Source: an optimization exercise on an open RTL-to-GDS flow (aim: small area, a short achievable clock period and few clock cycles). Production flows keep margins and buffers that such runs may drop.
RTL that was checked went through simulation tests only; none was proved equivalent to the original.
Some runs may be left out. An edit can pass the tests and still lose a function that they never use.
For runs 8 and 9, only the layout was checked, not whether the RTL still works.
No activity file was given, so power comes from the tool's default toggle rates.

--- flow/design.v ---
`timescale 1ns / 1ns
module systol_new1(read_select, result, finish, start, read_data, clk, rst, we, ws);
input start, clk, rst;
input [7:0] read_data;
output [13:0] read_select;
output [7:0] result;
output finish;
output we;
output [13:0] ws;
localparam H  = 6;                
localparam D  = H + 2;            
localparam NS = 48 / H;           
localparam L  = 2 * D + 1;        
localparam [11:0] OFF_ROW0 = -12'd150;                        
localparam [11:0] OFF_ROW49 = 12'd50 * (D - 5) - 12'd1;       
localparam [11:0] OFF_SAME = -12'd201;                        
localparam [11:0] OFF_NEXT = 12'd50 * (D - 4) - 12'd2;        
localparam [11:0] OFF_XS = -12'd52;                           
localparam [11:0] OFF_SAME49 = -12'd201 + 12'd50 - 12'd50 * H;  
localparam [11:0] K_ROW = 12'd50;                             
localparam [11:0] K_COL = -12'd50 * (D - 1) + 12'd1;          
localparam [11:0] K_STRIP = -12'd99;                          
reg busy;
reg [2:0] k;                      
reg [5:0] c;                      
reg [2:0] s;                      
reg [11:0] ra;                    
reg [7:0] sr [0:L-1];
reg [9:0] h0, h1;
reg [11:0] u;
reg [7:0] result_r;
reg [11:0] ws_r;
reg we_r, finish_r;
reg last_k;                       
reg strip_end;                    
reg fin_q;                        
wire fin = fin_q;
wire [11:0] kra = !last_k ? K_ROW : strip_end ? K_STRIP : K_COL;
	wire ar_p0 = ra[0] ^ kra[0];
	wire ar_g0 = ra[0] & kra[0];
	wire ar_p1 = ra[1] ^ kra[1];
	wire ar_g1 = ra[1] & kra[1];
	wire ar_p2 = ra[2] ^ kra[2];
	wire ar_g2 = ra[2] & kra[2];
	wire ar_p3 = ra[3] ^ kra[3];
	wire ar_g3 = ra[3] & kra[3];
	wire ar_p4 = ra[4] ^ kra[4];
	wire ar_g4 = ra[4] & kra[4];
	wire ar_p5 = ra[5] ^ kra[5];
	wire ar_g5 = ra[5] & kra[5];
	wire ar_p6 = ra[6] ^ kra[6];
	wire ar_g6 = ra[6] & kra[6];
	wire ar_p7 = ra[7] ^ kra[7];
	wire ar_g7 = ra[7] & kra[7];
	wire ar_p8 = ra[8] ^ kra[8];
	wire ar_g8 = ra[8] & kra[8];
	wire ar_p9 = ra[9] ^ kra[9];
	wire ar_g9 = ra[9] & kra[9];
	wire ar_p10 = ra[10] ^ kra[10];
	wire ar_g10 = ra[10] & kra[10];
	wire ar_p11 = ra[11] ^ kra[11];
	wire ar_g11 = ra[11] & kra[11];
	wire ar_G0 = ar_g1 | (ar_p1 & ar_g0);
	wire ar_P0 = ar_p1 & ar_p0;
	wire ar_G1 = ar_g2 | (ar_p2 & ar_g1);
	wire ar_P1 = ar_p2 & ar_p1;
	wire ar_G2 = ar_g3 | (ar_p3 & ar_g2);
	wire ar_P2 = ar_p3 & ar_p2;
	wire ar_G3 = ar_g4 | (ar_p4 & ar_g3);
	wire ar_P3 = ar_p4 & ar_p3;
	wire ar_G4 = ar_g5 | (ar_p5 & ar_g4);
	wire ar_P4 = ar_p5 & ar_p4;
	wire ar_G5 = ar_g6 | (ar_p6 & ar_g5);
	wire ar_P5 = ar_p6 & ar_p5;
	wire ar_G6 = ar_g7 | (ar_p7 & ar_g6);
	wire ar_P6 = ar_p7 & ar_p6;
	wire ar_G7 = ar_g8 | (ar_p8 & ar_g7);
	wire ar_P7 = ar_p8 & ar_p7;
	wire ar_G8 = ar_g9 | (ar_p9 & ar_g8);
	wire ar_P8 = ar_p9 & ar_p8;
	wire ar_G9 = ar_g10 | (ar_p10 & ar_g9);
	wire ar_P9 = ar_p10 & ar_p9;
	wire ar_G10 = ar_g11 | (ar_p11 & ar_g10);
	wire ar_P10 = ar_p11 & ar_p10;
	wire ar_G11 = ar_G1 | (ar_P1 & ar_g0);
	wire ar_P11 = ar_P1 & ar_p0;
	wire ar_G12 = ar_G2 | (ar_P2 & ar_G0);
	wire ar_P12 = ar_P2 & ar_P0;
	wire ar_G13 = ar_G3 | (ar_P3 & ar_G1);
	wire ar_P13 = ar_P3 & ar_P1;
	wire ar_G14 = ar_G4 | (ar_P4 & ar_G2);
	wire ar_P14 = ar_P4 & ar_P2;
	wire ar_G15 = ar_G5 | (ar_P5 & ar_G3);
	wire ar_P15 = ar_P5 & ar_P3;
	wire ar_G16 = ar_G6 | (ar_P6 & ar_G4);
	wire ar_P16 = ar_P6 & ar_P4;
	wire ar_G17 = ar_G7 | (ar_P7 & ar_G5);
	wire ar_P17 = ar_P7 & ar_P5;
	wire ar_G18 = ar_G8 | (ar_P8 & ar_G6);
	wire ar_P18 = ar_P8 & ar_P6;
	wire ar_G19 = ar_G9 | (ar_P9 & ar_G7);
	wire ar_P19 = ar_P9 & ar_P7;
	wire ar_G20 = ar_G10 | (ar_P10 & ar_G8);
	wire ar_P20 = ar_P10 & ar_P8;
	wire ar_G21 = ar_G13 | (ar_P13 & ar_g0);
	wire ar_P21 = ar_P13 & ar_p0;
	wire ar_G22 = ar_G14 | (ar_P14 & ar_G0);
	wire ar_P22 = ar_P14 & ar_P0;
	wire ar_G23 = ar_G15 | (ar_P15 & ar_G11);
	wire ar_P23 = ar_P15 & ar_P11;
	wire ar_G24 = ar_G16 | (ar_P16 & ar_G12);
	wire ar_P24 = ar_P16 & ar_P12;
	wire ar_G25 = ar_G17 | (ar_P17 & ar_G13);
	wire ar_P25 = ar_P17 & ar_P13;
	wire ar_G26 = ar_G18 | (ar_P18 & ar_G14);
	wire ar_P26 = ar_P18 & ar_P14;
	wire ar_G27 = ar_G19 | (ar_P19 & ar_G15);
	wire ar_P27 = ar_P19 & ar_P15;
	wire ar_G28 = ar_G20 | (ar_P20 & ar_G16);
	wire ar_P28 = ar_P20 & ar_P16;
	wire ar_G29 = ar_G25 | (ar_P25 & ar_g0);
	wire ar_P29 = ar_P25 & ar_p0;
	wire ar_G30 = ar_G26 | (ar_P26 & ar_G0);
	wire ar_P30 = ar_P26 & ar_P0;
	wire ar_G31 = ar_G27 | (ar_P27 & ar_G11);
	wire ar_P31 = ar_P27 & ar_P11;
	wire ar_G32 = ar_G28 | (ar_P28 & ar_G12);
	wire ar_P32 = ar_P28 & ar_P12;
	wire [11:0] ra_sum;
	assign ra_sum[0] = ar_p0;
	assign ra_sum[1] = ar_p1 ^ ar_g0;
	assign ra_sum[2] = ar_p2 ^ ar_G0;
	assign ra_sum[3] = ar_p3 ^ ar_G11;
	assign ra_sum[4] = ar_p4 ^ ar_G12;
	assign ra_sum[5] = ar_p5 ^ ar_G21;
	assign ra_sum[6] = ar_p6 ^ ar_G22;
	assign ra_sum[7] = ar_p7 ^ ar_G23;
	assign ra_sum[8] = ar_p8 ^ ar_G24;
	assign ra_sum[9] = ar_p9 ^ ar_G29;
	assign ra_sum[10] = ar_p10 ^ ar_G30;
	assign ra_sum[11] = ar_p11 ^ ar_G31;
reg busy_nx;
reg [2:0] k_nx;
reg [5:0] c_nx;
reg [2:0] s_nx;
reg [11:0] ra_nx;
always @*
begin
	busy_nx = 0;
	k_nx = 0;
	c_nx = 0;
	s_nx = 0;
	ra_nx = 0;
	if (busy && !fin)
	begin
		busy_nx = 1;
		s_nx = s;
		ra_nx = ra_sum;
		if (last_k)
		begin
			if (strip_end)
				s_nx = s + 1'b1;
			else
				c_nx = c + 1'b1;
		end
		else
		begin
			k_nx = k + 1'b1;
			c_nx = c;
		end
	end
	else if (!busy && start)
	begin
		busy_nx = 1;
		k_nx = 1;
		ra_nx = K_ROW;
	end
end
always @(posedge clk)
begin
	if (rst)
	begin
		busy <= 0;
		k <= 0;
		c <= 0;
		s <= 0;
		ra <= 0;
	end
	else
	begin
		busy <= busy_nx;
		k <= k_nx;
		c <= c_nx;
		s <= s_nx;
		ra <= ra_nx;
	end
end
wire same_col = (k_nx >= 3'd5);
wire nc0 = (c_nx == 6'd0);
wire nc1 = (c_nx == 6'd1);
wire ns0 = (s_nx == 3'd0);
wire cx0  = same_col ? nc0 : nc1;
wire cx1  = same_col ? nc1 : (c_nx == 6'd2);
wire cx50 = same_col ? (c_nx == 6'd50) : (c_nx == 6'd51);
wire slot_a = (k_nx == 3'd3);
wire slot_b = (k_nx == 3'd4);
wire wr_a = slot_a && ns0 && (c_nx <= 6'd49);
wire wr_b = slot_b && (s_nx == NS - 1) && !nc0 && (c_nx <= 6'd50);
wire wr_i = !slot_a && !slot_b && (same_col ? !(nc0 && ns0) : !(ns0 && (nc0 || nc1)));
reg wen_q;
reg [1:0] rsel_q;                 
reg [2:0] osel_q;
always @(posedge clk)
begin
	if (rst)
	begin
		wen_q <= 0;
		fin_q <= 0;
		last_k <= 0;
		strip_end <= 0;
	end
	else
	begin
		wen_q <= busy_nx && (wr_a || wr_b || wr_i);
		fin_q <= busy_nx && (k_nx == 3'd2) && (c_nx == 6'd51);
		last_k <= (k_nx == D - 1);
		strip_end <= (k_nx == D - 1) && (c_nx == 6'd49) && (s_nx != NS - 1);
	end
	rsel_q <= slot_a ? 2'd1 : slot_b ? 2'd2 : (cx0 | cx1 | cx50) ? 2'd3 : 2'd0;
	osel_q <= slot_a ? 3'd0 : slot_b ? 3'd1 :
	          same_col ? (cx0 ? 3'd2 : 3'd3) :
	          nc0 ? 3'd4 : cx0 ? 3'd4 : 3'd5;
end
reg [11:0] off;
always @*
	case (osel_q)
	3'd0: off = OFF_ROW0;
	3'd1: off = OFF_ROW49;
	3'd2: off = OFF_SAME49;
	3'd3: off = OFF_SAME;
	3'd4: off = OFF_XS;
	default: off = OFF_NEXT;
	endcase
	wire aw_p0 = ra[0] ^ off[0];
	wire aw_g0 = ra[0] & off[0];
	wire aw_p1 = ra[1] ^ off[1];
	wire aw_g1 = ra[1] & off[1];
	wire aw_p2 = ra[2] ^ off[2];
	wire aw_g2 = ra[2] & off[2];
	wire aw_p3 = ra[3] ^ off[3];
	wire aw_g3 = ra[3] & off[3];
	wire aw_p4 = ra[4] ^ off[4];
	wire aw_g4 = ra[4] & off[4];
	wire aw_p5 = ra[5] ^ off[5];
	wire aw_g5 = ra[5] & off[5];
	wire aw_p6 = ra[6] ^ off[6];
	wire aw_g6 = ra[6] & off[6];
	wire aw_p7 = ra[7] ^ off[7];
	wire aw_g7 = ra[7] & off[7];
	wire aw_p8 = ra[8] ^ off[8];
	wire aw_g8 = ra[8] & off[8];
	wire aw_p9 = ra[9] ^ off[9];
	wire aw_g9 = ra[9] & off[9];
	wire aw_p10 = ra[10] ^ off[10];
	wire aw_g10 = ra[10] & off[10];
	wire aw_p11 = ra[11] ^ off[11];
	wire aw_g11 = ra[11] & off[11];
	wire aw_G0 = aw_g1 | (aw_p1 & aw_g0);
	wire aw_P0 = aw_p1 & aw_p0;
	wire aw_G1 = aw_g2 | (aw_p2 & aw_g1);
	wire aw_P1 = aw_p2 & aw_p1;
	wire aw_G2 = aw_g3 | (aw_p3 & aw_g2);
	wire aw_P2 = aw_p3 & aw_p2;
	wire aw_G3 = aw_g4 | (aw_p4 & aw_g3);
	wire aw_P3 = aw_p4 & aw_p3;
	wire aw_G4 = aw_g5 | (aw_p5 & aw_g4);
	wire aw_P4 = aw_p5 & aw_p4;
	wire aw_G5 = aw_g6 | (aw_p6 & aw_g5);
	wire aw_P5 = aw_p6 & aw_p5;
	wire aw_G6 = aw_g7 | (aw_p7 & aw_g6);
	wire aw_P6 = aw_p7 & aw_p6;
	wire aw_G7 = aw_g8 | (aw_p8 & aw_g7);
	wire aw_P7 = aw_p8 & aw_p7;
	wire aw_G8 = aw_g9 | (aw_p9 & aw_g8);
	wire aw_P8 = aw_p9 & aw_p8;
	wire aw_G9 = aw_g10 | (aw_p10 & aw_g9);
	wire aw_P9 = aw_p10 & aw_p9;
	wire aw_G10 = aw_g11 | (aw_p11 & aw_g10);
	wire aw_P10 = aw_p11 & aw_p10;
	wire aw_G11 = aw_G1 | (aw_P1 & aw_g0);
	wire aw_P11 = aw_P1 & aw_p0;
	wire aw_G12 = aw_G2 | (aw_P2 & aw_G0);
	wire aw_P12 = aw_P2 & aw_P0;
	wire aw_G13 = aw_G3 | (aw_P3 & aw_G1);
	wire aw_P13 = aw_P3 & aw_P1;
	wire aw_G14 = aw_G4 | (aw_P4 & aw_G2);
	wire aw_P14 = aw_P4 & aw_P2;
	wire aw_G15 = aw_G5 | (aw_P5 & aw_G3);
	wire aw_P15 = aw_P5 & aw_P3;
	wire aw_G16 = aw_G6 | (aw_P6 & aw_G4);
	wire aw_P16 = aw_P6 & aw_P4;
	wire aw_G17 = aw_G7 | (aw_P7 & aw_G5);
	wire aw_P17 = aw_P7 & aw_P5;
	wire aw_G18 = aw_G8 | (aw_P8 & aw_G6);
	wire aw_P18 = aw_P8 & aw_P6;
	wire aw_G19 = aw_G9 | (aw_P9 & aw_G7);
	wire aw_P19 = aw_P9 & aw_P7;
	wire aw_G20 = aw_G10 | (aw_P10 & aw_G8);
	wire aw_P20 = aw_P10 & aw_P8;
	wire aw_G21 = aw_G13 | (aw_P13 & aw_g0);
	wire aw_P21 = aw_P13 & aw_p0;
	wire aw_G22 = aw_G14 | (aw_P14 & aw_G0);
	wire aw_P22 = aw_P14 & aw_P0;
	wire aw_G23 = aw_G15 | (aw_P15 & aw_G11);
	wire aw_P23 = aw_P15 & aw_P11;
	wire aw_G24 = aw_G16 | (aw_P16 & aw_G12);
	wire aw_P24 = aw_P16 & aw_P12;
	wire aw_G25 = aw_G17 | (aw_P17 & aw_G13);
	wire aw_P25 = aw_P17 & aw_P13;
	wire aw_G26 = aw_G18 | (aw_P18 & aw_G14);
	wire aw_P26 = aw_P18 & aw_P14;
	wire aw_G27 = aw_G19 | (aw_P19 & aw_G15);
	wire aw_P27 = aw_P19 & aw_P15;
	wire aw_G28 = aw_G20 | (aw_P20 & aw_G16);
	wire aw_P28 = aw_P20 & aw_P16;
	wire aw_G29 = aw_G25 | (aw_P25 & aw_g0);
	wire aw_P29 = aw_P25 & aw_p0;
	wire aw_G30 = aw_G26 | (aw_P26 & aw_G0);
	wire aw_P30 = aw_P26 & aw_P0;
	wire aw_G31 = aw_G27 | (aw_P27 & aw_G11);
	wire aw_P31 = aw_P27 & aw_P11;
	wire aw_G32 = aw_G28 | (aw_P28 & aw_G12);
	wire aw_P32 = aw_P28 & aw_P12;
	wire [11:0] ws_sum;
	assign ws_sum[0] = aw_p0;
	assign ws_sum[1] = aw_p1 ^ aw_g0;
	assign ws_sum[2] = aw_p2 ^ aw_G0;
	assign ws_sum[3] = aw_p3 ^ aw_G11;
	assign ws_sum[4] = aw_p4 ^ aw_G12;
	assign ws_sum[5] = aw_p5 ^ aw_G21;
	assign ws_sum[6] = aw_p6 ^ aw_G22;
	assign ws_sum[7] = aw_p7 ^ aw_G23;
	assign ws_sum[8] = aw_p8 ^ aw_G24;
	assign ws_sum[9] = aw_p9 ^ aw_G29;
	assign ws_sum[10] = aw_p10 ^ aw_G30;
	assign ws_sum[11] = aw_p11 ^ aw_G31;
wire [7:0] hp = sr[0];
wire [7:0] hq = sr[D];
wire [7:0] hr = sr[2*D];
wire [8:0] hs = {hq[7], hp[7:1] ^ hq[6:0] ^ hr[7:1], hp[0] ^ hr[0]};
wire [7:0] hc = {(hp[7:1] & hq[6:0]) | (hp[7:1] & hr[7:1]) | (hq[6:0] & hr[7:1]), hp[0] & hr[0]};
	wire ah_p0 = hs[0] ^ 1'b0;
	wire ah_g0 = hs[0] & 1'b0;
	wire ah_p1 = hs[1] ^ hc[0];
	wire ah_g1 = hs[1] & hc[0];
	wire ah_p2 = hs[2] ^ hc[1];
	wire ah_g2 = hs[2] & hc[1];
	wire ah_p3 = hs[3] ^ hc[2];
	wire ah_g3 = hs[3] & hc[2];
	wire ah_p4 = hs[4] ^ hc[3];
	wire ah_g4 = hs[4] & hc[3];
	wire ah_p5 = hs[5] ^ hc[4];
	wire ah_g5 = hs[5] & hc[4];
	wire ah_p6 = hs[6] ^ hc[5];
	wire ah_g6 = hs[6] & hc[5];
	wire ah_p7 = hs[7] ^ hc[6];
	wire ah_g7 = hs[7] & hc[6];
	wire ah_p8 = hs[8] ^ hc[7];
	wire ah_g8 = hs[8] & hc[7];
	wire ah_p9 = 1'b0 ^ 1'b0;
	wire ah_g9 = 1'b0 & 1'b0;
	wire ah_G0 = ah_g1 | (ah_p1 & ah_g0);
	wire ah_P0 = ah_p1 & ah_p0;
	wire ah_G1 = ah_g3 | (ah_p3 & ah_g2);
	wire ah_P1 = ah_p3 & ah_p2;
	wire ah_G2 = ah_g5 | (ah_p5 & ah_g4);
	wire ah_P2 = ah_p5 & ah_p4;
	wire ah_G3 = ah_g7 | (ah_p7 & ah_g6);
	wire ah_P3 = ah_p7 & ah_p6;
	wire ah_G4 = ah_g9 | (ah_p9 & ah_g8);
	wire ah_P4 = ah_p9 & ah_p8;
	wire ah_G5 = ah_G1 | (ah_P1 & ah_G0);
	wire ah_P5 = ah_P1 & ah_P0;
	wire ah_G6 = ah_G3 | (ah_P3 & ah_G2);
	wire ah_P6 = ah_P3 & ah_P2;
	wire ah_G7 = ah_G6 | (ah_P6 & ah_G5);
	wire ah_P7 = ah_P6 & ah_P5;
	wire ah_G8 = ah_G2 | (ah_P2 & ah_G5);
	wire ah_P8 = ah_P2 & ah_P5;
	wire ah_G9 = ah_G4 | (ah_P4 & ah_G7);
	wire ah_P9 = ah_P4 & ah_P7;
	wire ah_G10 = ah_g2 | (ah_p2 & ah_G0);
	wire ah_P10 = ah_p2 & ah_P0;
	wire ah_G11 = ah_g4 | (ah_p4 & ah_G5);
	wire ah_P11 = ah_p4 & ah_P5;
	wire ah_G12 = ah_g6 | (ah_p6 & ah_G8);
	wire ah_P12 = ah_p6 & ah_P8;
	wire ah_G13 = ah_g8 | (ah_p8 & ah_G7);
	wire ah_P13 = ah_p8 & ah_P7;
	wire [9:0] h_sum;
	assign h_sum[0] = ah_p0;
	assign h_sum[1] = ah_p1 ^ ah_g0;
	assign h_sum[2] = ah_p2 ^ ah_G0;
	assign h_sum[3] = ah_p3 ^ ah_G10;
	assign h_sum[4] = ah_p4 ^ ah_G5;
	assign h_sum[5] = ah_p5 ^ ah_G11;
	assign h_sum[6] = ah_p6 ^ ah_G8;
	assign h_sum[7] = ah_p7 ^ ah_G12;
	assign h_sum[8] = ah_p8 ^ ah_G7;
	assign h_sum[9] = ah_p9 ^ ah_G13;
	wire au_p0 = h1[0] ^ 1'b0;
	wire au_g0 = h1[0] & 1'b0;
	wire au_p1 = h1[1] ^ h0[0];
	wire au_g1 = h1[1] & h0[0];
	wire au_p2 = h1[2] ^ h0[1];
	wire au_g2 = h1[2] & h0[1];
	wire au_p3 = h1[3] ^ h0[2];
	wire au_g3 = h1[3] & h0[2];
	wire au_p4 = h1[4] ^ h0[3];
	wire au_g4 = h1[4] & h0[3];
	wire au_p5 = h1[5] ^ h0[4];
	wire au_g5 = h1[5] & h0[4];
	wire au_p6 = h1[6] ^ h0[5];
	wire au_g6 = h1[6] & h0[5];
	wire au_p7 = h1[7] ^ h0[6];
	wire au_g7 = h1[7] & h0[6];
	wire au_p8 = h1[8] ^ h0[7];
	wire au_g8 = h1[8] & h0[7];
	wire au_p9 = h1[9] ^ h0[8];
	wire au_g9 = h1[9] & h0[8];
	wire au_p10 = 1'b0 ^ h0[9];
	wire au_g10 = 1'b0 & h0[9];
	wire au_p11 = 1'b0 ^ 1'b0;
	wire au_g11 = 1'b0 & 1'b0;
	wire au_G0 = au_g1 | (au_p1 & au_g0);
	wire au_P0 = au_p1 & au_p0;
	wire au_G1 = au_g3 | (au_p3 & au_g2);
	wire au_P1 = au_p3 & au_p2;
	wire au_G2 = au_g5 | (au_p5 & au_g4);
	wire au_P2 = au_p5 & au_p4;
	wire au_G3 = au_g7 | (au_p7 & au_g6);
	wire au_P3 = au_p7 & au_p6;
	wire au_G4 = au_g9 | (au_p9 & au_g8);
	wire au_P4 = au_p9 & au_p8;
	wire au_G5 = au_g11 | (au_p11 & au_g10);
	wire au_P5 = au_p11 & au_p10;
	wire au_G6 = au_G1 | (au_P1 & au_G0);
	wire au_P6 = au_P1 & au_P0;
	wire au_G7 = au_G3 | (au_P3 & au_G2);
	wire au_P7 = au_P3 & au_P2;
	wire au_G8 = au_G5 | (au_P5 & au_G4);
	wire au_P8 = au_P5 & au_P4;
	wire au_G9 = au_G7 | (au_P7 & au_G6);
	wire au_P9 = au_P7 & au_P6;
	wire au_G10 = au_G8 | (au_P8 & au_G9);
	wire au_P10 = au_P8 & au_P9;
	wire au_G11 = au_G2 | (au_P2 & au_G6);
	wire au_P11 = au_P2 & au_P6;
	wire au_G12 = au_G4 | (au_P4 & au_G9);
	wire au_P12 = au_P4 & au_P9;
	wire au_G13 = au_g2 | (au_p2 & au_G0);
	wire au_P13 = au_p2 & au_P0;
	wire au_G14 = au_g4 | (au_p4 & au_G6);
	wire au_P14 = au_p4 & au_P6;
	wire au_G15 = au_g6 | (au_p6 & au_G11);
	wire au_P15 = au_p6 & au_P11;
	wire au_G16 = au_g8 | (au_p8 & au_G9);
	wire au_P16 = au_p8 & au_P9;
	wire au_G17 = au_g10 | (au_p10 & au_G12);
	wire au_P17 = au_p10 & au_P12;
	wire [11:0] u_sum;
	assign u_sum[0] = au_p0;
	assign u_sum[1] = au_p1 ^ au_g0;
	assign u_sum[2] = au_p2 ^ au_G0;
	assign u_sum[3] = au_p3 ^ au_G13;
	assign u_sum[4] = au_p4 ^ au_G6;
	assign u_sum[5] = au_p5 ^ au_G14;
	assign u_sum[6] = au_p6 ^ au_G11;
	assign u_sum[7] = au_p7 ^ au_G15;
	assign u_sum[8] = au_p8 ^ au_G9;
	assign u_sum[9] = au_p9 ^ au_G16;
	assign u_sum[10] = au_p10 ^ au_G12;
	assign u_sum[11] = au_p11 ^ au_G17;
	wire av_p0 = u[0] ^ h0[0];
	wire av_g0 = u[0] & h0[0];
	wire av_p1 = u[1] ^ h0[1];
	wire av_g1 = u[1] & h0[1];
	wire av_p2 = u[2] ^ h0[2];
	wire av_g2 = u[2] & h0[2];
	wire av_p3 = u[3] ^ h0[3];
	wire av_g3 = u[3] & h0[3];
	wire av_p4 = u[4] ^ h0[4];
	wire av_g4 = u[4] & h0[4];
	wire av_p5 = u[5] ^ h0[5];
	wire av_g5 = u[5] & h0[5];
	wire av_p6 = u[6] ^ h0[6];
	wire av_g6 = u[6] & h0[6];
	wire av_p7 = u[7] ^ h0[7];
	wire av_g7 = u[7] & h0[7];
	wire av_p8 = u[8] ^ h0[8];
	wire av_g8 = u[8] & h0[8];
	wire av_p9 = u[9] ^ h0[9];
	wire av_g9 = u[9] & h0[9];
	wire av_p10 = u[10] ^ 1'b0;
	wire av_g10 = u[10] & 1'b0;
	wire av_p11 = u[11] ^ 1'b0;
	wire av_g11 = u[11] & 1'b0;
	wire av_G0 = av_g1 | (av_p1 & av_g0);
	wire av_P0 = av_p1 & av_p0;
	wire av_G1 = av_g3 | (av_p3 & av_g2);
	wire av_P1 = av_p3 & av_p2;
	wire av_G2 = av_g5 | (av_p5 & av_g4);
	wire av_P2 = av_p5 & av_p4;
	wire av_G3 = av_g7 | (av_p7 & av_g6);
	wire av_P3 = av_p7 & av_p6;
	wire av_G4 = av_g9 | (av_p9 & av_g8);
	wire av_P4 = av_p9 & av_p8;
	wire av_G5 = av_g11 | (av_p11 & av_g10);
	wire av_P5 = av_p11 & av_p10;
	wire av_G6 = av_G1 | (av_P1 & av_G0);
	wire av_P6 = av_P1 & av_P0;
	wire av_G7 = av_G3 | (av_P3 & av_G2);
	wire av_P7 = av_P3 & av_P2;
	wire av_G8 = av_G5 | (av_P5 & av_G4);
	wire av_P8 = av_P5 & av_P4;
	wire av_G9 = av_G7 | (av_P7 & av_G6);
	wire av_P9 = av_P7 & av_P6;
	wire av_G10 = av_G8 | (av_P8 & av_G9);
	wire av_P10 = av_P8 & av_P9;
	wire av_G11 = av_G2 | (av_P2 & av_G6);
	wire av_P11 = av_P2 & av_P6;
	wire av_G12 = av_G4 | (av_P4 & av_G9);
	wire av_P12 = av_P4 & av_P9;
	wire av_G13 = av_g2 | (av_p2 & av_G0);
	wire av_P13 = av_p2 & av_P0;
	wire av_G14 = av_g4 | (av_p4 & av_G6);
	wire av_P14 = av_p4 & av_P6;
	wire av_G15 = av_g6 | (av_p6 & av_G11);
	wire av_P15 = av_p6 & av_P11;
	wire av_G16 = av_g8 | (av_p8 & av_G9);
	wire av_P16 = av_p8 & av_P9;
	wire av_G17 = av_g10 | (av_p10 & av_G12);
	wire av_P17 = av_p10 & av_P12;
	wire [11:0] vsum;
	assign vsum[0] = av_p0;
	assign vsum[1] = av_p1 ^ av_g0;
	assign vsum[2] = av_p2 ^ av_G0;
	assign vsum[3] = av_p3 ^ av_G13;
	assign vsum[4] = av_p4 ^ av_G6;
	assign vsum[5] = av_p5 ^ av_G14;
	assign vsum[6] = av_p6 ^ av_G11;
	assign vsum[7] = av_p7 ^ av_G15;
	assign vsum[8] = av_p8 ^ av_G9;
	assign vsum[9] = av_p9 ^ av_G16;
	assign vsum[10] = av_p10 ^ av_G12;
	assign vsum[11] = av_p11 ^ av_G17;
integer i;
always @(posedge clk)
begin
	sr[0] <= read_data;
	for (i = 1; i < L; i = i + 1)
		sr[i] <= sr[i-1];
	h0 <= h_sum;
	h1 <= h0;
	u <= u_sum;
end
always @(posedge clk)
begin
	if (rst)
	begin
		we_r <= 0;
		finish_r <= 0;
	end
	else
	begin
		we_r <= wen_q;
		finish_r <= fin_q;
	end
	ws_r <= ws_sum;
	case (rsel_q)
	2'd0: result_r <= vsum[11:4];
	2'd1: result_r <= sr[1];
	2'd2: result_r <= sr[3];
	default: result_r <= sr[D+2];
	endcase
end
assign read_select = {2'b00, ra};
assign result = result_r;
assign ws = {2'b00, ws_r};
assign we = we_r;
assign finish = finish_r;
endmodule
--- flow/run.sh ---
#!/bin/bash
# synth_recipe.tcl (not shown) runs the flow's synth.tcl, then flattens the netlist and writes it again
# the make line also repeats each setting of config.mk as NAME=value (left out here)
make -C /OpenROAD-flow-scripts/flow DESIGN_CONFIG=/design/flow/config.mk WORK_HOME=/design/flow/orfs CLKGATE_MAP_FILE= SYNTH_SCRIPT=/design/flow/synth_recipe.tcl finish
--- flow/config.mk ---
export PLATFORM = sky130hd
export DESIGN_NAME = systol_new1
export DESIGN_NICKNAME = systol_new1
export VERILOG_FILES = /design/flow/design.v
export SDC_FILE = /design/flow/constraint.sdc
export NUM_CORES = 4
export LEC_CHECK = 0
export CAP_MARGIN = 20
export CORE_MARGIN = 2
export CORE_UTILIZATION = 40
export CTS_BUF_LIST = sky130_fd_sc_hd__clkbuf_16
export CTS_CLUSTER_DIAMETER = 300
export CTS_CLUSTER_SIZE = 28
export SETUP_SLACK_MARGIN = 4.4
export SLEW_MARGIN = 20
--- flow/constraint.sdc ---
create_clock -name core_clock -period 7.0 [get_ports {clk}]
set_input_delay 1.4000 -clock core_clock [delete_from_list [all_inputs] [get_ports {clk}]]
set_output_delay 1.4000 -clock core_clock [all_outputs]
set_load 0.01 [all_outputs]
==> impl_metrics.toml, run 1 <==
[outcome]
outcome = "complete, no violations"

[place]
io_buffers = 44
dp.cells = 875
dp_hpwl_um = 9310

[final_layout]
drive_gt1_frac = 0.136
nNetsFinal = 754
multi_input_area_um2 = 3070
syn_to_final_growth_pct = 16.0
fillers = 1709
seqCellArea_um2 = 4530
final_cell_mix = "dfxtp_1 (206), ha_1 (47), dlygate4sd2_1 (35)"
final_common_cell = "dfxtp_1"

[synth]
synth_area_um2 = 7570
synth_cell_type_count = 58
synthCells = 605
synth_compound_area_frac = 0.0867
synth.area.mux_share = 0.0296
yosys.area_share.simple = 0.0880
synthAdderAreaFrac = 0.139
yosys_warnings = 2

[setup_path]
worstPathArrival_ns = 2.93
worstSetupStartpoint = "osel_q[1]$_SDFF_PN0_"
timing.reg2reg.setup_slack_ns = 4.44
start_kind = "flop"

[timing]
rsz0062_at_grt = "yes"
drv_slew = 0
hold_violations = 0
tightestPinTransition_ns = 0.699
post-route-period-util = 0.366
setup-tns-final_ns = 0
slew_headroom = 0.534

[floorplan]
die_x_um = 142
die-height_um = 142
io_pins = 49
rows = 50

[clock_tree]
cts-htree-levels = 1
numCtsBuffers = 11
clock_path_buffers = 3
clkTransAtPathRegs_ns = 0.11
insertion_delay_ns = 0.46
cts_tree = "yes"

[routing]
post_drt_wl_per_cell_um = 14.7
post_drt_via_cell_ratio = 4.89
ant_nets = 0
dr.pass1.iters = 4

[power_and_ir_drop]
powerDensity_nw_per_um2 = 324

[grt]
antenna_found_initial = 0
Testbench counts for the RTL of run 1, summed over its fixed seeds: cycles 77,088.
==> run 1: state kept, by name, summed over array words and instances (netlist names), 2 cells and up <==
signal / cells
rsel_q: 2
h0: 10
u: 12
osel_q: 3
s: 3
c: 6
ra: 12
sr: 136
k: 3
result_r: 8
ws_r: 12
h1: 10
==> run 1: cell families after synthesis <==
| group | Yosys count |
|---|---|
| and+or+nand+nor | 127 |
| AOI/OAI and AO/OA | 96 |
| xor gates and xnor gates | 36 |
| muxes | 12 |
| DFF | 224 |
| adders and majority gates | 72 |
| other | 1 |
| buffers and inverters | 37 |
==> run 1: synth_stat cells (9+ instances only) <==
cell type	number	area, um2
nand2_1	29	109
fa_1	20	400
nor2_1	28	105
nor2b_1	12	75.1
nand2b_1	9	56.3
a21oi_1	24	120
nor3_1	9	45.0
dfxtp_1	224	4480
a21o_1	15	113
o21ai_0	11	55.1
xnor2_1	20	175
inv_1	26	97.6
xor2_1	16	140
ha_1	52	651
==> run 1: worst paths after layout <==
| path | end | cells past startpoint |
|---|---|---|
| min | sr[5][0]$_DFF_P_ | 0 |
| min reg2reg | sr[5][0]$_DFF_P_ | 0 |
| max reg2reg | ws_r[11]$_DFF_P_ | 10 |
| max | ws_r[11]$_DFF_P_ | 10 |
==> run 1: per-stage QoR <==
stage,worst slack (ns),hold slack (ns)
2_1_floorplan,4.34,0.310
4_1_cts,4.40,0.326
6_report,4.44,0.331
3_5_place_dp,3.58,0.312
5_1_grt,4.34,0.338
3_3_place_gp,3.61,0.310
==> run 1: worst max-delay path, cell delays in order (launching register included) <==
cell,delay [ns]
dfxtp_4,0.35
buf_4,0.15
xor2_1,0.16
o21ai_2,0.18
ha_4,0.24
a211oi_4,0.26
nor2_2,0.07
or4_4,0.55
a211oi_4,0.29
a21oi_2,0.10
xnor2_1,0.12
==> run 1: area by class of cell <==
class / instances / area share
Timing Repair Buffer: 61 / 0.0591
Tap cell: 234 / 0.0333
Clock buffer: 11 / 0.0314
Inverter: 26 / 0.0111
Multi-Input combinational cell: 347 / 0.349
Sequential cell: 224 / 0.516
==> run 1: power by group <==
part	switching [W]	internal [W]	total (W)
clock	0.000368	0.000284	0.000653
combinational	0.000302	0.000368	0.000670
sequential	0.0000845	0.00144	0.00152
total	0.000755	0.00209	0.00284
==> run 1: repair_timing <==
item                       in CTS  in global routing
setup buffers                   9                  8
setup endpoints to repair      56                 13
gates resized for setup        81                 14
gates cloned                    0                  0
pin swaps                      19                 19
==> run 1: metal layers <==
layer,up-vias,global-route usage,wire (um)
met5,-,0,0
met4,0,0.0279,251
met3,27,0.0223,412
met2,80,0.220,6220
met1,2121,0.186,6360
li1,2191,-,-
Figure 1. The metal 1 layer (run 1).
The bar under the picture is 50 um long. Supply wires on this layer in gray.
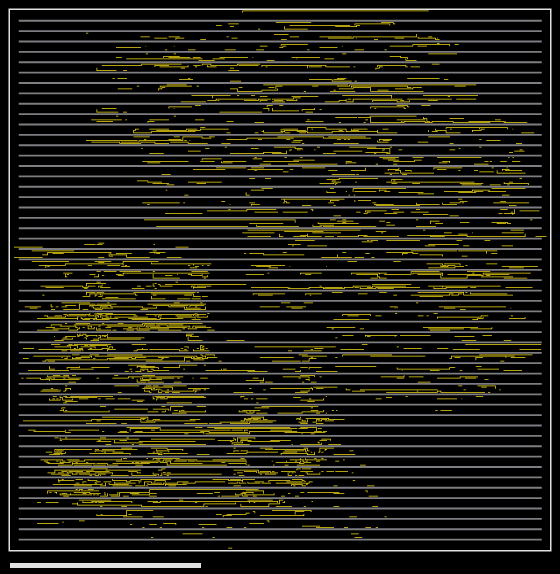
- nets with wire on the layer: 716
- longest straight run: 48.8 um
Routed WL: 13200 um
vias after detailed routing: 4419

Figure 2. The metal 2 layer (run 1).
Cells faint in the background.
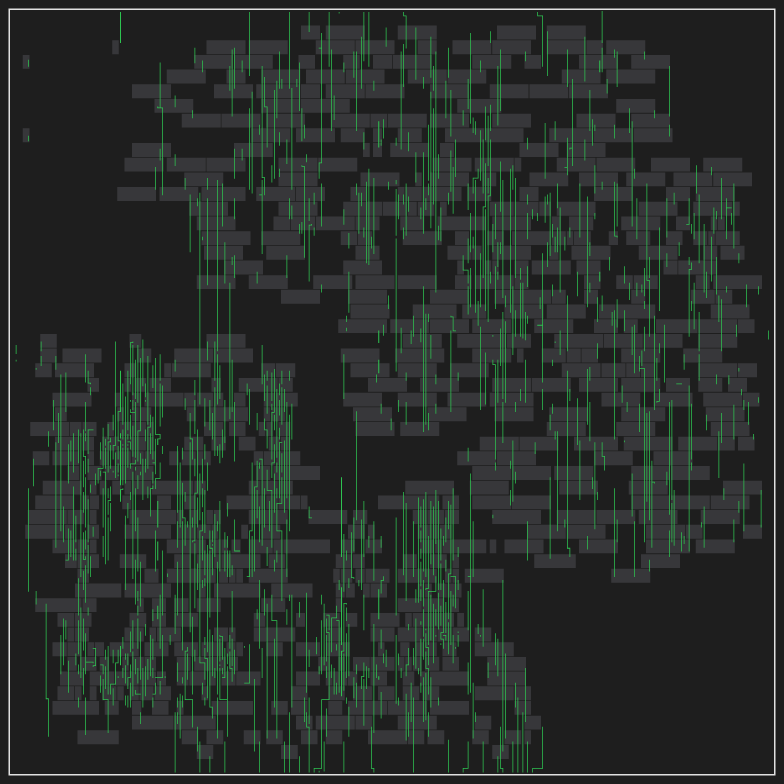
- longest straight run: 44.5 um
- wire length on this layer: 6220 um
M2 GR Usage: 0.220

Figure 3. M3 wires (run 1).
Cells faint in the background.
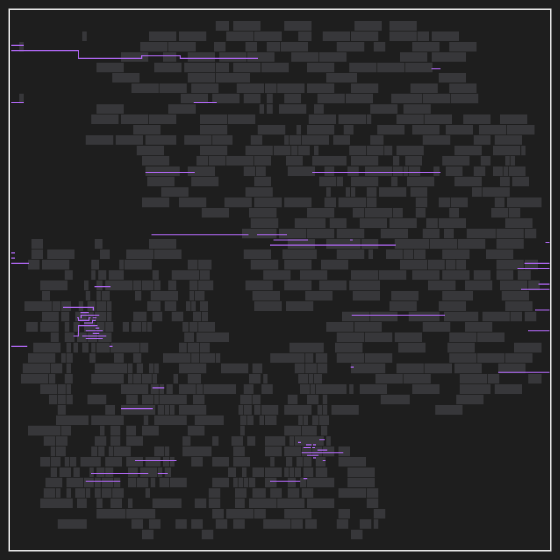
- nets with wire on the layer: 43
- share of all routed wire: 3.1%
- main direction: horizontal
- wire length on this layer: 412 um
met3 Use GR: 0.0223

==> inputs of run 2 (changes only) <==
==> flow/flow/run.sh (new file) <==
#!/bin/bash
# Layout flow: the standard flow (standard synthesis unchanged), with
#  - port buffers made from buf_1 cells instead of the default delay buffers,
#  - clock tree from clkbuf_16 in clusters of up to 28 sinks, without
#    dummy loads.
# Each tool's full output stays in the ORFS logs folder; the make output is
# kept in flow_make.log here.
set -euo pipefail
bash standard.sh \
  "BUFFER_PORTS_ARGS=-buffer_cell sky130_fd_sc_hd__buf_1" \
  "CTS_ARGS=-sink_clustering_enable -repair_clock_nets -buf_list sky130_fd_sc_hd__clkbuf_16 -sink_clustering_size 28 -sink_clustering_max_diameter 300 -dont_use_dummy_load" \
  finish > flow_make.log 2>&1
==> flow/standard.sh (new file) <==
#!/bin/bash
# synth_recipe.tcl (not shown) runs the flow's synth.tcl, then flattens the netlist and writes it again
# the make line also repeats each setting of config.mk as NAME=value (left out here)
make -C /OpenROAD-flow-scripts/flow DESIGN_CONFIG=/design/flow/config.mk WORK_HOME=/design/flow/orfs CLKGATE_MAP_FILE= SYNTH_SCRIPT=/design/flow/synth_recipe.tcl "${@:-finish}"
--- a/flow/config.mk
+++ b/flow/config.mk
@@ -9,7 +9,4 @@
 export CORE_MARGIN = 2
 export CORE_UTILIZATION = 40
-export CTS_BUF_LIST = sky130_fd_sc_hd__clkbuf_16
-export CTS_CLUSTER_DIAMETER = 300
-export CTS_CLUSTER_SIZE = 28
 export SETUP_SLACK_MARGIN = 4.4
 export SLEW_MARGIN = 20
removed: flow/run.sh
Figure 4. M3 wires (run 2).
Cells faint in the background.
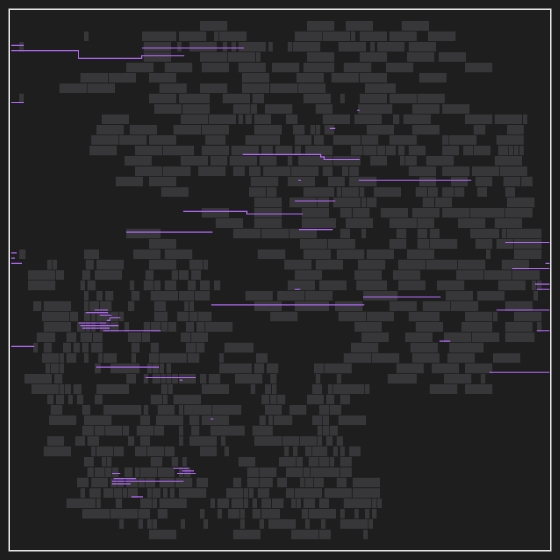
- wire length on this layer: 476 um
- longest straight run: 39.8 um
- main direction: horizontal
Routed WL: 13100 um
met3 Use GR: 0.0229
vias after detailed routing: 4378

Figure 5. The metal 1 layer (run 2).
The bar under the picture is 50 um long. Supply wires on this layer in gray.
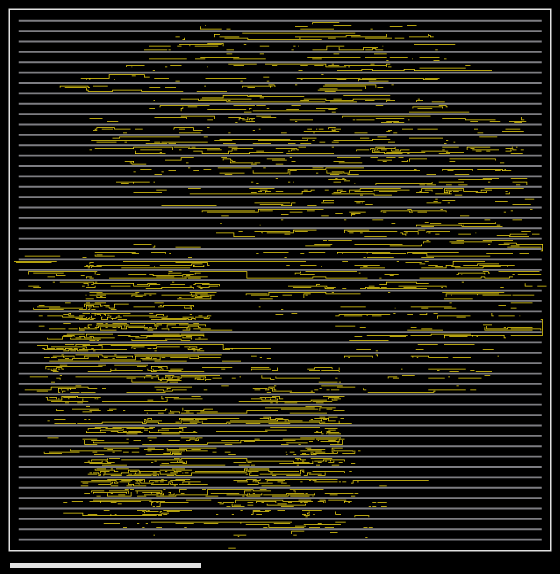
- nets with wire on the layer: 713
- wire length on this layer: 6430 um
- longest straight run: 47.8 um
GR Util met1: 0.182

==> run 2 against run 1 <==
  * Die area unchanged
  * Largest power group unchanged
  * Still clean on timing, DRC and antenna
  * Critical endpoint is now ws_r[9]$_DFF_P_
  * Highest routed layer unchanged
  * Synthesized area unchanged
  * Global-route usage down 0.22 points
  * Combinational power down 3.4%
  * Sequential share of layout area up 1.5 points
  * Core utilization down 1.6 points
  * Critical path depth down 1
==> impl_metrics.toml, run 2 <==
[outcome]
outcome = "complete, no violations"

[clock_tree]
numCtsBuffers = 11
clkTransAtPathRegs_ns = 0.11
clock_path_buffers = 3
cts_tree = "yes"

[grt]
antenna_found_initial = 0

[place]
dp.cells = 875
dp_hpwl_um = 9250
io_buffers = 44

[timing]
drv_slew = 0
post-route-period-util = 0.367
slew_headroom = 0.532
hold_violations = 0
tightestPinTransition_ns = 0.701

[synth]
ys_top_cells_by_area = "dfxtp_1 (59%), ha_1 (8.6%), fa_1 (5.3%), mux4_2 (2.4%), xnor2_1 (2.3%)"
yosysMostFrequentCell = "dfxtp_1"
synth_top_area_cell = "dfxtp_1"
yosys_warnings = 2
synth_cell_type_count = 58
synth_area_um2 = 7570
synthCells = 605

[routing]
ant_nets = 0
post_drt_wl_per_cell_um = 14.6
post_drt_via_cell_ratio = 4.87

[final_layout]
fillers = 1712
final_common_cell = "dfxtp_1"
top_register = "sr"
drive_gt1_frac = 0.110
nNetsFinal = 750
largest_register_ffs = 136
final_cell_mix = "dfxtp_1 (215), ha_1 (49), buf_1 (43)"
syn_to_final_growth_pct = 12.1

[floorplan]
die-height_um = 142
rows = 50
io_pins = 49

[setup_path]
start_kind = "flop"
worstPathArrival_ns = 2.96

[power_and_ir_drop]
cellLeakagePower_nw = 3.53
Figure 6. The metal 2 layer (run 2).
Cells faint in the background.
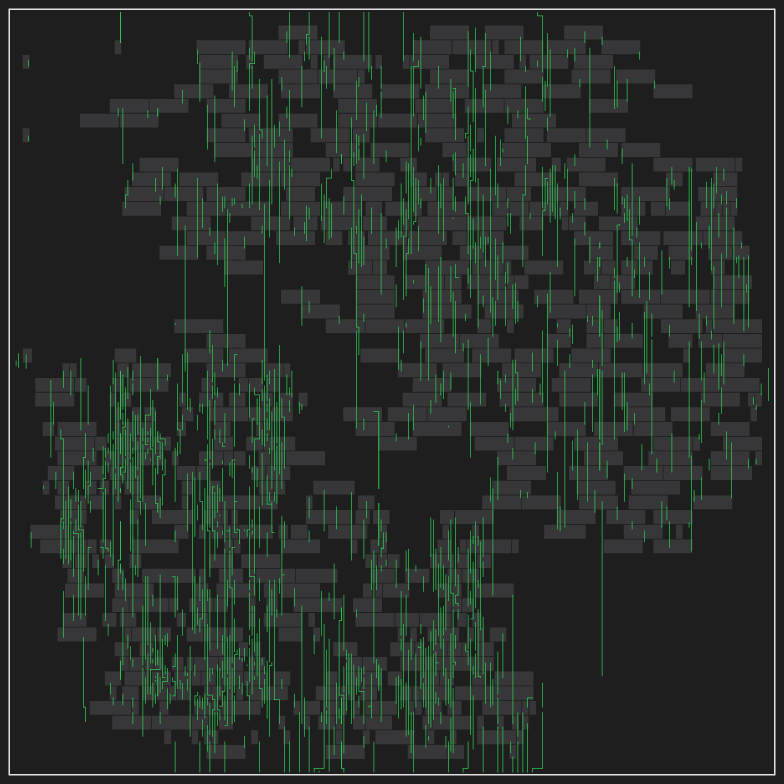
- wire length on this layer: 6010 um
- main direction: vertical
- longest straight run: 34.7 um
- share of all routed wire: 46%
M2 GR Usage: 0.215

run 2: metal layers:
metal	vias to the layer above	wire length, um	track usage
li1	2183	-	-
met1	2106	6430	0.182
met2	70	6010	0.215
met3	19	476	0.0229
met4	0	221	0.0321
met5	-	0	0
run 2: area by class of cell:
class                      instances  area, um2  area share
sequential                       224       4500       0.531
inverter                          26       97.6      0.0115
multi-input combinational        347       3050       0.360
clock buffer                      11        275      0.0325
tap                              234        293      0.0345
timing repair buffer              57        264      0.0311
run 2: cells by family after synthesis:
kind of cell	synth area share
compound gates	0.0867
xor+xnor	0.0417
fa+ha+maj	0.139
buf+inv	0.0220
flops	0.593
mux	0.0296
other cells	0.000496
simple gates	0.0880
run 2: path summary, 6_finish.rpt:
path                            to  slack [ns]  cells past startpoint                  from
setup / recovery   ws_r[9]$_DFF_P_        4.43                      9  osel_q[1]$_SDFF_PN0_
hold / removal    sr[6][1]$_DFF_P_        0.32                      0      sr[5][1]$_DFF_P_
setup reg to reg   ws_r[9]$_DFF_P_        4.43                      9  osel_q[1]$_SDFF_PN0_
hold reg to reg   sr[6][1]$_DFF_P_        0.32                      0      sr[5][1]$_DFF_P_
run 2: what timing repair did:
action / in CTS / in global routing
hold buffers: 0 / 0
setup buffers: 6 / 7
pin swaps: 13 / 16
setup endpoints to repair: 20 / 11
gates resized for setup: 20 / 19
run 2: report_power, final:
part	internal (W)	switching (W)	leakage, nW
combinational	0.000341	0.000305	1.51
clock	0.000284	0.000366	0.136
sequential	0.00144	0.0000846	1.88
total	0.00206	0.000756	3.53
run 2: worst max-delay path: stages (launching register included):
cell and delay, ns:
dfxtp_4 0.36, buf_4 0.14, or3_1 0.35, ha_1 0.35, o21ai_1 0.24, nor2_2 0.07
or4_4 0.45, a211oi_4 0.27, buf_4 0.16, xnor2_1 0.11
run 2: per-stage QoR:
stage / worst slack [ns] / util / power [W] / cell area [um2] / hold slack (ns)
2_1_floorplan: 4.34 / - / 0.00199 / 7590 / 0.310
3_3_place_gp: 4.01 / 0.428 / 0.00214 / 7980 / 0.310
3_5_place_dp: 3.84 / 0.428 / 0.00217 / 7980 / 0.312
4_1_cts: 4.36 / 0.448 / 0.00285 / 8360 / 0.325
5_1_grt: 4.36 / 0.455 / 0.00300 / 8480 / 0.329
6_report: 4.43 / 0.455 / 0.00282 / 8480 / 0.322
==> inputs of run 3 (changes only) <==
--- a/flow/design.v
+++ b/flow/design.v
@@ -140,41 +140,13 @@
 	assign ra_sum[10] = ar_p10 ^ ar_G30;
 	assign ra_sum[11] = ar_p11 ^ ar_G31;
-reg busy_nx;
-reg [2:0] k_nx;
-reg [5:0] c_nx;
-reg [2:0] s_nx;
-reg [11:0] ra_nx;
-always @*
-begin
-	busy_nx = 0;
-	k_nx = 0;
-	c_nx = 0;
-	s_nx = 0;
-	ra_nx = 0;
-	if (busy && !fin)
-	begin
-		busy_nx = 1;
-		s_nx = s;
-		ra_nx = ra_sum;
-		if (last_k)
-		begin
-			if (strip_end)
-				s_nx = s + 1'b1;
-			else
-				c_nx = c + 1'b1;
-		end
-		else
-		begin
-			k_nx = k + 1'b1;
-			c_nx = c;
-		end
-	end
-	else if (!busy && start)
-	begin
-		busy_nx = 1;
-		k_nx = 1;
-		ra_nx = K_ROW;
-	end
-end
+wire run = (busy || start) && !fin;
+wire [2:0] k_adv = last_k ? 3'd0 : k + 1'b1;
+wire [5:0] c_adv = !last_k ? c : strip_end ? 6'd0 : c + 1'b1;
+wire [2:0] s_adv = strip_end ? s + 1'b1 : s;
+wire busy_nx = run;
+wire [2:0] k_nx = run ? k_adv : 3'd0;
+wire [5:0] c_nx = run ? c_adv : 6'd0;
+wire [2:0] s_nx = run ? s_adv : 3'd0;
+wire [11:0] ra_nx = run ? ra_sum : 12'd0;
 always @(posedge clk)
 begin
@@ -196,15 +168,15 @@
 	end
 end
-wire same_col = (k_nx >= 3'd5);
-wire nc0 = (c_nx == 6'd0);
-wire nc1 = (c_nx == 6'd1);
-wire ns0 = (s_nx == 3'd0);
+wire same_col = (k_adv >= 3'd5);
+wire nc0 = (c_adv == 6'd0);
+wire nc1 = (c_adv == 6'd1);
+wire ns0 = (s_adv == 3'd0);
 wire cx0  = same_col ? nc0 : nc1;
-wire cx1  = same_col ? nc1 : (c_nx == 6'd2);
-wire cx50 = same_col ? (c_nx == 6'd50) : (c_nx == 6'd51);
-wire slot_a = (k_nx == 3'd3);
-wire slot_b = (k_nx == 3'd4);
-wire wr_a = slot_a && ns0 && (c_nx <= 6'd49);
-wire wr_b = slot_b && (s_nx == NS - 1) && !nc0 && (c_nx <= 6'd50);
+wire cx1  = same_col ? nc1 : (c_adv == 6'd2);
+wire cx50 = same_col ? (c_adv == 6'd50) : (c_adv == 6'd51);
+wire slot_a = (k_adv == 3'd3);
+wire slot_b = (k_adv == 3'd4);
+wire wr_a = slot_a && ns0 && (c_adv <= 6'd49);
+wire wr_b = slot_b && (s_adv == NS - 1) && !nc0 && (c_adv <= 6'd50);
 wire wr_i = !slot_a && !slot_b && (same_col ? !(nc0 && ns0) : !(ns0 && (nc0 || nc1)));
 reg wen_q;
@@ -222,8 +194,8 @@
 	else
 	begin
-		wen_q <= busy_nx && (wr_a || wr_b || wr_i);
-		fin_q <= busy_nx && (k_nx == 3'd2) && (c_nx == 6'd51);
-		last_k <= (k_nx == D - 1);
-		strip_end <= (k_nx == D - 1) && (c_nx == 6'd49) && (s_nx != NS - 1);
+		wen_q <= busy && !fin && (wr_a || wr_b || wr_i);
+		fin_q <= busy && !fin && (k_adv == 3'd2) && (c_adv == 6'd51);
+		last_k <= run && (k_adv == D - 1);
+		strip_end <= run && (k_adv == D - 1) && (c_adv == 6'd49) && (s_adv != NS - 1);
 	end
 	rsel_q <= slot_a ? 2'd1 : slot_b ? 2'd2 : (cx0 | cx1 | cx50) ? 2'd3 : 2'd0;
@@ -555,4 +527,5 @@
 	assign vsum[10] = av_p10 ^ av_G12;
 	assign vsum[11] = av_p11 ^ av_G17;
+wire [7:0] pix = (rsel_q == 2'd1) ? sr[1] : (rsel_q == 2'd2) ? sr[3] : sr[D+2];
 integer i;
 always @(posedge clk)
@@ -578,10 +551,5 @@
 	end
 	ws_r <= ws_sum;
-	case (rsel_q)
-	2'd0: result_r <= vsum[11:4];
-	2'd1: result_r <= sr[1];
-	2'd2: result_r <= sr[3];
-	default: result_r <= sr[D+2];
-	endcase
+	result_r <= (rsel_q == 2'd0) ? vsum[11:4] : pix;
 end
 assign read_select = {2'b00, ra};
Figure 7. M3 wires (run 3).
Cells faint in the background.
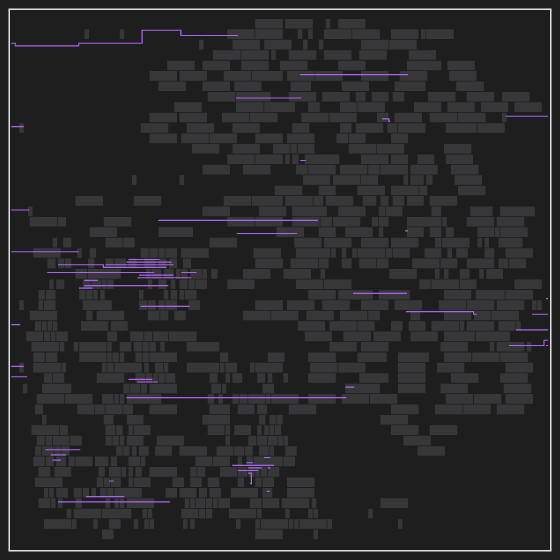
- main direction: horizontal
- share of all routed wire: 4.6%
- wire length on this layer: 581 um
met3 Use GR: 0.0234
vias after detailed routing: 4292
Routed WL: 12500 um

Figure 8. The metal 2 layer (run 3).
Cells faint in the background.
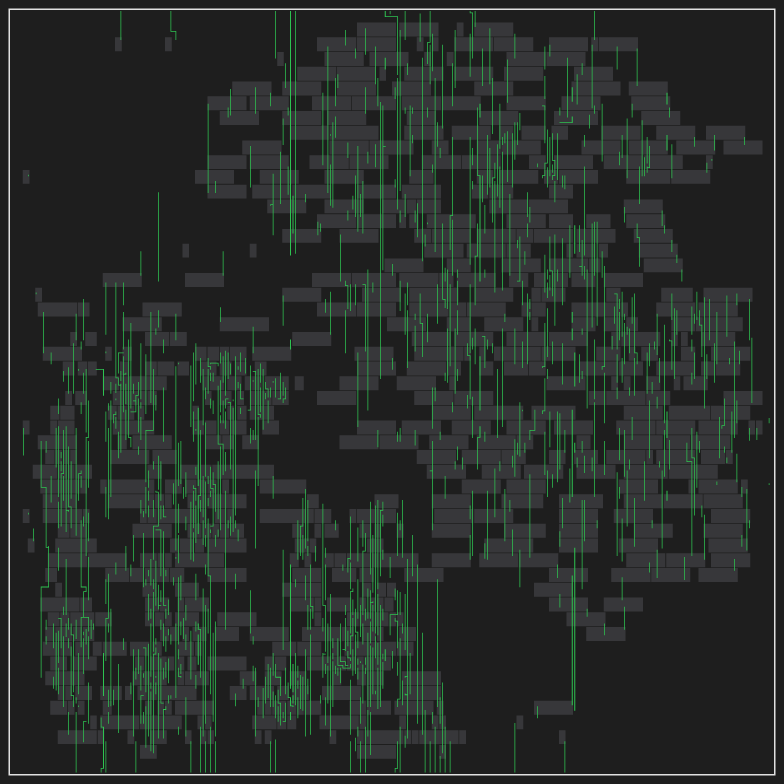
- share of all routed wire: 47%
- main direction: vertical
M2 GR Usage: 0.213

==> run 3 against run 2 <==
  * Critical path type is now flop to output pin
  * Register-to-register slack gained 0.11 ns
  * Synthesized cell count increased by 0.17%
  * Flip-flop and latch count did not move
  * Critical endpoint is now read_select[11]
==> impl_metrics.toml, run 3 <==
[outcome]
outcome = "complete, no violations"

[final_layout]
fillers = 1652
syn_to_final_growth_pct = 10.6
drive_gt1_frac = 0.0824
largest_register_ffs = 136

[synth]
synth_area_um2 = 7500
netlist_top_cells_count = "dfxtp_1 (224), ha_1 (52), nor2_1 (35), inv_1 (30), a21oi_1 (23)"
ys_top_cells_by_area = "dfxtp_1 (60%), ha_1 (8.7%), fa_1 (5.3%), mux4_2 (2.4%), xor2_1 (2.1%)"
synth_top_area_cell = "dfxtp_1"
synthCells = 606

[timing]
post-route-period-util = 0.353
setup-tns-final_ns = 0
hold_violations = 0
slew_headroom = 0.570
drv_slew = 0
rsz0062_at_grt = "yes"

[clock_tree]
cts_tree = "yes"
insertion_delay_ns = 0.46
cts-htree-levels = 1
clock_path_buffers = 3
clkTransAtPathRegs_ns = 0.11

[floorplan]
rows = 50
die-height_um = 141

[power_and_ir_drop]
cellLeakagePower_nw = 3.47

[routing]
ant_nets = 0
post_drt_wl_per_cell_um = 14.1

[place]
dp.cells = 875

[setup_path]
start_kind = "flop"
Testbench counts for the RTL of run 3, summed over its fixed seeds: cycles 77,088.
Figure 9. The metal 1 layer (run 3).
The bar under the picture is 50 um long. Supply wires on this layer in gray.
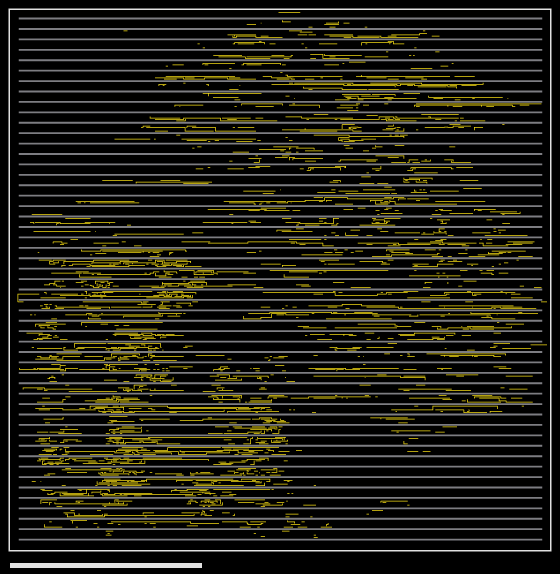
- main direction: horizontal
- longest straight run: 32.7 um
- wire length on this layer: 5910 um
- nets with wire on the layer: 700
- share of all routed wire: 47%
GR Util met1: 0.173

[run 3: cell types whose count changed in the layout (fill, tap and decap cells not counted), moves of 4 or more]
cell      previous run  this run
nand2_1             28        18
inv_1               25        30
o21ai_0              7        15
nor3_1               9        19
buf_4               13         4
a31oi_1              5         1
nand2b_1             9         4
nor2_1              27        35
[run 3: final timing paths]
kind	slack, ns	from	end	cells past startpoint
worst max-delay path	4.53	ra[11]$_SDFF_PP0_	read_select[11]	1
worst min-delay path	0.33	sr[5][0]$_DFF_P_	sr[6][0]$_DFF_P_	0
worst max register to register	4.54	h0[1]$_DFF_P_	result_r[7]$_DFF_P_	10
worst min register to register	0.33	sr[5][0]$_DFF_P_	sr[6][0]$_DFF_P_	0
[run 3: what timing repair did]
action / in CTS / in global routing
endpoints found under the setup margin: 15 / 15
resized for setup: 10 / 18
pin swaps: 5 / 12
setup buffers: 1 / 2
[run 3: kinds of logic (layout without fill, tap and decap cells)]
family | after synthesis | count (layout) | share of synthesized area
AO/OA/AOI/OAI | 92 | 92 | 0.0806
XOR/XNOR | 35 | 35 | 0.0409
adder cells (fa/ha/maj) | 72 | 72 | 0.140
buffers and inverters | 43 | 89 | 0.0257
flip-flops | 224 | 224 | 0.598
multiplexers | 9 | 9 | 0.0255
other | 1 | 4 | 0.000500
AND/OR/NAND/NOR | 130 | 130 | 0.0891
[run 3: per-layer routing]
metal | routed length [um] | GRT usage
met3 | 580 | 0.0234
met2 | 5910 | 0.213
met1 | 5910 | 0.173
met5 | 0 | 0
met4 | 125 | 0.0258
[run 3: stage by stage]
step,util,hold WS [ns]
detailed placement,0.425,0.312
finish,0.447,0.330
floorplan,-,0.310
CTS,0.442,0.327
global route,0.447,0.332
global placement,0.425,0.310
[run 3: final cells by class]
class	instances	area, um2	share of cell area
clock buffers	11	275	0.0332
inverters	30	113	0.0136
multi-input cells	342	2920	0.352
flip-flops and latches	224	4500	0.543
well taps	234	293	0.0353
repair buffers	48	195	0.0235
[run 3: power by group]
| group | switching, W | internal, W |
|---|---|---|
| clock | 0.000363 | 0.000284 |
| sequential | 0.0000954 | 0.00145 |
| combinational | 0.000331 | 0.000357 |
| total | 0.000790 | 0.00209 |
==> inputs of run 4 (changes only) <==
--- a/flow/config.mk
+++ b/flow/config.mk
@@ -9,4 +9,4 @@
 export CORE_MARGIN = 2
 export CORE_UTILIZATION = 40
-export SETUP_SLACK_MARGIN = 4.4
+export SETUP_SLACK_MARGIN = 4.6
 export SLEW_MARGIN = 20
Figure 10. The metal 1 layer (run 4).
The bar under the picture is 50 um long. Supply wires on this layer in gray.
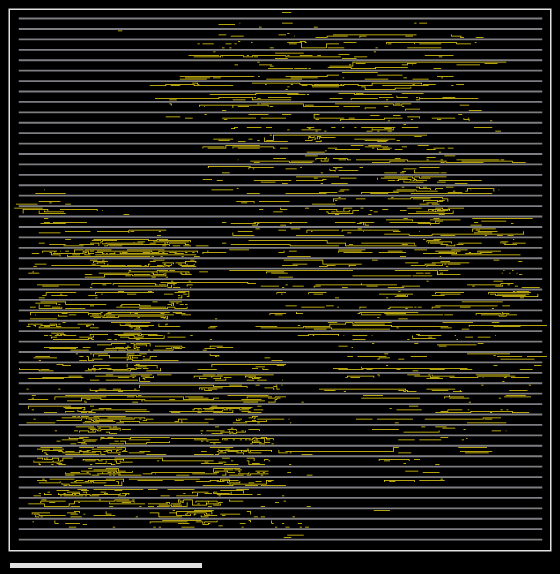
- longest straight run: 40.0 um
- wire length on this layer: 6130 um
- share of all routed wire: 47%
Routed WL: 13200 um
vias after detailed routing: 4421

Figure 11. The metal 2 layer (run 4).
Cells faint in the background.
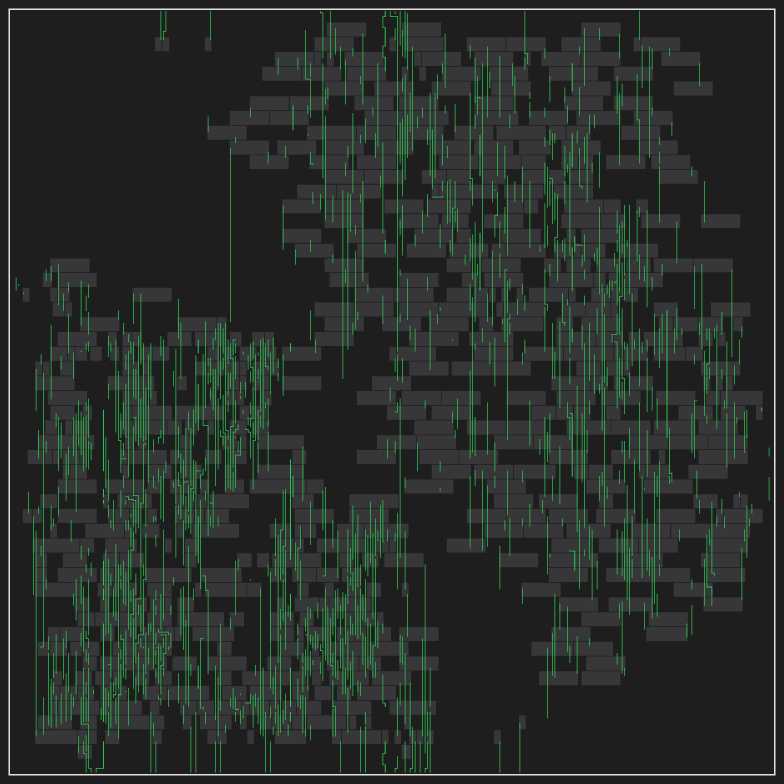
- longest straight run: 61.7 um
- nets with wire on the layer: 674
- main direction: vertical
- share of all routed wire: 48%
- wire length on this layer: 6300 um
M2 GR Usage: 0.217

==> run 4 against run 3 <==
  * Total power up 2.8%
  * Register-to-register slack worse by 0.05 ns
  * First-iteration DRC count up 30%
  * Cell area up 4.4%
  * Synthesized area unchanged
  * Final cell count up 2.2%
  * Still clean
  * Non-clock buffer count up 20
  * Die area unchanged
==> impl_metrics.toml, run 4 <==
[outcome]
outcome = "complete, no violations"

[synth]
synth_area_um2 = 7500
synth_top_area_cell = "dfxtp_1"
synth.top_cell.area_share = 0.598
synthCells = 606
ys_top_cells_by_area = "dfxtp_1 (60%), ha_1 (8.7%), fa_1 (5.3%), mux4_2 (2.4%), xor2_1 (2.1%)"
synth_cell_type_count = 53
yosys_warnings = 2
yosysMostFrequentCell = "dfxtp_1"
netlist_top_cells_count = "dfxtp_1 (224), ha_1 (52), nor2_1 (35), inv_1 (30), a21oi_1 (23)"

[timing]
drv_slew = 0
hold_violations = 0
rsz0062_at_grt = "yes"
post-route-period-util = 0.358
fmax_mhz = 399
slew_headroom = 0.574
setup-tns-final_ns = 0
setup_viol = 0
tightestPinTransition_ns = 0.635

[final_layout]
largest_register_ffs = 136
top_register = "sr"
nNetsFinal = 760
drive_gt1_frac = 0.193
final_common_cell = "dfxtp_1"
final_cell_mix = "dfxtp_1 (200), ha_1 (47), nor2_1 (33)"
final_area_um2 = 8660
syn_to_final_growth_pct = 15.5

[clock_tree]
cts_hold_buf = 0
clkTransAtPathRegs_ns = 0.11
clock_path_buffers = 3
insertion_delay_ns = 0.46
cts-htree-levels = 1
numCtsBuffers = 11

[place]
post-place-ws_ns = 4.16
io_buffers = 44
dp_hpwl_um = 9250
placed_area_um2 = 7910

[floorplan]
rows = 50
die_area_um2 = 19900
die_x_um = 141
io_pins = 49
die-height_um = 141

[power_and_ir_drop]
power_w = 0.00296
powerDensity_nw_per_um2 = 342
cellLeakagePower_nw = 3.67

[routing]
ant_nets = 0
post_drt_via_cell_ratio = 4.86
first_iter_violations = 207
post_drt_wl_per_cell_um = 14.5
dr.pass1.iters = 4

[setup_path]
timing.reg2reg.setup_slack_ns = 4.49
r2r_cells = 10
worstPathArrival_ns = 2.84
start_kind = "flop"
r2r-end = "result_r[7]$_DFF_P_"
endpoint = "result_r[7]$_DFF_P_"
worstSetupStartpoint = "u[1]$_DFF_P_"
r2r_start = "u[1]$_DFF_P_"

[grt]
antenna_found_initial = 0
Figure 12. M3 wires (run 4).
Cells faint in the background.
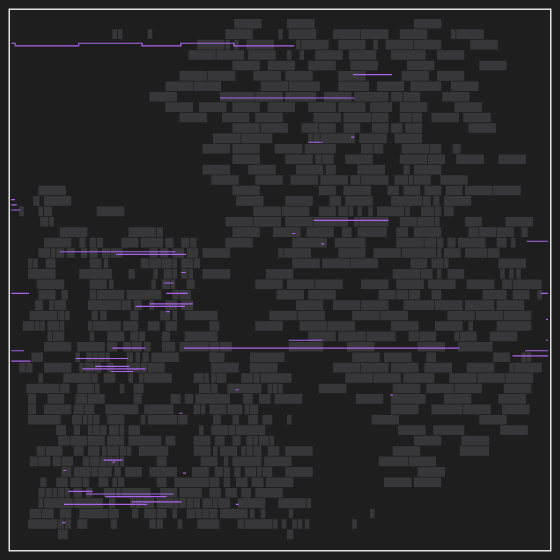
- main direction: horizontal
- share of all routed wire: 3.7%
- nets with wire on the layer: 33
- longest straight run: 71.5 um
met3 Use GR: 0.0231

run 4: changes by cell type in the layout (fill, tap and decap cells not counted), moves of 4 or more:
cell and change:
dfxtp_1 -15, ha_4 +4, dfxtp_4 +5, buf_1 -16, dfxtp_2 +10, buf_2 +14, buf_4 +20, fa_2 +5
fa_1 -5
run 4: worst min-delay path by stage:
| stage | start | to | depth (start not counted) |
|---|---|---|---|
| 2_1_floorplan | sr[9][0]$_DFF_P_ | sr[10][0]$_DFF_P_ | 0 |
| 3_3_place_gp | sr[12][6]$_DFF_P_ | sr[13][6]$_DFF_P_ | 0 |
| 3_5_place_dp | sr[12][7]$_DFF_P_ | sr[13][7]$_DFF_P_ | 0 |
| 4_1_cts | sr[4][7]$_DFF_P_ | sr[5][7]$_DFF_P_ | 0 |
| 5_1_grt | sr[4][7]$_DFF_P_ | sr[5][7]$_DFF_P_ | 0 |
| 6_report | sr[4][7]$_DFF_P_ | sr[5][7]$_DFF_P_ | 0 |
run 4: repair_timing:
action                     CTS  global route
resized for setup           56            41
pin swaps                   15            23
setup endpoints to repair   37            29
setup buffers               14             9
run 4: area by class of cell:
cell class / instances / area (um2)
Clock buffer: 11 / 275
Sequential cell: 224 / 4530
Fill cell: 1672 / 9920
Tap cell: 234 / 293
Timing Repair Buffer: 68 / 365
Multi-Input combinational cell: 342 / 3080
Inverter: 30 / 115
run 4: report_power, final:
group | switching [W] | internal [W]
logic | 0.000362 | 0.000395
clock network | 0.000368 | 0.000285
registers | 0.0000995 | 0.00145
total | 0.000829 | 0.00213
run 4: routing by layer:
metal | track usage | share of wire | vias to the layer above
met3 | 0.0231 | 0.037 | 23
met4 | 0.0405 | 0.020 | 0
met2 | 0.217 | 0.48 | 68
met1 | 0.177 | 0.47 | 2118
li1 | - | - | 2212
met5 | 0 | 0 | -
run 4: metrics by stage:
step | utilization | instances | hold slack, ns
after floorplan | - | 609 | 0.310
after global placement | 0.426 | 875 | 0.310
after detailed placement | 0.426 | 875 | 0.312
after CTS | 0.453 | 900 | 0.314
after global routing | 0.466 | 909 | 0.332
final | 0.466 | 909 | 0.320
run 4: cell families (layout without fill, tap and decap cells):
| group | after synthesis | after routing | share of synthesized area |
|---|---|---|---|
| DFF | 224 | 224 | 0.598 |
| and+or+nand+nor | 130 | 130 | 0.0891 |
| AOI/OAI and AO/OA | 92 | 92 | 0.0806 |
| adders and majority gates | 72 | 72 | 0.140 |
| buffers and inverters | 43 | 109 | 0.0257 |
| xor gates and xnor gates | 35 | 35 | 0.0409 |
| muxes | 9 | 9 | 0.0255 |
| other | 1 | 4 | 0.000500 |
run 4: worst max-delay path, cell delays in order (launching register included):
cell,delay (ns)
dfxtp_2,0.34
ha_4,0.23
a31o_4,0.24
a21oi_4,0.13
o21ai_2,0.08
nor4_2,0.25
nor3_2,0.09
a31o_2,0.26
ha_4,0.16
xor2_2,0.14
mux4_2,0.45
==> inputs of run 5 (changes only) <==
--- a/flow/config.mk
+++ b/flow/config.mk
@@ -9,4 +9,4 @@
 export CORE_MARGIN = 2
 export CORE_UTILIZATION = 40
-export SETUP_SLACK_MARGIN = 4.6
+export SETUP_SLACK_MARGIN = 4.8
 export SLEW_MARGIN = 20
Figure 13. The metal 2 layer (run 5).
Cells faint in the background.
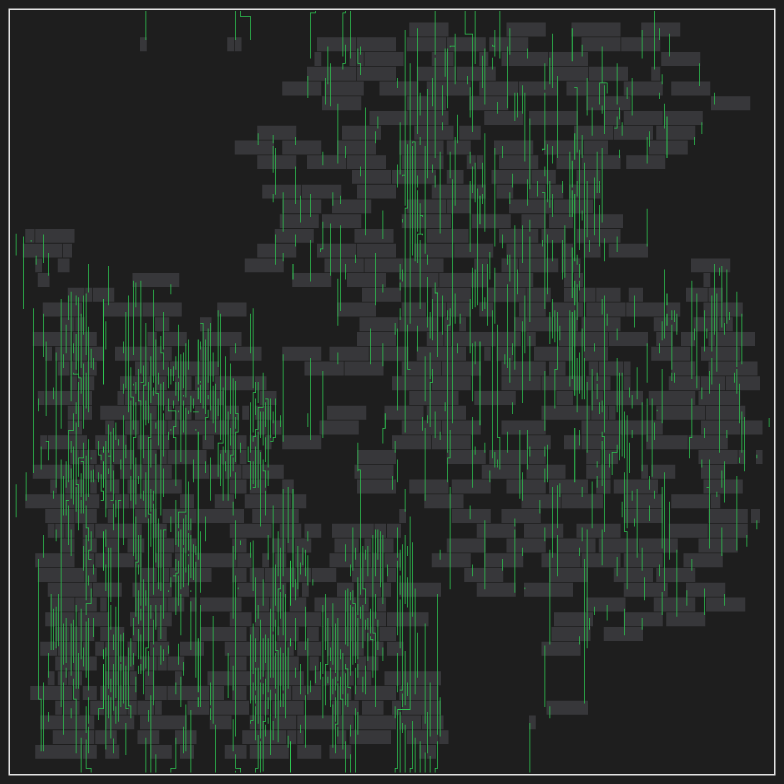
- share of all routed wire: 51%
- main direction: vertical
- nets with wire on the layer: 695
- longest straight run: 47.9 um
- wire length on this layer: 6940 um
M2 GR Usage: 0.244
Routed WL: 13700 um
vias after detailed routing: 4465

Figure 14. The metal 1 layer (run 5).
The bar under the picture is 50 um long. Supply wires on this layer in gray.
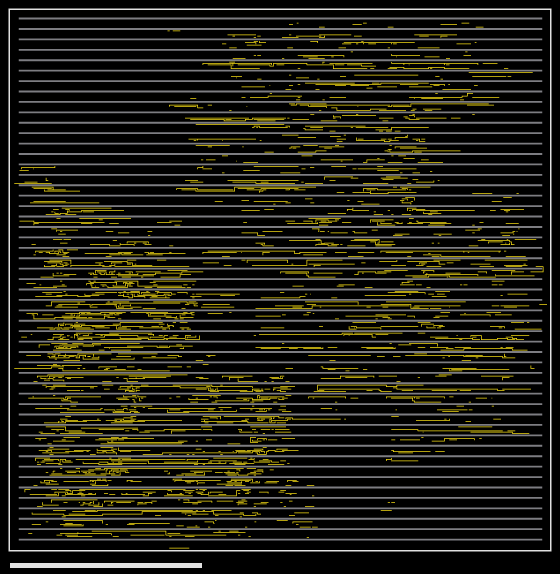
- longest straight run: 36.3 um
- nets with wire on the layer: 746
GR Util met1: 0.175

==> run 5 against run 4 <==
  * Sequential share of layout area is 2.4 points lower
  * Flip-flop and latch count unchanged
  * Cell area up 5.4%
  * Combinational power grew 7.7%
  * Die area unchanged
  * Final cell count grew 2.1%
  * Critical path type unchanged
  * Critical endpoint is now h0[8]$_DFF_P_
  * Largest power group unchanged
==> impl_metrics.toml, run 5 <==
[clock_tree]
clock_path_buffers = 3
cts-htree-levels = 1
numCtsBuffers = 11
clkTransAtPathRegs_ns = 0.10

[synth]
synth_area_um2 = 7500
ys_top_cells_by_area = "dfxtp_1 (60%), ha_1 (8.7%), fa_1 (5.3%), mux4_2 (2.4%), xor2_1 (2.1%)"
synth.top_cell.area_share = 0.598
synthCells = 606
yosysMostFrequentCell = "dfxtp_1"
yosys_warnings = 2
netlist_top_cells_count = "dfxtp_1 (224), ha_1 (52), nor2_1 (35), inv_1 (30), a21oi_1 (23)"

[timing]
post-route-period-util = 0.350
rsz0062_at_grt = "yes"
drv_slew = 0
slew_headroom = 0.507
hold_violations = 0
setup_viol = 0

[power_and_ir_drop]
p_clk_frac = 0.213
p_seq_frac = 0.517
switchingPower_w = 0.000832

[floorplan]
die-height_um = 141
rows = 50
io_pins = 49
die_x_um = 141

[setup_path]
path_buf_inv = 0
timing.reg2reg.setup_slack_ns = 4.55
worstPathArrival_ns = 2.78
r2r_cells = 9
crit_path_top_delay_cell = "fa_1"
crit_path_cell_trace = "fa_1 -> ha_1 -> a21o_1 -> a21oi_2 -> o21bai_1 -> a21o_1 -> nand3_1 -> nand2_1 -> fa_1"
max_stage_delay_ns = 0.55

[outcome]
outcome = "complete, no violations"

[routing]
wl_met1_um = 6210
post_drt_wl_per_cell_um = 14.8
post_drt_via_cell_ratio = 4.81
met3WireLength_um = 342

[final_layout]
multi_input_area_um2 = 3220
nNetsFinal = 779
seqCellArea_um2 = 4560
largest_register_ffs = 136
top_register = "sr"
fillers = 1611
final_common_cell = "dfxtp_1"
syn_to_final_growth_pct = 21.7
final_cell_mix = "dfxtp_1 (191), ha_1 (42), buf_4 (40)"

[min_path]
hold_start = "sr[9][3]$_DFF_P_"

[place]
io_buffers = 44

[grt]
antenna_found_initial = 0
Figure 15. M3 wires (run 5).
Cells faint in the background.
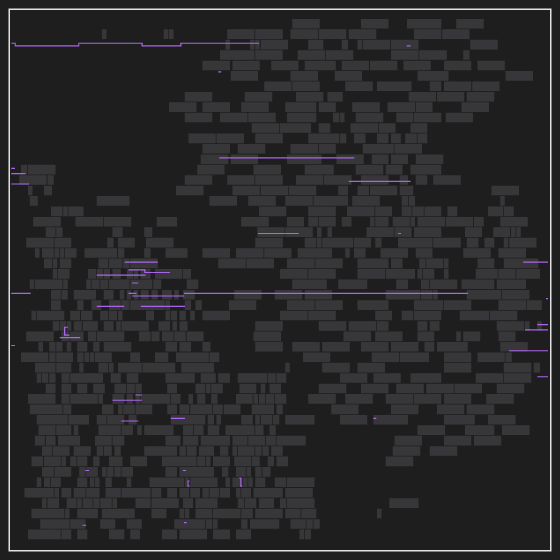
- nets with wire on the layer: 30
- share of all routed wire: 2.5%
- main direction: horizontal
- wire length on this layer: 343 um
- longest straight run: 73.8 um
met3 Use GR: 0.0187

-- run 5: layout make-up --
class	count	share of cell area
clock buffer	11	0.0302
inverter	30	0.0126
tap	234	0.0321
multi-input combinational	343	0.353
sequential	224	0.499
timing repair buffer	86	0.0735
-- run 5: how the worst max path moves through the flow --
stage / startpoint / endpoint / slack, ns / cells after the start
final: sr[0][2]$_DFF_P_ / h0[8]$_DFF_P_ / 4.55 / 9
after CTS: sr[0][2]$_DFF_P_ / h0[8]$_DFF_P_ / 4.52 / 9
after global placement: start / ra[11]$_SDFF_PP0_ / 4.22 / 7
after detailed placement: start / ra[11]$_SDFF_PP0_ / 4.16 / 7
after global routing: sr[0][2]$_DFF_P_ / h0[8]$_DFF_P_ / 4.45 / 9
after floorplan: h0[1]$_DFF_P_ / result_r[7]$_DFF_P_ / 4.67 / 10
-- run 5: kinds of logic (layout without fill, tap and decap cells) --
family,Yosys count,in the layout,synth area share
DFF,224,224,0.598
and+or+nand+nor,130,130,0.0891
AOI/OAI and AO/OA,92,93,0.0806
adders and majority gates,72,72,0.140
buffers and inverters,43,127,0.0257
xor gates and xnor gates,35,35,0.0409
muxes,9,9,0.0255
other,1,4,0.000500
-- run 5: stage by stage --
stage / area (um2) / total power, W / utilization / cells / setup WS [ns]
5_1_grt: 9130 / 0.00321 / 0.491 / 928 / 4.45
3_3_place_gp: 8000 / 0.00224 / 0.430 / 874 / 4.22
4_1_cts: 8810 / 0.00303 / 0.474 / 911 / 4.52
3_5_place_dp: 8000 / 0.00226 / 0.430 / 874 / 4.16
6_report: 9130 / 0.00302 / 0.491 / 928 / 4.55
2_1_floorplan: 7620 / 0.00207 / - / 609 / 4.67
-- run 5: power groups by stage --
stage / registers, W / logic (W) / clock network, W
after detailed placement: 0.00159 / 0.000677 / 0
after floorplan: 0.00157 / 0.000502 / 0
final: 0.00156 / 0.000815 / 0.000644
after global placement: 0.00158 / 0.000662 / 0
after global routing: 0.00158 / 0.000909 / 0.000716
after CTS: 0.00156 / 0.000787 / 0.000677
-- run 5: worst register-to-register path: stages (launching register included) --
cell and delay, ns:
dfxtp_2 0.34, fa_1 0.55, ha_1 0.23, a21o_1 0.16
a21oi_2 0.17, o21bai_1 0.09, a21o_1 0.20, nand3_1 0.09
nand2_1 0.06, fa_1 0.43
-- run 5: metal layers --
metal | global-route usage | vias up
li1 | - | 2246
met1 | 0.175 | 2145
met2 | 0.244 | 56
met3 | 0.0187 | 18
met4 | 0.0353 | 0
met5 | 0 | -
-- run 5: timing repair --
item | in CTS | in global routing
gates cloned | 1 | 0
endpoints found under the setup margin | 63 | 65
gates resized for setup | 118 | 43
pin swaps | 19 | 23
setup buffers | 25 | 17
==> inputs of run 6 (changes only) <==
--- a/flow/config.mk
+++ b/flow/config.mk
@@ -9,4 +9,4 @@
 export CORE_MARGIN = 2
 export CORE_UTILIZATION = 40
-export SETUP_SLACK_MARGIN = 4.8
+export SETUP_SLACK_MARGIN = 4.0
 export SLEW_MARGIN = 20
Figure 16. Routed metal, one color a layer (run 6).
Only two layers are drawn.
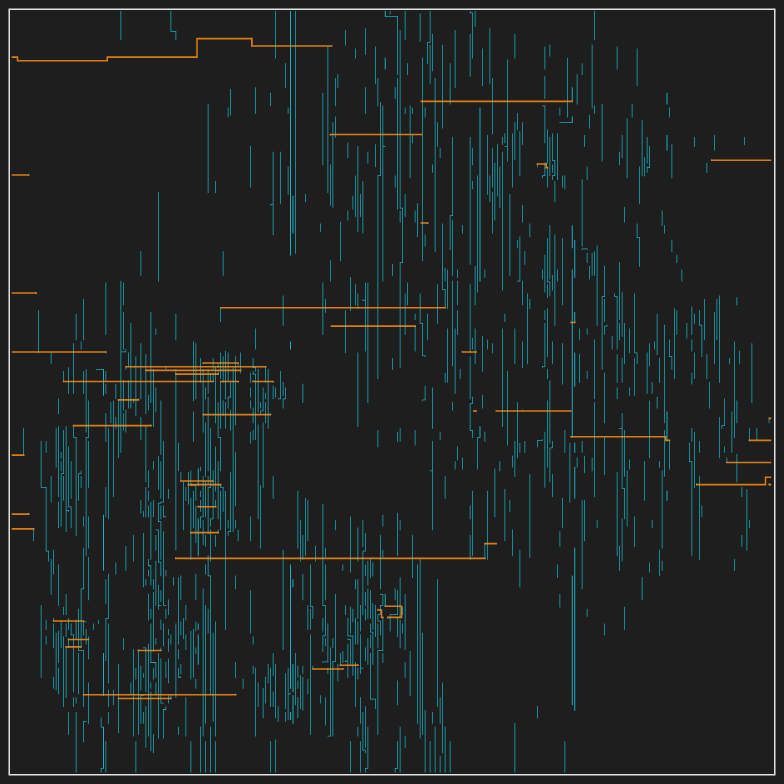
- orange: M3 (wire length 552 um)
- cyan: M2 (wire length 5690 um)
Total GRT Usage: 0.126
Routed WL: 12300 um
WL/cell: 13.9 um
vias after detailed routing: 4241

Figure 17. The metal 2 layer (run 6).
Cells faint in the background.
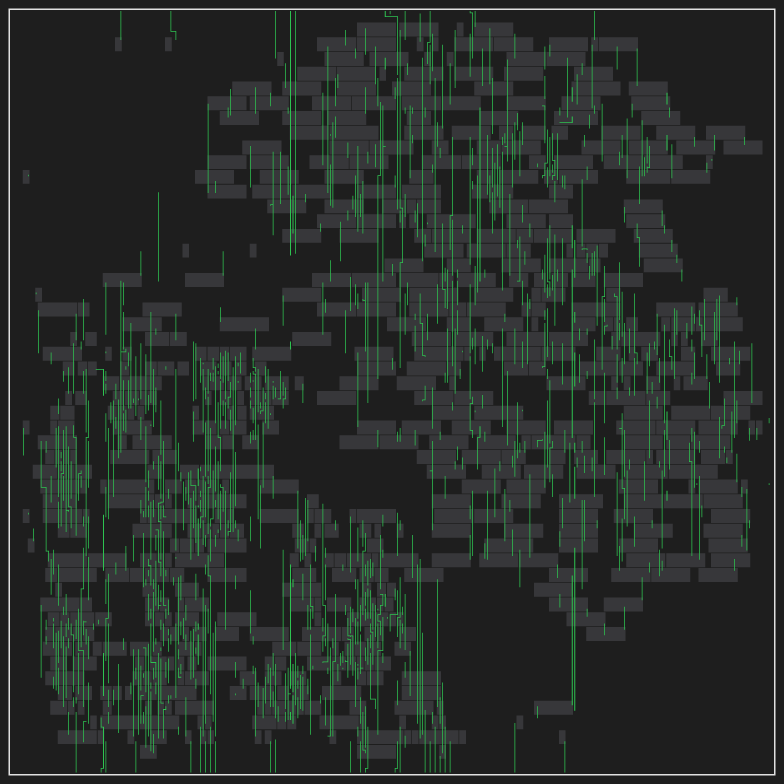
- wire length on this layer: 5690 um
- nets with wire on the layer: 636
- main direction: vertical
M2 GR Usage: 0.211

==> run 6 against run 5 <==
  * Still clean on timing, DRC and antenna
  * Flip-flop and latch count unchanged
  * Sequential share of layout area increased by 5.0 points
  * Sequential power about the same
  * Clock power increased by 1%
  * Cell area decreased by 10%
  * Synthesized cell count unchanged
  * Largest power group unchanged
==> impl_metrics.toml, run 6 <==
[outcome]
outcome = "complete, no violations"

[floorplan]
die_x_um = 141
io_pins = 49
die_area_um2 = 19900
rows = 50

[grt]
met3_usage = 0.0234
antenna_found_initial = 0
top_usage_layer = "met2"

[timing]
setup_viol = 0
final.setup.worst_slack_ns = 4.31
drv_slew = 0
rsz0062_at_grt = "no"
tightestPinTransition_ns = 0.653
fmax_mhz = 372
hold_violations = 0
setup-tns-final_ns = 0
slew_headroom = 0.561

[power_and_ir_drop]
p_clk_frac = 0.230
switchingPower_w = 0.000771
cellLeakagePower_nw = 3.44
powerDensity_nw_per_um2 = 348
pwr-share-comb = 0.227
power_w = 0.00284
p_seq_frac = 0.543

[place]
io_buffers = 44
dp_hpwl_um = 9020

[routing]
first_iter_violations = 170
ant_nets = 0
dr.pass1.iters = 4
post_drt_via_cell_ratio = 4.79

[clock_tree]
cts-htree-levels = 1
clkTransAtPathRegs_ns = 0.10
cts_tree = "yes"
numCtsBuffers = 11
post_cts_buffers = 0
clock_path_buffers = 3
cts_resized = 0

[final_layout]
final_cell_mix = "dfxtp_1 (223), ha_1 (52), buf_1 (44)"
top_register = "sr"
multi_input_area_um2 = 2840
nNetsFinal = 737
fillers = 1660
final_common_cell = "dfxtp_1"
syn_to_final_growth_pct = 8.97
seqCellArea_um2 = 4490
drive_gt1_frac = 0.0491
largest_register_ffs = 136

[synth]
netlist_top_cells_count = "dfxtp_1 (224), ha_1 (52), nor2_1 (35), inv_1 (30), a21oi_1 (23)"
ys_seq_area_frac = 0.598
ys.flop_type = "dfxtp_1"
synth_area_um2 = 7500
yosysMostFrequentCell = "dfxtp_1"
synthCells = 606
yosys_warnings = 2
synth_cell_type_count = 53
synth_top_area_cell = "dfxtp_1"
synth.top_cell.area_share = 0.598

[setup_path]
worstPathArrival_ns = 3.02
start_kind = "flop"
Figure 18. The metal 1 layer (run 6).
The bar under the picture is 50 um long. Supply wires on this layer in gray.
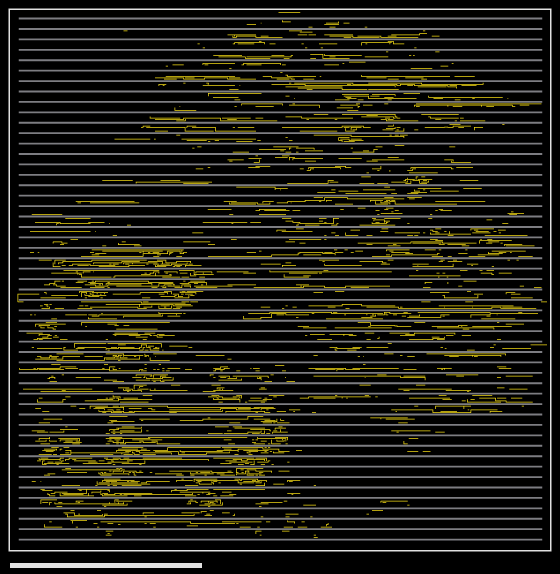
- main direction: horizontal
- longest straight run: 32.7 um
- nets with wire on the layer: 699
- wire length on this layer: 5910 um
GR Util met1: 0.173

run 6: cell count changes in the layout (fill, tap and decap cells not counted), moves of 7 or more:
cell and delta:
o21ai_0 +7, fa_2 -7, buf_1 +34, dfxtp_4 -12
a21oi_1 +7, fa_1 +7, buf_2 -13, dfxtp_1 +32
dfxtp_2 -20, ha_1 +10, buf_6 -22, buf_4 -39
run 6: cell type report:
class                           instances  area share
Timing Repair Buffer                   45      0.0211
Multi-Input combinational cell        342       0.347
Tap cell                              234      0.0358
Inverter                               30      0.0138
Clock buffer                           11      0.0337
Sequential cell                       224       0.549
run 6: per-stage QoR:
step | utilization | hold slack, ns | instances | instance area, um2
finish | 0.440 | 0.327 | 886 | 8180
global route | 0.440 | 0.332 | 886 | 8180
global placement | 0.425 | 0.310 | 875 | 7900
detailed placement | 0.425 | 0.312 | 875 | 7900
floorplan | - | 0.310 | 609 | 7510
CTS | 0.440 | 0.327 | 886 | 8170
run 6: path summary, 6_finish.rpt:
kind / slack (ns) / from / depth (start not counted) / endpoint
setup / recovery: 4.31 / h0[1]$_DFF_P_ / 10 / result_r[7]$_DFF_P_
hold / removal: 0.33 / sr[7][7]$_DFF_P_ / 0 / sr[8][7]$_DFF_P_
setup reg to reg: 4.31 / h0[1]$_DFF_P_ / 10 / result_r[7]$_DFF_P_
hold reg to reg: 0.33 / sr[7][7]$_DFF_P_ / 0 / sr[8][7]$_DFF_P_
run 6: power by group through the flow:
stage,registers (W),clock network [W],logic (W)
floorplan,0.00157,0,0.000486
global placement,0.00157,0,0.000637
detailed placement,0.00158,0,0.000656
CTS,0.00155,0.000678,0.000659
global route,0.00157,0.000723,0.000749
finish,0.00154,0.000652,0.000645
run 6: kinds of logic (layout without fill, tap and decap cells):
family | Yosys count | count (layout) | synth area share
compound gates | 92 | 92 | 0.0806
xor+xnor | 35 | 35 | 0.0409
fa+ha+maj | 72 | 72 | 0.140
buf+inv | 43 | 86 | 0.0257
flops | 224 | 224 | 0.598
mux | 9 | 9 | 0.0255
other cells | 1 | 4 | 0.000500
simple gates | 130 | 130 | 0.0891
run 6: worst max-delay path: stages, from the launching register on:
cell and delay [ns]:
dfxtp_1 0.35, ha_1 0.30, a31o_2 0.24, a21oi_1 0.18, o21ai_0 0.15, nor4_1 0.18
nor3_1 0.13, a31o_2 0.27, ha_1 0.19, xor2_1 0.16, mux4_2 0.44
run 6: routing by layer:
metal,up-vias,wire (um)
li1,2160,-
met1,1990,5910
met2,79,5690
met3,12,552
met4,0,130
met5,-,0
==> inputs of run 7 (changes only) <==
--- a/flow/config.mk
+++ b/flow/config.mk
@@ -9,4 +9,4 @@
 export CORE_MARGIN = 2
 export CORE_UTILIZATION = 40
-export SETUP_SLACK_MARGIN = 4.0
+export SETUP_SLACK_MARGIN = 4.2
 export SLEW_MARGIN = 20
Figure 19. Routed metal, one color a layer (run 7).
Only two layers are drawn.
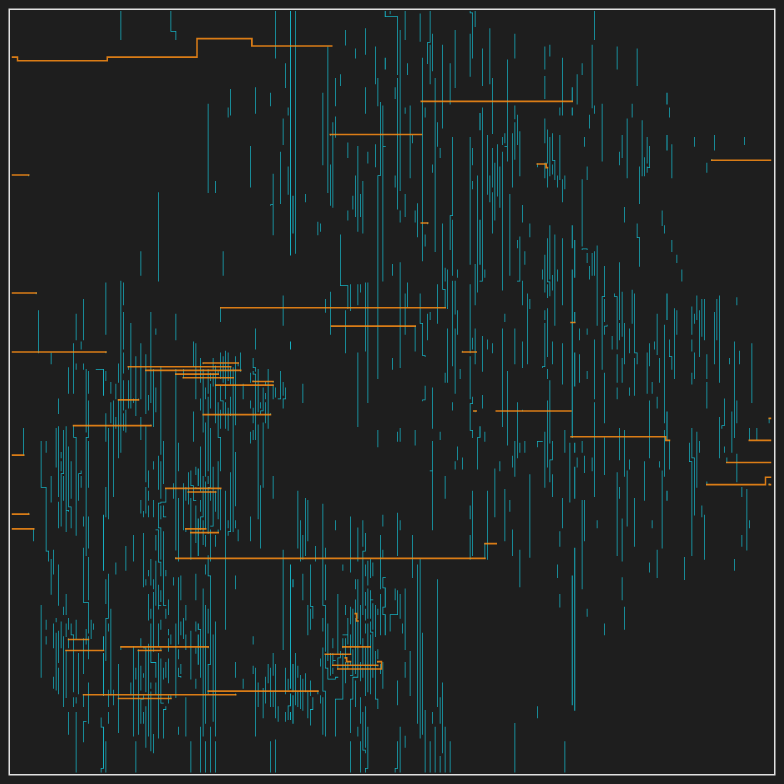
- cyan: M2 (wire length 5720 um)
- orange: M3 (wire length 584 um)
WL/cell: 14.0 um
Routed WL: 12400 um
vias after detailed routing: 4274

Figure 20. M3 wires (run 7).
Cells faint in the background.
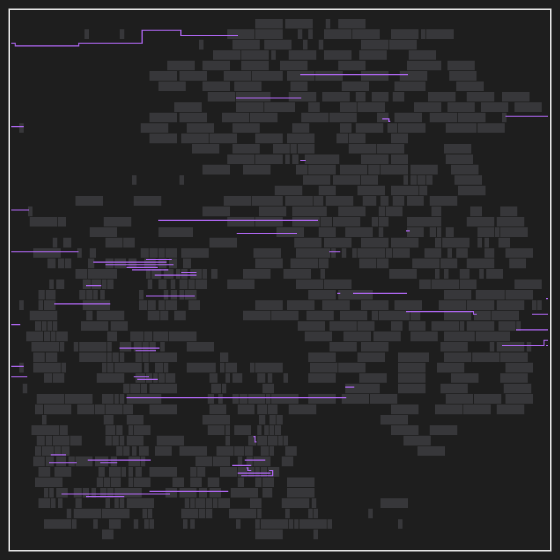
- main direction: horizontal
- share of all routed wire: 4.7%
- longest straight run: 57.0 um
- wire length on this layer: 584 um
met3 Use GR: 0.0234

==> run 7 against run 6 <==
  * Still clean on timing, DRC and antenna
  * Cell area grew 0.15%
  * Sequential power is essentially flat
  * Wire length grew 0.64%
  * Largest cell class unchanged
  * Highest routed layer unchanged
==> impl_metrics.toml, run 7 <==
[setup_path]
path_buf_inv = 0
worstPathArrival_ns = 2.99
crit_path_top_delay_cell = "mux4_2"
start_kind = "flop"

[timing]
setup-tns-final_ns = 0
drv_slew = 0
setup_viol = 0

[final_layout]
drive_gt1_frac = 0.0552
top_register = "sr"
nNetsFinal = 737
syn_to_final_growth_pct = 9.14
fillers = 1661
final_cell_mix = "dfxtp_1 (221), ha_1 (52), buf_1 (44)"
final_common_cell = "dfxtp_1"

[floorplan]
die_x_um = 141
die_area_um2 = 19900
die-height_um = 141

[synth]
synth.top_cell.area_share = 0.598
synthCells = 606
ys.flop_type = "dfxtp_1"
yosys_warnings = 2
netlist_top_cells_count = "dfxtp_1 (224), ha_1 (52), nor2_1 (35), inv_1 (30), a21oi_1 (23)"
synth_area_um2 = 7500

[routing]
post_drt_via_cell_ratio = 4.82
ant_nets = 0
first_iter_violations = 157

[outcome]
outcome = "complete, no violations"

[min_path]
whs_path_depth = 0

[power_and_ir_drop]
cellLeakagePower_nw = 3.44
p_sw_frac = 0.272

[grt]
track_usage = 0.126
Figure 21. The metal 1 layer (run 7).
The bar under the picture is 50 um long. Supply wires on this layer in gray.
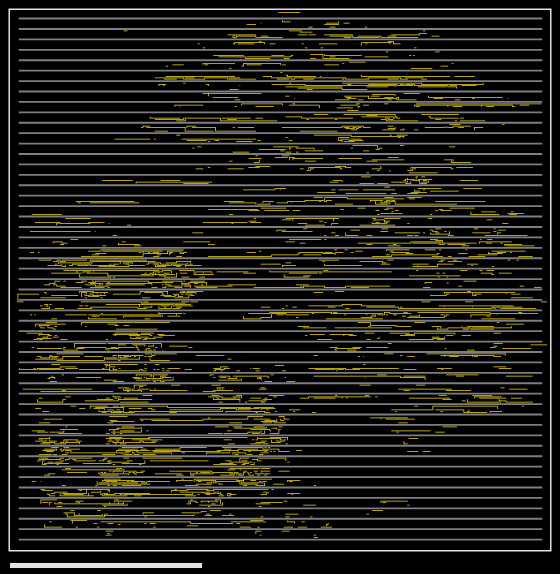
- main direction: horizontal
- nets with wire on the layer: 700
- longest straight run: 32.7 um
- wire length on this layer: 5930 um

==> run 7: cell counts after synthesis <==
Identical to the previous run, type by type.
==> run 7: metrics by stage <==
step,hold WS (ns),instance area (um2),worst slack (ns),power [W],utilization
after floorplan,0.310,7510,4.50,0.00205,-
after global placement,0.310,7900,4.22,0.00221,0.425
after detailed placement,0.312,7900,4.14,0.00223,0.425
after CTS,0.327,8180,4.28,0.00289,0.440
after global routing,0.332,8190,4.19,0.00304,0.441
final,0.328,8190,4.34,0.00285,0.441
==> run 7: cells by family after synthesis <==
logic type / count (synthesis) / share of synthesized area
and+or+nand+nor: 130 / 0.0891
muxes: 9 / 0.0255
DFF: 224 / 0.598
AOI/OAI and AO/OA: 92 / 0.0806
adders and majority gates: 72 / 0.140
other: 1 / 0.000500
buffers and inverters: 43 / 0.0257
xor gates and xnor gates: 35 / 0.0409
==> run 7: power by group through the flow <==
stage	logic [W]	clock network [W]	registers [W]
global route	0.000753	0.000723	0.00157
CTS	0.000659	0.000678	0.00155
floorplan	0.000486	0	0.00157
finish	0.000651	0.000653	0.00154
global placement	0.000637	0	0.00157
detailed placement	0.000656	0	0.00158
==> run 7: worst max path at each step <==
stage | startpoint | endpoint | slack [ns]
2_1_floorplan | h0[1]$_DFF_P_ | result_r[7]$_DFF_P_ | 4.50
3_3_place_gp | rst | ra[11]$_SDFF_PP0_ | 4.22
3_5_place_dp | last_k$_SDFF_PP0_ | ra[10]$_SDFF_PP0_ | 4.14
4_1_cts | h0[1]$_DFF_P_ | result_r[7]$_DFF_P_ | 4.28
5_1_grt | h0[1]$_DFF_P_ | result_r[7]$_DFF_P_ | 4.19
6_report | h0[1]$_DFF_P_ | result_r[7]$_DFF_P_ | 4.34
==> run 7: metal layers <==
layer | routed length, um | part of all wire | GRT usage
met5 | 0 | 0 | 0
met3 | 583 | 0.047 | 0.0234
met1 | 5930 | 0.48 | 0.173
met2 | 5720 | 0.46 | 0.211
met4 | 130 | 0.011 | 0.0258
==> run 7: what timing repair did <==
action                                  CTS  global route
endpoints found under the setup margin    2             5
gates resized for setup                   1             4
setup buffers                             0             0
==> run 7: layout make-up <==
| cell class | instances | share of cell area |
|---|---|---|
| timing repair buffer | 45 | 0.0211 |
| clock buffer | 11 | 0.0336 |
| tap | 234 | 0.0358 |
| sequential | 224 | 0.548 |
| inverter | 30 | 0.0138 |
| multi-input combinational | 342 | 0.348 |
==> inputs of run 8 (changes only) <==
--- a/flow/design.v
+++ b/flow/design.v
@@ -32,5 +32,5 @@
 reg [11:0] ws_r;
 reg we_r, finish_r;
-reg last_k;                       
+wire last_k = (k == D - 1);
 reg strip_end;                    
 reg fin_q;                        
@@ -189,5 +189,4 @@
 		wen_q <= 0;
 		fin_q <= 0;
-		last_k <= 0;
 		strip_end <= 0;
 	end
@@ -196,5 +195,4 @@
 		wen_q <= busy && !fin && (wr_a || wr_b || wr_i);
 		fin_q <= busy && !fin && (k_adv == 3'd2) && (c_adv == 6'd51);
-		last_k <= run && (k_adv == D - 1);
 		strip_end <= run && (k_adv == D - 1) && (c_adv == 6'd49) && (s_adv != NS - 1);
 	end
--- a/flow/config.mk
+++ b/flow/config.mk
@@ -9,4 +9,4 @@
 export CORE_MARGIN = 2
 export CORE_UTILIZATION = 40
-export SETUP_SLACK_MARGIN = 4.2
+export SETUP_SLACK_MARGIN = 4.4
 export SLEW_MARGIN = 20
Figure 22. M3 wires (run 8).
Cells faint in the background.
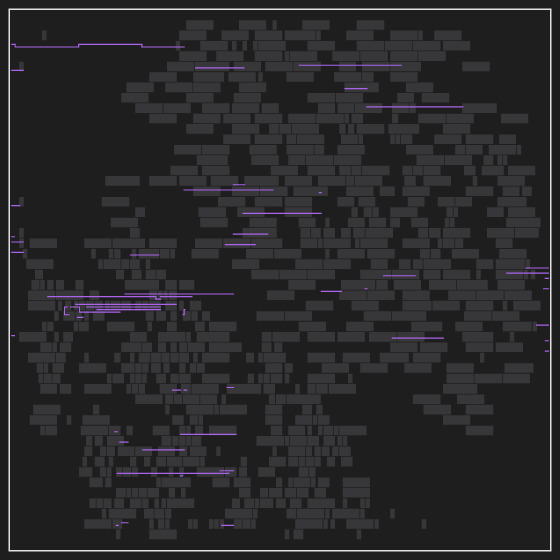
- share of all routed wire: 3.6%
- nets with wire on the layer: 35
vias after detailed routing: 4477
Routed WL: 13100 um

Figure 23. The metal 2 layer (run 8).
Cells faint in the background.
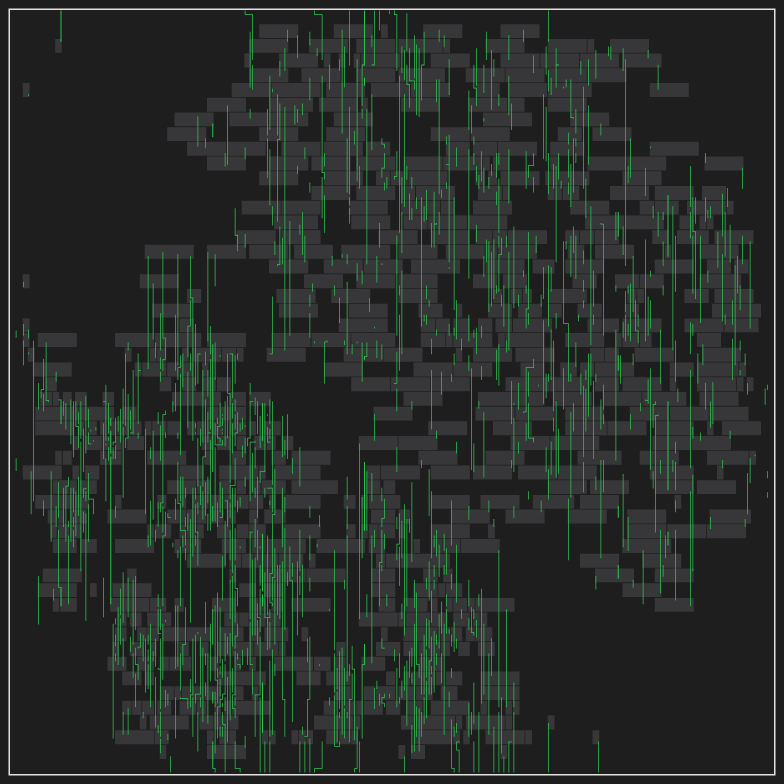
- main direction: vertical
- longest straight run: 44.9 um
- nets with wire on the layer: 676
- share of all routed wire: 48%
M2 GR Usage: 0.226

==> run 8 against run 7 <==
  * Synthesized cell count increased by 0.99%
  * Flip-flop and latch count decreased by 1
  * Largest power group unchanged
  * Final cell count increased by 2.4%
  * Clock skew decreased by 0.0010 ns
  * Combinational power increased by 3.4%
  * Die area increased by 0.45%
  * Largest cell class unchanged
  * Maximum frequency increased by 1.7%
  * Still clean
  * Sequential share of layout area decreased by 1.9 points
==> impl_metrics.toml, run 8 <==
[clock_tree]
cts-htree-levels = 1
cts_tree = "yes"
clock_path_buffers = 3
numCtsBuffers = 11

[final_layout]
final_area_um2 = 8470
final_cell_mix = "dfxtp_1 (213), ha_1 (50), buf_1 (44)"
drive_gt1_frac = 0.113
top_register = "sr"
syn_to_final_growth_pct = 12.4
seqCellArea_um2 = 4480

[timing]
setup-tns-final_ns = 0
post-route-period-util = 0.374
drv_slew = 0
setup_viol = 0
tightestPinTransition_ns = 0.709
hold_violations = 0

[outcome]
outcome = "complete, no violations"

[setup_path]
crit_top_cell = "a21o_1"
worstPathArrival_ns = 2.95
start_kind = "flop"
crit_path_top_delay_cell = "fa_1"
crit_path_cell_trace = "fa_1 -> ha_1 -> a21o_1 -> a21oi_2 -> o21bai_1 -> a21o_1 -> a21o_1 -> a21o_1 -> fa_1"

[synth]
ys_top_cells_by_area = "dfxtp_1 (59%), ha_1 (8.8%), fa_1 (5.3%), mux4_2 (2.4%), xor2_1 (2.1%)"
yosysMostFrequentCell = "dfxtp_1"
netlist_top_cells_count = "dfxtp_1 (223), ha_1 (53), inv_1 (32), nor2_1 (32), a21oi_1 (24)"
synth_area_um2 = 7540
yosys_warnings = 2
ys_seq_area_frac = 0.592

[floorplan]
die-height_um = 141

[place]
io_buffers = 44

[power_and_ir_drop]
cellLeakagePower_nw = 3.57
Figure 24. Signal wires on met4 (run 8).
The bar under the picture is 50 um long. Supply wires on this layer in gray.
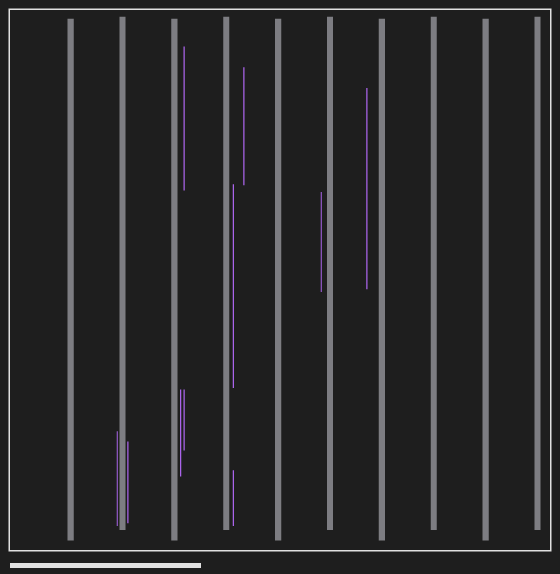
- wire length on this layer: 297 um
- share of all routed wire: 2.3%

[run 8: cell count changes after synthesis, sizes merged, moves of 4 or more]
cell and delta:
nand2b +4, a21boi +8, o21ai +5, xnor2 -8, nor2b +5, nor4 -4
nor3 -6, or3 +4
[run 8: metal layers]
layer	wire length (um)	track usage	vias up
li1	-	-	2221
met1	6120	0.180	2161
met2	6240	0.226	69
met3	471	0.0226	26
met4	297	0.0368	0
met5	0	0	-
[run 8: cell type report]
type | instances | area share
clock buffer | 11 | 0.0325
inverter | 32 | 0.0145
tap | 234 | 0.0345
sequential | 223 | 0.529
multi-input combinational | 345 | 0.354
timing repair buffer | 62 | 0.0354
[run 8: worst max-delay path, delay by kind of cell, from the launching register on]
| kind | cells | cell delay (ns) |
|---|---|---|
| adders and majority gates | 3 | 1.21 |
| DFF | 1 | 0.34 |
| AOI/OAI and AO/OA | 6 | 0.95 |
[run 8: stage by stage]
step	utilization	power, W	hold WS, ns	cells	setup WS, ns
finish	0.456	0.00285	0.334	907	4.39
global route	0.456	0.00304	0.338	907	4.27
CTS	0.447	0.00288	0.327	896	4.36
detailed placement	0.427	0.00219	0.312	879	3.59
global placement	0.427	0.00216	0.310	879	3.74
floorplan	-	0.00200	0.310	615	4.40
[run 8: cell families after synthesis]
group	count (synthesis)
AO/OA/AOI/OAI	105
buffers and inverters	47
adder cells (fa/ha/maj)	73
flip-flops	223
AND/OR/NAND/NOR	126
multiplexers	10
XOR/XNOR	27
other	1
[run 8: path summary, 6_finish.rpt]
kind,start,endpoint,slack (ns),cells past startpoint
worst max-delay path,sr[8][1]$_DFF_P_,h0[8]$_DFF_P_,4.39,9
worst min-delay path,sr[14][5]$_DFF_P_,sr[15][5]$_DFF_P_,0.33,0
worst max register to register,sr[8][1]$_DFF_P_,h0[8]$_DFF_P_,4.39,9
worst min register to register,sr[14][5]$_DFF_P_,sr[15][5]$_DFF_P_,0.33,0
[run 8: where the power goes]
group / internal [W] / switching [W] / total [W]
Sequential: 0.00144 / 0.0000943 / 0.00153
Combinational: 0.000352 / 0.000321 / 0.000673
Clock: 0.000284 / 0.000361 / 0.000646
[run 8: timing repair]
| action | 4_1_cts | 5_1_grt |
|---|---|---|
| pin swaps | 16 | 23 |
| setup endpoints to repair | 26 | 20 |
| setup buffers | 6 | 11 |
| gates resized for setup | 19 | 26 |
==> inputs of run 9 (changes only) <==
--- a/flow/config.mk
+++ b/flow/config.mk
@@ -8,5 +8,5 @@
 export CAP_MARGIN = 20
 export CORE_MARGIN = 2
-export CORE_UTILIZATION = 40
+export CORE_UTILIZATION = 55
 export SETUP_SLACK_MARGIN = 4.4
 export SLEW_MARGIN = 20
Figure 25. Routed metal, one color a layer (run 9).
Only two layers are drawn.
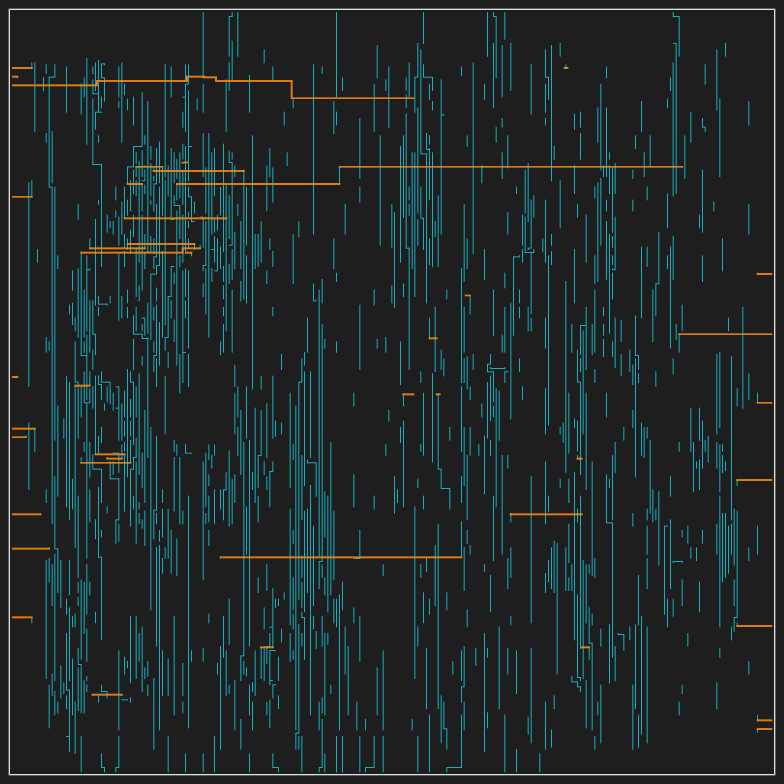
- cyan: M2 (wire length 6250 um)
- orange: M3 (wire length 364 um)
Routed WL: 12500 um
WL/cell: 14.7 um
vias after detailed routing: 4405
Total GRT Usage: 0.175

Figure 26. The metal 1 layer (run 9).
The bar under the picture is 20 um long. Supply wires on this layer in gray.
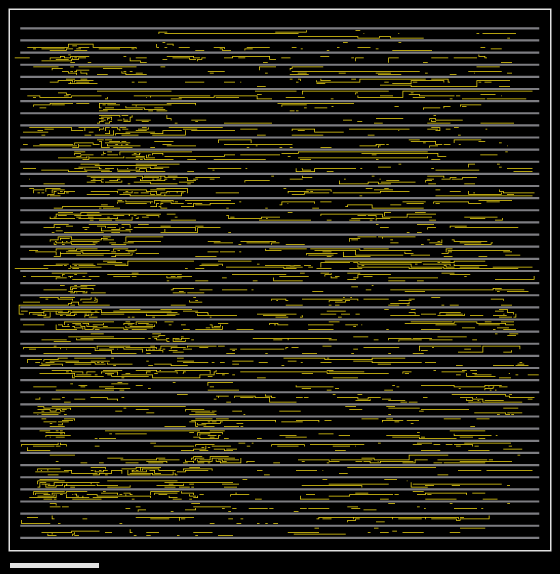
- longest straight run: 31.3 um
- share of all routed wire: 46%
- wire length on this layer: 5770 um
GR Util met1: 0.234

==> run 9 against run 8 <==
  * Register-to-register slack better by 0.02 ns
  * Maximum frequency up 0.88%
  * Count of clock-buffer cells in the layout unchanged
  * Worst hold slack worse by 0.0087 ns
  * Flip-flop and latch count unchanged
  * Synthesized area unchanged
  * Setup slack better by 0.023 ns
  * Core utilization up 18 points
  * Synthesized cell count unchanged
  * Non-clock buffer count up 3
  * Clock skew up 0.0017 ns
  * Critical path type unchanged
  * Final cell count down 6.1%
==> impl_metrics.toml, run 9 <==
[outcome]
outcome = "complete, no violations"

[synth]
netlist_top_cells_count = "dfxtp_1 (223), ha_1 (53), inv_1 (32), nor2_1 (32), a21oi_1 (24)"
synth_cell_type_count = 61
synth_area_um2 = 7540
synth.top_cell.area_share = 0.592
ys.flop_type = "dfxtp_1"

[clock_tree]
cts_tree = "yes"
clock_path_buffers = 3
cts-htree-levels = 1

[place]
dp_hpwl_um = 8880
io_buffers = 44
dp.cells = 821

[power_and_ir_drop]
powerDensity_nw_per_um2 = 338
power_w = 0.00284
cellLeakagePower_nw = 3.58

[min_path]
hold_start = "sr[9][2]$_DFF_P_"

[final_layout]
fin_cells = 852
syn_to_final_growth_pct = 11.5
fin_util = 0.632
top_register = "sr"
final_common_cell = "dfxtp_1"
largest_register_ffs = 136

[floorplan]
die-height_um = 121

[routing]
ant_nets = 0

[timing]
tightestPinTransition_ns = 0.629
setup_viol = 0
Figure 27. The metal 2 layer (run 9).
Cells faint in the background.
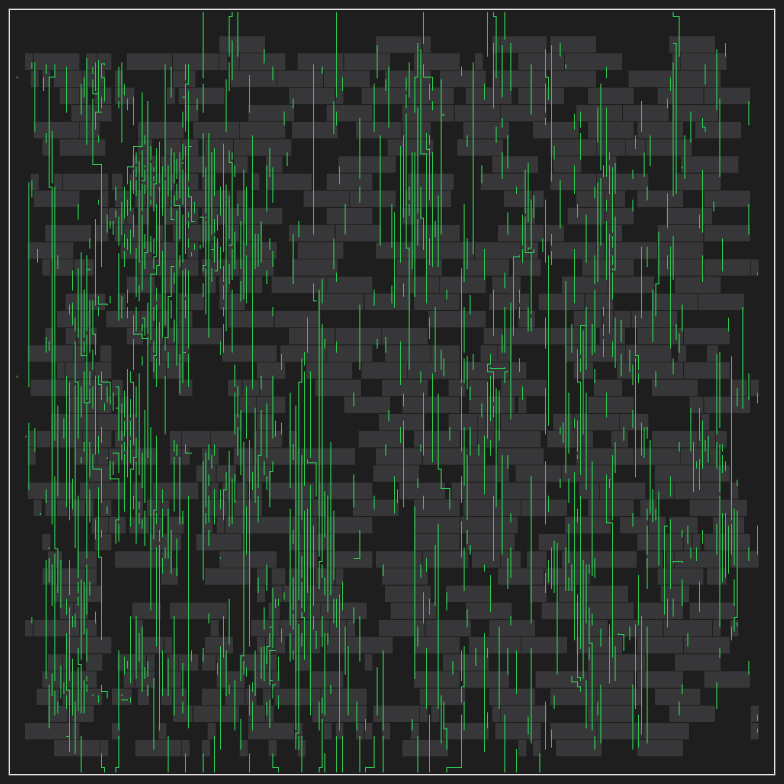
- nets with wire on the layer: 667
- wire length on this layer: 6250 um
- main direction: vertical
- share of all routed wire: 50%
M2 GR Usage: 0.305

[run 9: layer usage]
layer  wire length [um]  global-route usage  part of all wire  vias up
li1                   -                   -                 -     2226
met1               5770               0.234              0.46     2105
met2               6250               0.305              0.50       61
met3                364              0.0258             0.029       13
met4                136              0.0334             0.011        0
met5                  0                   0                 0        -
[run 9: metrics by stage]
step           setup WS [ns]  hold slack (ns)  cell area [um2]
6_report                4.41            0.325             8400
5_1_grt                 4.32            0.339             8400
4_1_cts                 4.39            0.328             8290
3_5_place_dp            3.61            0.312             7860
3_3_place_gp            3.74            0.310             7860
2_1_floorplan           4.40            0.310             7550
[run 9: cell type report]
cell class	instances	area (um2)
fill	1065	4890
sequential	223	4480
multi-input combinational	345	2990
timing repair buffer	65	323
clock buffer	11	275
tap	176	220
inverter	32	120
[run 9: repair_timing]
action,CTS,global route
hold buffers,0,0
pin swaps,20,11
buffers inserted,12,8
gates resized for setup,21,19
endpoints found under the setup margin,27,16
[run 9: cells by family (layout without fill, tap and decap cells)]
logic type / count (synthesis) / count (layout) / share of synthesized area
flops: 223 / 223 / 0.592
buf+inv: 47 / 108 / 0.0267
xor+xnor: 27 / 27 / 0.0314
simple gates: 126 / 126 / 0.0877
mux: 10 / 10 / 0.0266
fa+ha+maj: 73 / 73 / 0.141
other cells: 1 / 4 / 0.000498
compound gates: 105 / 105 / 0.0938
[run 9: critical path, stage by stage, from the launching register on]
cell and delay (ns):
dfxtp_2 0.33, fa_1 0.56, ha_1 0.24, a21o_1 0.17, a21oi_2 0.15, o21bai_1 0.10
a21o_1 0.18, a21o_1 0.17, a21o_1 0.17, fa_1 0.42
[run 9: where the power goes]
part / internal (W) / switching [W] / total, W
Combinational: 0.000358 / 0.000317 / 0.000675
Sequential: 0.00144 / 0.0000917 / 0.00153
Clock: 0.000284 / 0.000354 / 0.000638
[run 9: final timing paths]
path / slack (ns) / end / depth (start not counted)
max: 4.41 / h0[8]$_DFF_P_ / 9
max reg2reg: 4.41 / h0[8]$_DFF_P_ / 9
min: 0.33 / sr[10][2]$_DFF_P_ / 0
min reg2reg: 0.33 / sr[10][2]$_DFF_P_ / 0
==> inputs of run 10 (changes only) <==
--- a/flow/design.v
+++ b/flow/design.v
@@ -32,5 +32,5 @@
 reg [11:0] ws_r;
 reg we_r, finish_r;
-wire last_k = (k == D - 1);
+reg last_k;                       
 reg strip_end;                    
 reg fin_q;                        
@@ -189,4 +189,5 @@
 		wen_q <= 0;
 		fin_q <= 0;
+		last_k <= 0;
 		strip_end <= 0;
 	end
@@ -195,4 +196,5 @@
 		wen_q <= busy && !fin && (wr_a || wr_b || wr_i);
 		fin_q <= busy && !fin && (k_adv == 3'd2) && (c_adv == 6'd51);
+		last_k <= run && (k_adv == D - 1);
 		strip_end <= run && (k_adv == D - 1) && (c_adv == 6'd49) && (s_adv != NS - 1);
 	end
==> flow/flow/run.sh (replaced) <==
#!/bin/bash
# Layout flow: the standard flow (standard synthesis unchanged), with
#  - port buffers made from buf_1 cells instead of the default delay buffers,
#  - clock tree from clkbuf_8 in clusters of up to 20 sinks, without
#    dummy loads.
# Each tool's full output stays in the ORFS logs folder; the make output is
# kept in flow_make.log here.
set -euo pipefail
bash standard.sh \
  "BUFFER_PORTS_ARGS=-buffer_cell sky130_fd_sc_hd__buf_1" \
  "CTS_ARGS=-sink_clustering_enable -repair_clock_nets -buf_list sky130_fd_sc_hd__clkbuf_8 -sink_clustering_size 20 -sink_clustering_max_diameter 300 -dont_use_dummy_load" \
  finish > flow_make.log 2>&1
--- a/flow/config.mk
+++ b/flow/config.mk
@@ -8,5 +8,5 @@
 export CAP_MARGIN = 20
 export CORE_MARGIN = 2
-export CORE_UTILIZATION = 55
+export CORE_UTILIZATION = 40
 export SETUP_SLACK_MARGIN = 4.4
 export SLEW_MARGIN = 20
Figure 28. The metal 1 layer (run 10).
The bar under the picture is 50 um long. Supply wires on this layer in gray.
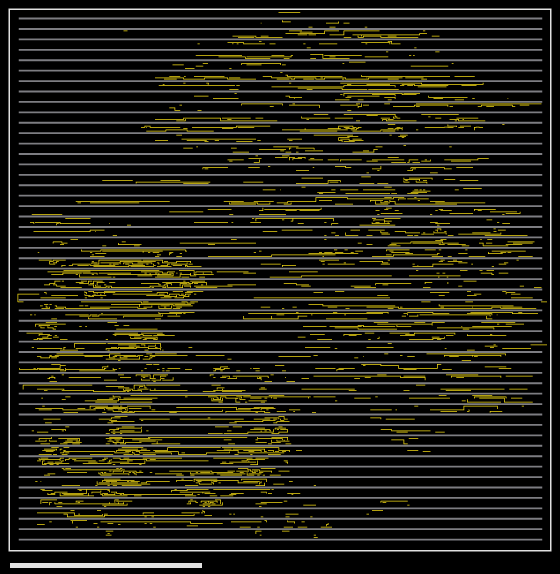
- longest straight run: 35.4 um
- nets with wire on the layer: 706
- main direction: horizontal
GR Util met1: 0.175
vias after detailed routing: 4325

Figure 29. The metal 2 layer (run 10).
Cells faint in the background.
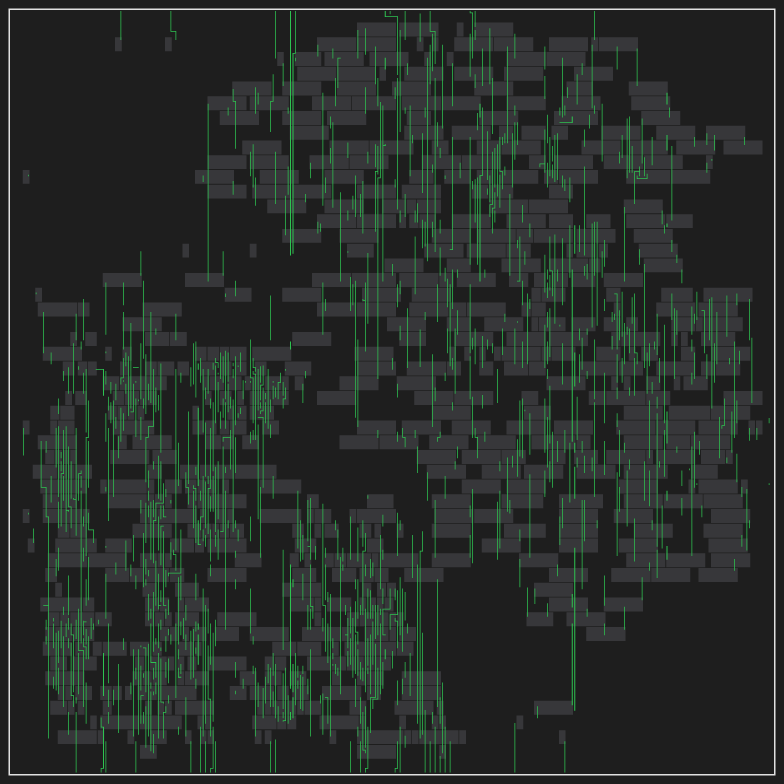
- longest straight run: 45.0 um
- main direction: vertical
- nets with wire on the layer: 650
Routed WL: 12500 um
M2 GR Usage: 0.210

==> run 10 against run 9 <==
  * Still clean on timing, DRC and antenna
  * Synthesized cell count decreased by 0.98%
  * Die area increased by 36%
  * Clock power decreased by 13%
  * Setup slack improved by 0.11 ns
  * Combinational power increased by 2%
==> impl_metrics.toml, run 10 <==
[power_and_ir_drop]
switchingPower_w = 0.000787
powerDensity_nw_per_um2 = 340
p_int_w = 0.00200
p_seq_frac = 0.554
cellLeakagePower_nw = 3.44
power_w = 0.00279

[setup_path]
crit_path_top_delay_cell = "dfxtp_1"
crit_path_cell_trace = "buf_1"
r2r_start = "h0[1]$_DFF_P_"
start_kind = "flop"
worstSetupStartpoint = "ra[9]$_SDFF_PP0_"
path_delay_family = "flip-flops"
max_stage_delay_ns = 0.43
path_buf_inv = 1

[final_layout]
final_common_cell = "dfxtp_1"
syn_to_final_growth_pct = 9.42
nNetsFinal = 743
largest_register_ffs = 136

[floorplan]
rows = 50
die-height_um = 141
die_area_um2 = 19900
io_pins = 49

[clock_tree]
clock_path_buffers = 3
clkTransAtPathRegs_ns = 0.12
numCtsBuffers = 15
cts-htree-levels = 1
insertion_delay_ns = 0.49

[outcome]
outcome = "complete, no violations"

[synth]
synth_top_area_cell = "dfxtp_1"
ys.flop_type = "dfxtp_1"
synthCells = 606
yosysMostFrequentCell = "dfxtp_1"
ys_seq_area_frac = 0.598
ys_top_cells_by_area = "dfxtp_1 (60%), ha_1 (8.7%), fa_1 (5.3%), mux4_2 (2.4%), xor2_1 (2.1%)"

[timing]
rsz0062_at_grt = "yes"
fmax_mhz = 402
hold_violations = 0
hold-worst-slack_ns = 0.312

[place]
io_buffers = 44

[routing]
ant_nets = 0

[grt]
track_usage = 0.128
Testbench counts for the RTL of run 10, summed over its fixed seeds: cycles 77,088.
Figure 30. M3 wires (run 10).
Cells faint in the background.
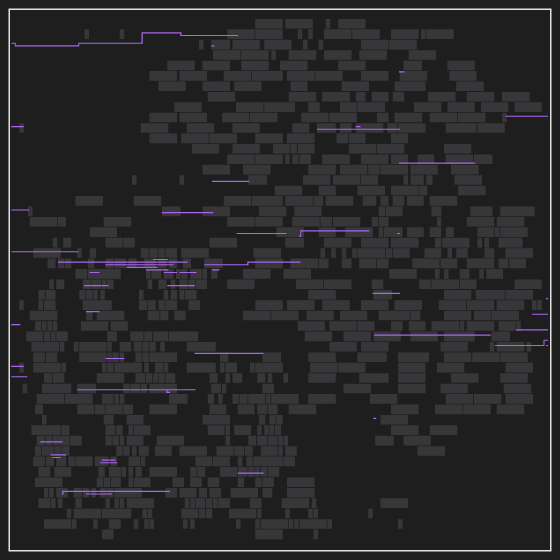
- longest straight run: 33.6 um
- share of all routed wire: 4.1%
- nets with wire on the layer: 36
- wire length on this layer: 506 um
- main direction: horizontal
met3 Use GR: 0.0265

## run 10: power by group through the flow
stage                     Combinational [W]  Sequential, W  Clock (W)
after floorplan                    0.000486        0.00157          0
after global placement             0.000637        0.00157          0
after CTS                          0.000681        0.00155   0.000588
final                              0.000687        0.00155   0.000557
after global routing               0.000787        0.00157   0.000636
after detailed placement           0.000656        0.00158          0
## run 10: cell type report
type,count,area (um2)
Timing Repair Buffer,47,188
Fill cell,1665,10400
Inverter,30,113
Tap cell,234,293
Multi-Input combinational cell,342,2910
Sequential cell,224,4500
Clock buffer,15,206
## run 10: path summary, 6_finish.rpt
kind                                             to  depth (start not counted)  slack, ns
worst max register to register  result_r[3]$_DFF_P_                          8       4.52
worst min register to register    sr[16][6]$_DFF_P_                          0       0.31
worst min-delay path              sr[16][6]$_DFF_P_                          0       0.31
worst max-delay path                 read_select[9]                          1       4.51
## run 10: through the flow
step | utilization | instances | cell area, um2 | worst slack, ns
after floorplan | - | 609 | 7510 | 4.50
after global placement | 0.425 | 875 | 7900 | 4.22
after detailed placement | 0.425 | 875 | 7900 | 4.14
after CTS | 0.438 | 891 | 8140 | 4.40
after global routing | 0.442 | 892 | 8210 | 4.39
final | 0.442 | 892 | 8210 | 4.51
## run 10: kinds of logic (layout without fill, tap and decap cells)
group / count (synthesis) / count (layout) / synth area share
multiplexers: 9 / 9 / 0.0255
other: 1 / 4 / 0.000500
AO/OA/AOI/OAI: 92 / 92 / 0.0806
buffers and inverters: 43 / 92 / 0.0257
adder cells (fa/ha/maj): 72 / 72 / 0.140
XOR/XNOR: 35 / 35 / 0.0409
AND/OR/NAND/NOR: 130 / 130 / 0.0891
flip-flops: 224 / 224 / 0.598
## run 10: per-layer routing
layer	up-vias	routed length, um	global-route usage
met5	-	0	0
met4	0	231	0.0316
met3	17	505	0.0265
met2	77	5780	0.210
met1	2062	5950	0.175
li1	2169	-	-
## run 10: timing repair
item,in CTS,in global routing
hold buffers,0,0
endpoints found under the setup margin,15,15
gates resized for setup,10,14
pin swaps,4,11
setup buffers,1,1
==> inputs of run 11 (changes only) <==
--- a/flow/config.mk
+++ b/flow/config.mk
@@ -9,4 +9,5 @@
 export CORE_MARGIN = 2
 export CORE_UTILIZATION = 40
+export PLACE_DENSITY = 0.8
 export SETUP_SLACK_MARGIN = 4.4
 export SLEW_MARGIN = 20
Figure 31. Signal wires on met4 (run 11).
The bar under the picture is 50 um long. Supply wires on this layer in gray.
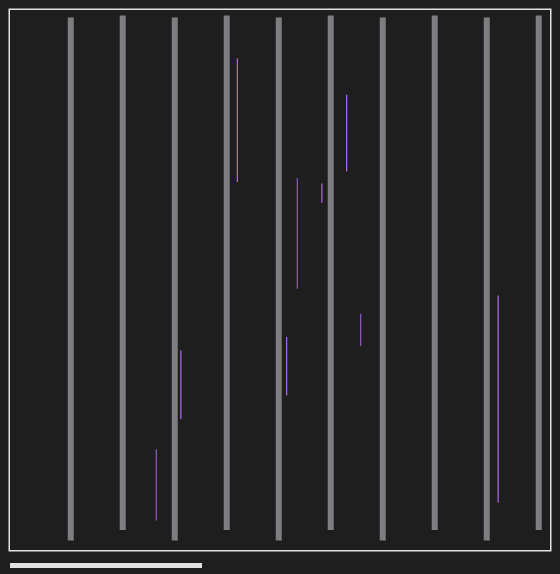
- main direction: vertical
- wire length on this layer: 198 um
- nets with wire on the layer: 5
- share of all routed wire: 1.6%
vias after detailed routing: 4362
Routed WL: 12500 um

Figure 32. The metal 1 layer (run 11).
The bar under the picture is 50 um long. Supply wires on this layer in gray.
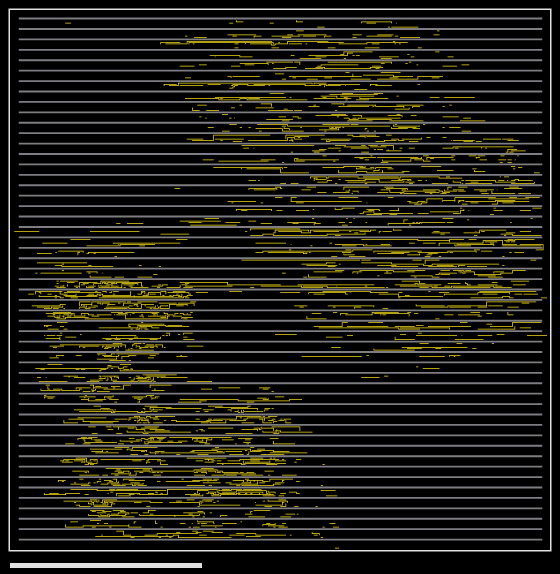
- nets with wire on the layer: 714
- main direction: horizontal
- longest straight run: 35.0 um
GR Util met1: 0.175

==> run 11 against run 10 <==
  * Still clean
  * Synthesized cell count unchanged
  * Flip-flop and latch count unchanged
  * Wire length increased by 0.29%
  * Sequential power about the same
  * Clock skew increased by 0.016 ns
  * Total power increased by 0.94%
  * Maximum frequency decreased by 0.16%
  * Die area unchanged
  * Count of clock-buffer cells in the layout unchanged
  * Global-route usage increased by 0.054 points
  * Clock power about the same
  * Largest cell class unchanged
  * Largest power group unchanged
==> impl_metrics.toml, run 11 <==
[synth]
synth_area_um2 = 7500
ys_top_cells_by_area = "dfxtp_1 (60%), ha_1 (8.7%), fa_1 (5.3%), mux4_2 (2.4%), xor2_1 (2.1%)"
synth_top_area_cell = "dfxtp_1"
ys.flop_type = "dfxtp_1"
yosysMostFrequentCell = "dfxtp_1"
synth.top_cell.area_share = 0.598
netlist_top_cells_count = "dfxtp_1 (224), ha_1 (52), nor2_1 (35), inv_1 (30), a21oi_1 (23)"

[floorplan]
io_pins = 49
die-height_um = 141

[timing]
post-route-period-util = 0.356
hold-worst-slack_ns = 0.329
slew_headroom = 0.521
tightestPinTransition_ns = 0.719
setup_viol = 0
fmax_mhz = 402
drv_slew = 0

[final_layout]
top_register = "sr"
drive_gt1_frac = 0.0880

[power_and_ir_drop]
powerDensity_nw_per_um2 = 342
power_w = 0.00282

[place]
dp_hpwl_um = 8750
post-place-ws_ns = 4.17
io_buffers = 44

[setup_path]
start_kind = "flop"
max_stage_delay_ns = 0.44
path_buf_inv = 1
crit_path_cell_trace = "buf_1"

[clock_tree]
insertion_delay_ns = 0.50
clkTransAtPathRegs_ns = 0.12
numCtsBuffers = 15
cts-htree-levels = 1

[routing]
first_iter_violations = 201
post_drt_wl_per_cell_um = 14.0
dr.pass1.iters = 4

[grt]
antenna_found_initial = 0
track_usage = 0.129

[outcome]
outcome = "complete, no violations"
Figure 33. M3 wires (run 11).
Cells faint in the background.
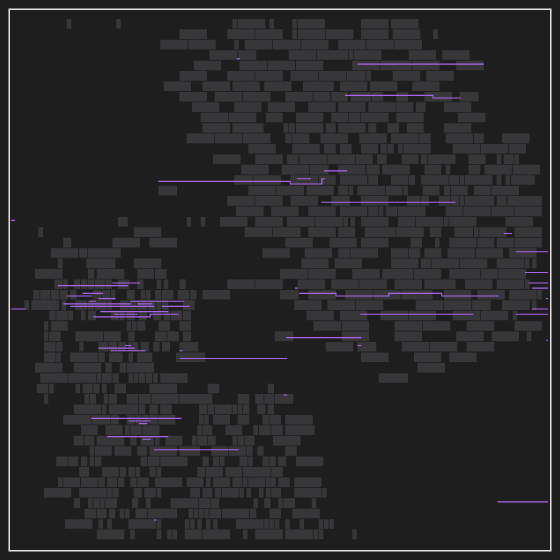
- main direction: horizontal
- wire length on this layer: 579 um
- nets with wire on the layer: 36
- share of all routed wire: 4.6%
- longest straight run: 34.7 um
met3 Use GR: 0.0231

-- run 11: cell types whose count changed in the layout (fill, tap and decap cells not counted), moves of 2 or more --
cell | before | now
dfxtp_1 | 213 | 216
dfxtp_2 | 10 | 6
ha_2 | 0 | 2
ha_1 | 51 | 49
-- run 11: repair_timing --
| action | 4_1_cts | 5_1_grt |
|---|---|---|
| pin swaps | 4 | 7 |
| hold endpoints to repair | 0 | 0 |
| resized for setup | 9 | 18 |
| buffers inserted | 1 | 2 |
| endpoints found under the setup margin | 12 | 16 |
-- run 11: worst paths after layout --
check,start,to,slack (ns),depth (start not counted)
max,ra[11]$_SDFF_PP0_,read_select[11],4.51,1
min,sr[14][3]$_DFF_P_,sr[15][3]$_DFF_P_,0.33,0
max reg2reg,sr[16][2]$_DFF_P_,h0[8]$_DFF_P_,4.52,9
min reg2reg,sr[14][3]$_DFF_P_,sr[15][3]$_DFF_P_,0.33,0
-- run 11: logic make-up (layout without fill, tap and decap cells) --
group                    after synthesis  count (layout)  share of synthesized area
AND/OR/NAND/NOR                      130             130                     0.0891
other                                  1               4                   0.000500
buffers and inverters                 43              93                     0.0257
AO/OA/AOI/OAI                         92              92                     0.0806
XOR/XNOR                              35              35                     0.0409
flip-flops                           224             224                      0.598
adder cells (fa/ha/maj)               72              72                      0.140
multiplexers                           9               9                     0.0255
-- run 11: area by class of cell --
type                       instances  area (um2)  area share
sequential                       224        4500       0.547
multi-input combinational        342        2920       0.355
tap                              234         293      0.0356
clock buffer                      15         206      0.0251
timing repair buffer              48         195      0.0237
inverter                          30         113      0.0137
-- run 11: per-stage QoR --
| step | instance area [um2] | util |
|---|---|---|
| after floorplan | 7510 | - |
| after global placement | 7900 | 0.425 |
| after detailed placement | 7900 | 0.425 |
| after CTS | 8140 | 0.438 |
| after global routing | 8230 | 0.443 |
| final | 8230 | 0.443 |
-- run 11: power by group --
| group | total, W | switching, W | internal, W |
|---|---|---|---|
| Clock | 0.000557 | 0.000362 | 0.000195 |
| Combinational | 0.000710 | 0.000344 | 0.000365 |
| Sequential | 0.00155 | 0.0000989 | 0.00145 |
-- run 11: routing by layer --
layer / track usage / share of wire / up-vias
met1: 0.175 / 0.46 / 2081
li1: - / - / 2177
met4: 0.0326 / 0.016 / 0
met5: 0 / 0 / -
met3: 0.0231 / 0.046 / 21
met2: 0.215 / 0.48 / 83

## afterwards: timing with drivers on the ports
How much do the figures lean on ideal ports? The routed layouts below were timed once more, with nothing changed but the port constraints.
Step 1, drivers: a clkbuf_16 drives clk and a buf_2 each remaining input, both assumed.
Step 2 adds t to the input delays and takes it off the output delays; t is the mean of the earliest and latest rising clock arrival at the registers after step 1. Input paths then give back, and output paths get back, about the clock's delay inside the block.
Slacks: no drivers / after step 1 / after step 2; pairs: no drivers / after step 1.
| run | t, ns | setup WS [ns] | worst setup path after step 2 |
|---|---|---|---|
| run 1 | 0.495 | 4.436 / 4.412 / 3.979 | input to register |
| run 2 | 0.495 | 4.430 / 4.430 / 4.079 | input to register |
| run 3 | 0.489 | 4.528 / 4.486 / 4.204 | input to register |
| run 4 | 0.495 | 4.493 / 4.493 / 4.280 | input to register |
| run 5 | 0.489 | 4.550 / 4.550 / 4.432 | input to register |
| run 6 | 0.490 | 4.313 / 4.313 / 4.206 | input to register |
| run 7 | 0.491 | 4.342 / 4.342 / 4.203 | input to register |
| run 8 | 0.490 | 4.385 / 4.385 / 4.378 | input to register |
| run 9 | 0.485 | 4.408 / 4.408 / 4.249 | input to register |
| run 10 | 0.489 | 4.513 / 4.477 / 4.220 | input to register |
| run 11 | 0.488 | 4.509 / 4.472 / 4.191 | input to register |
After both steps setup and hold are still met in every run listed. The setup slack of run 1, which loses most, moves by -0.024 ns with the drivers and by -0.457 ns with both steps.
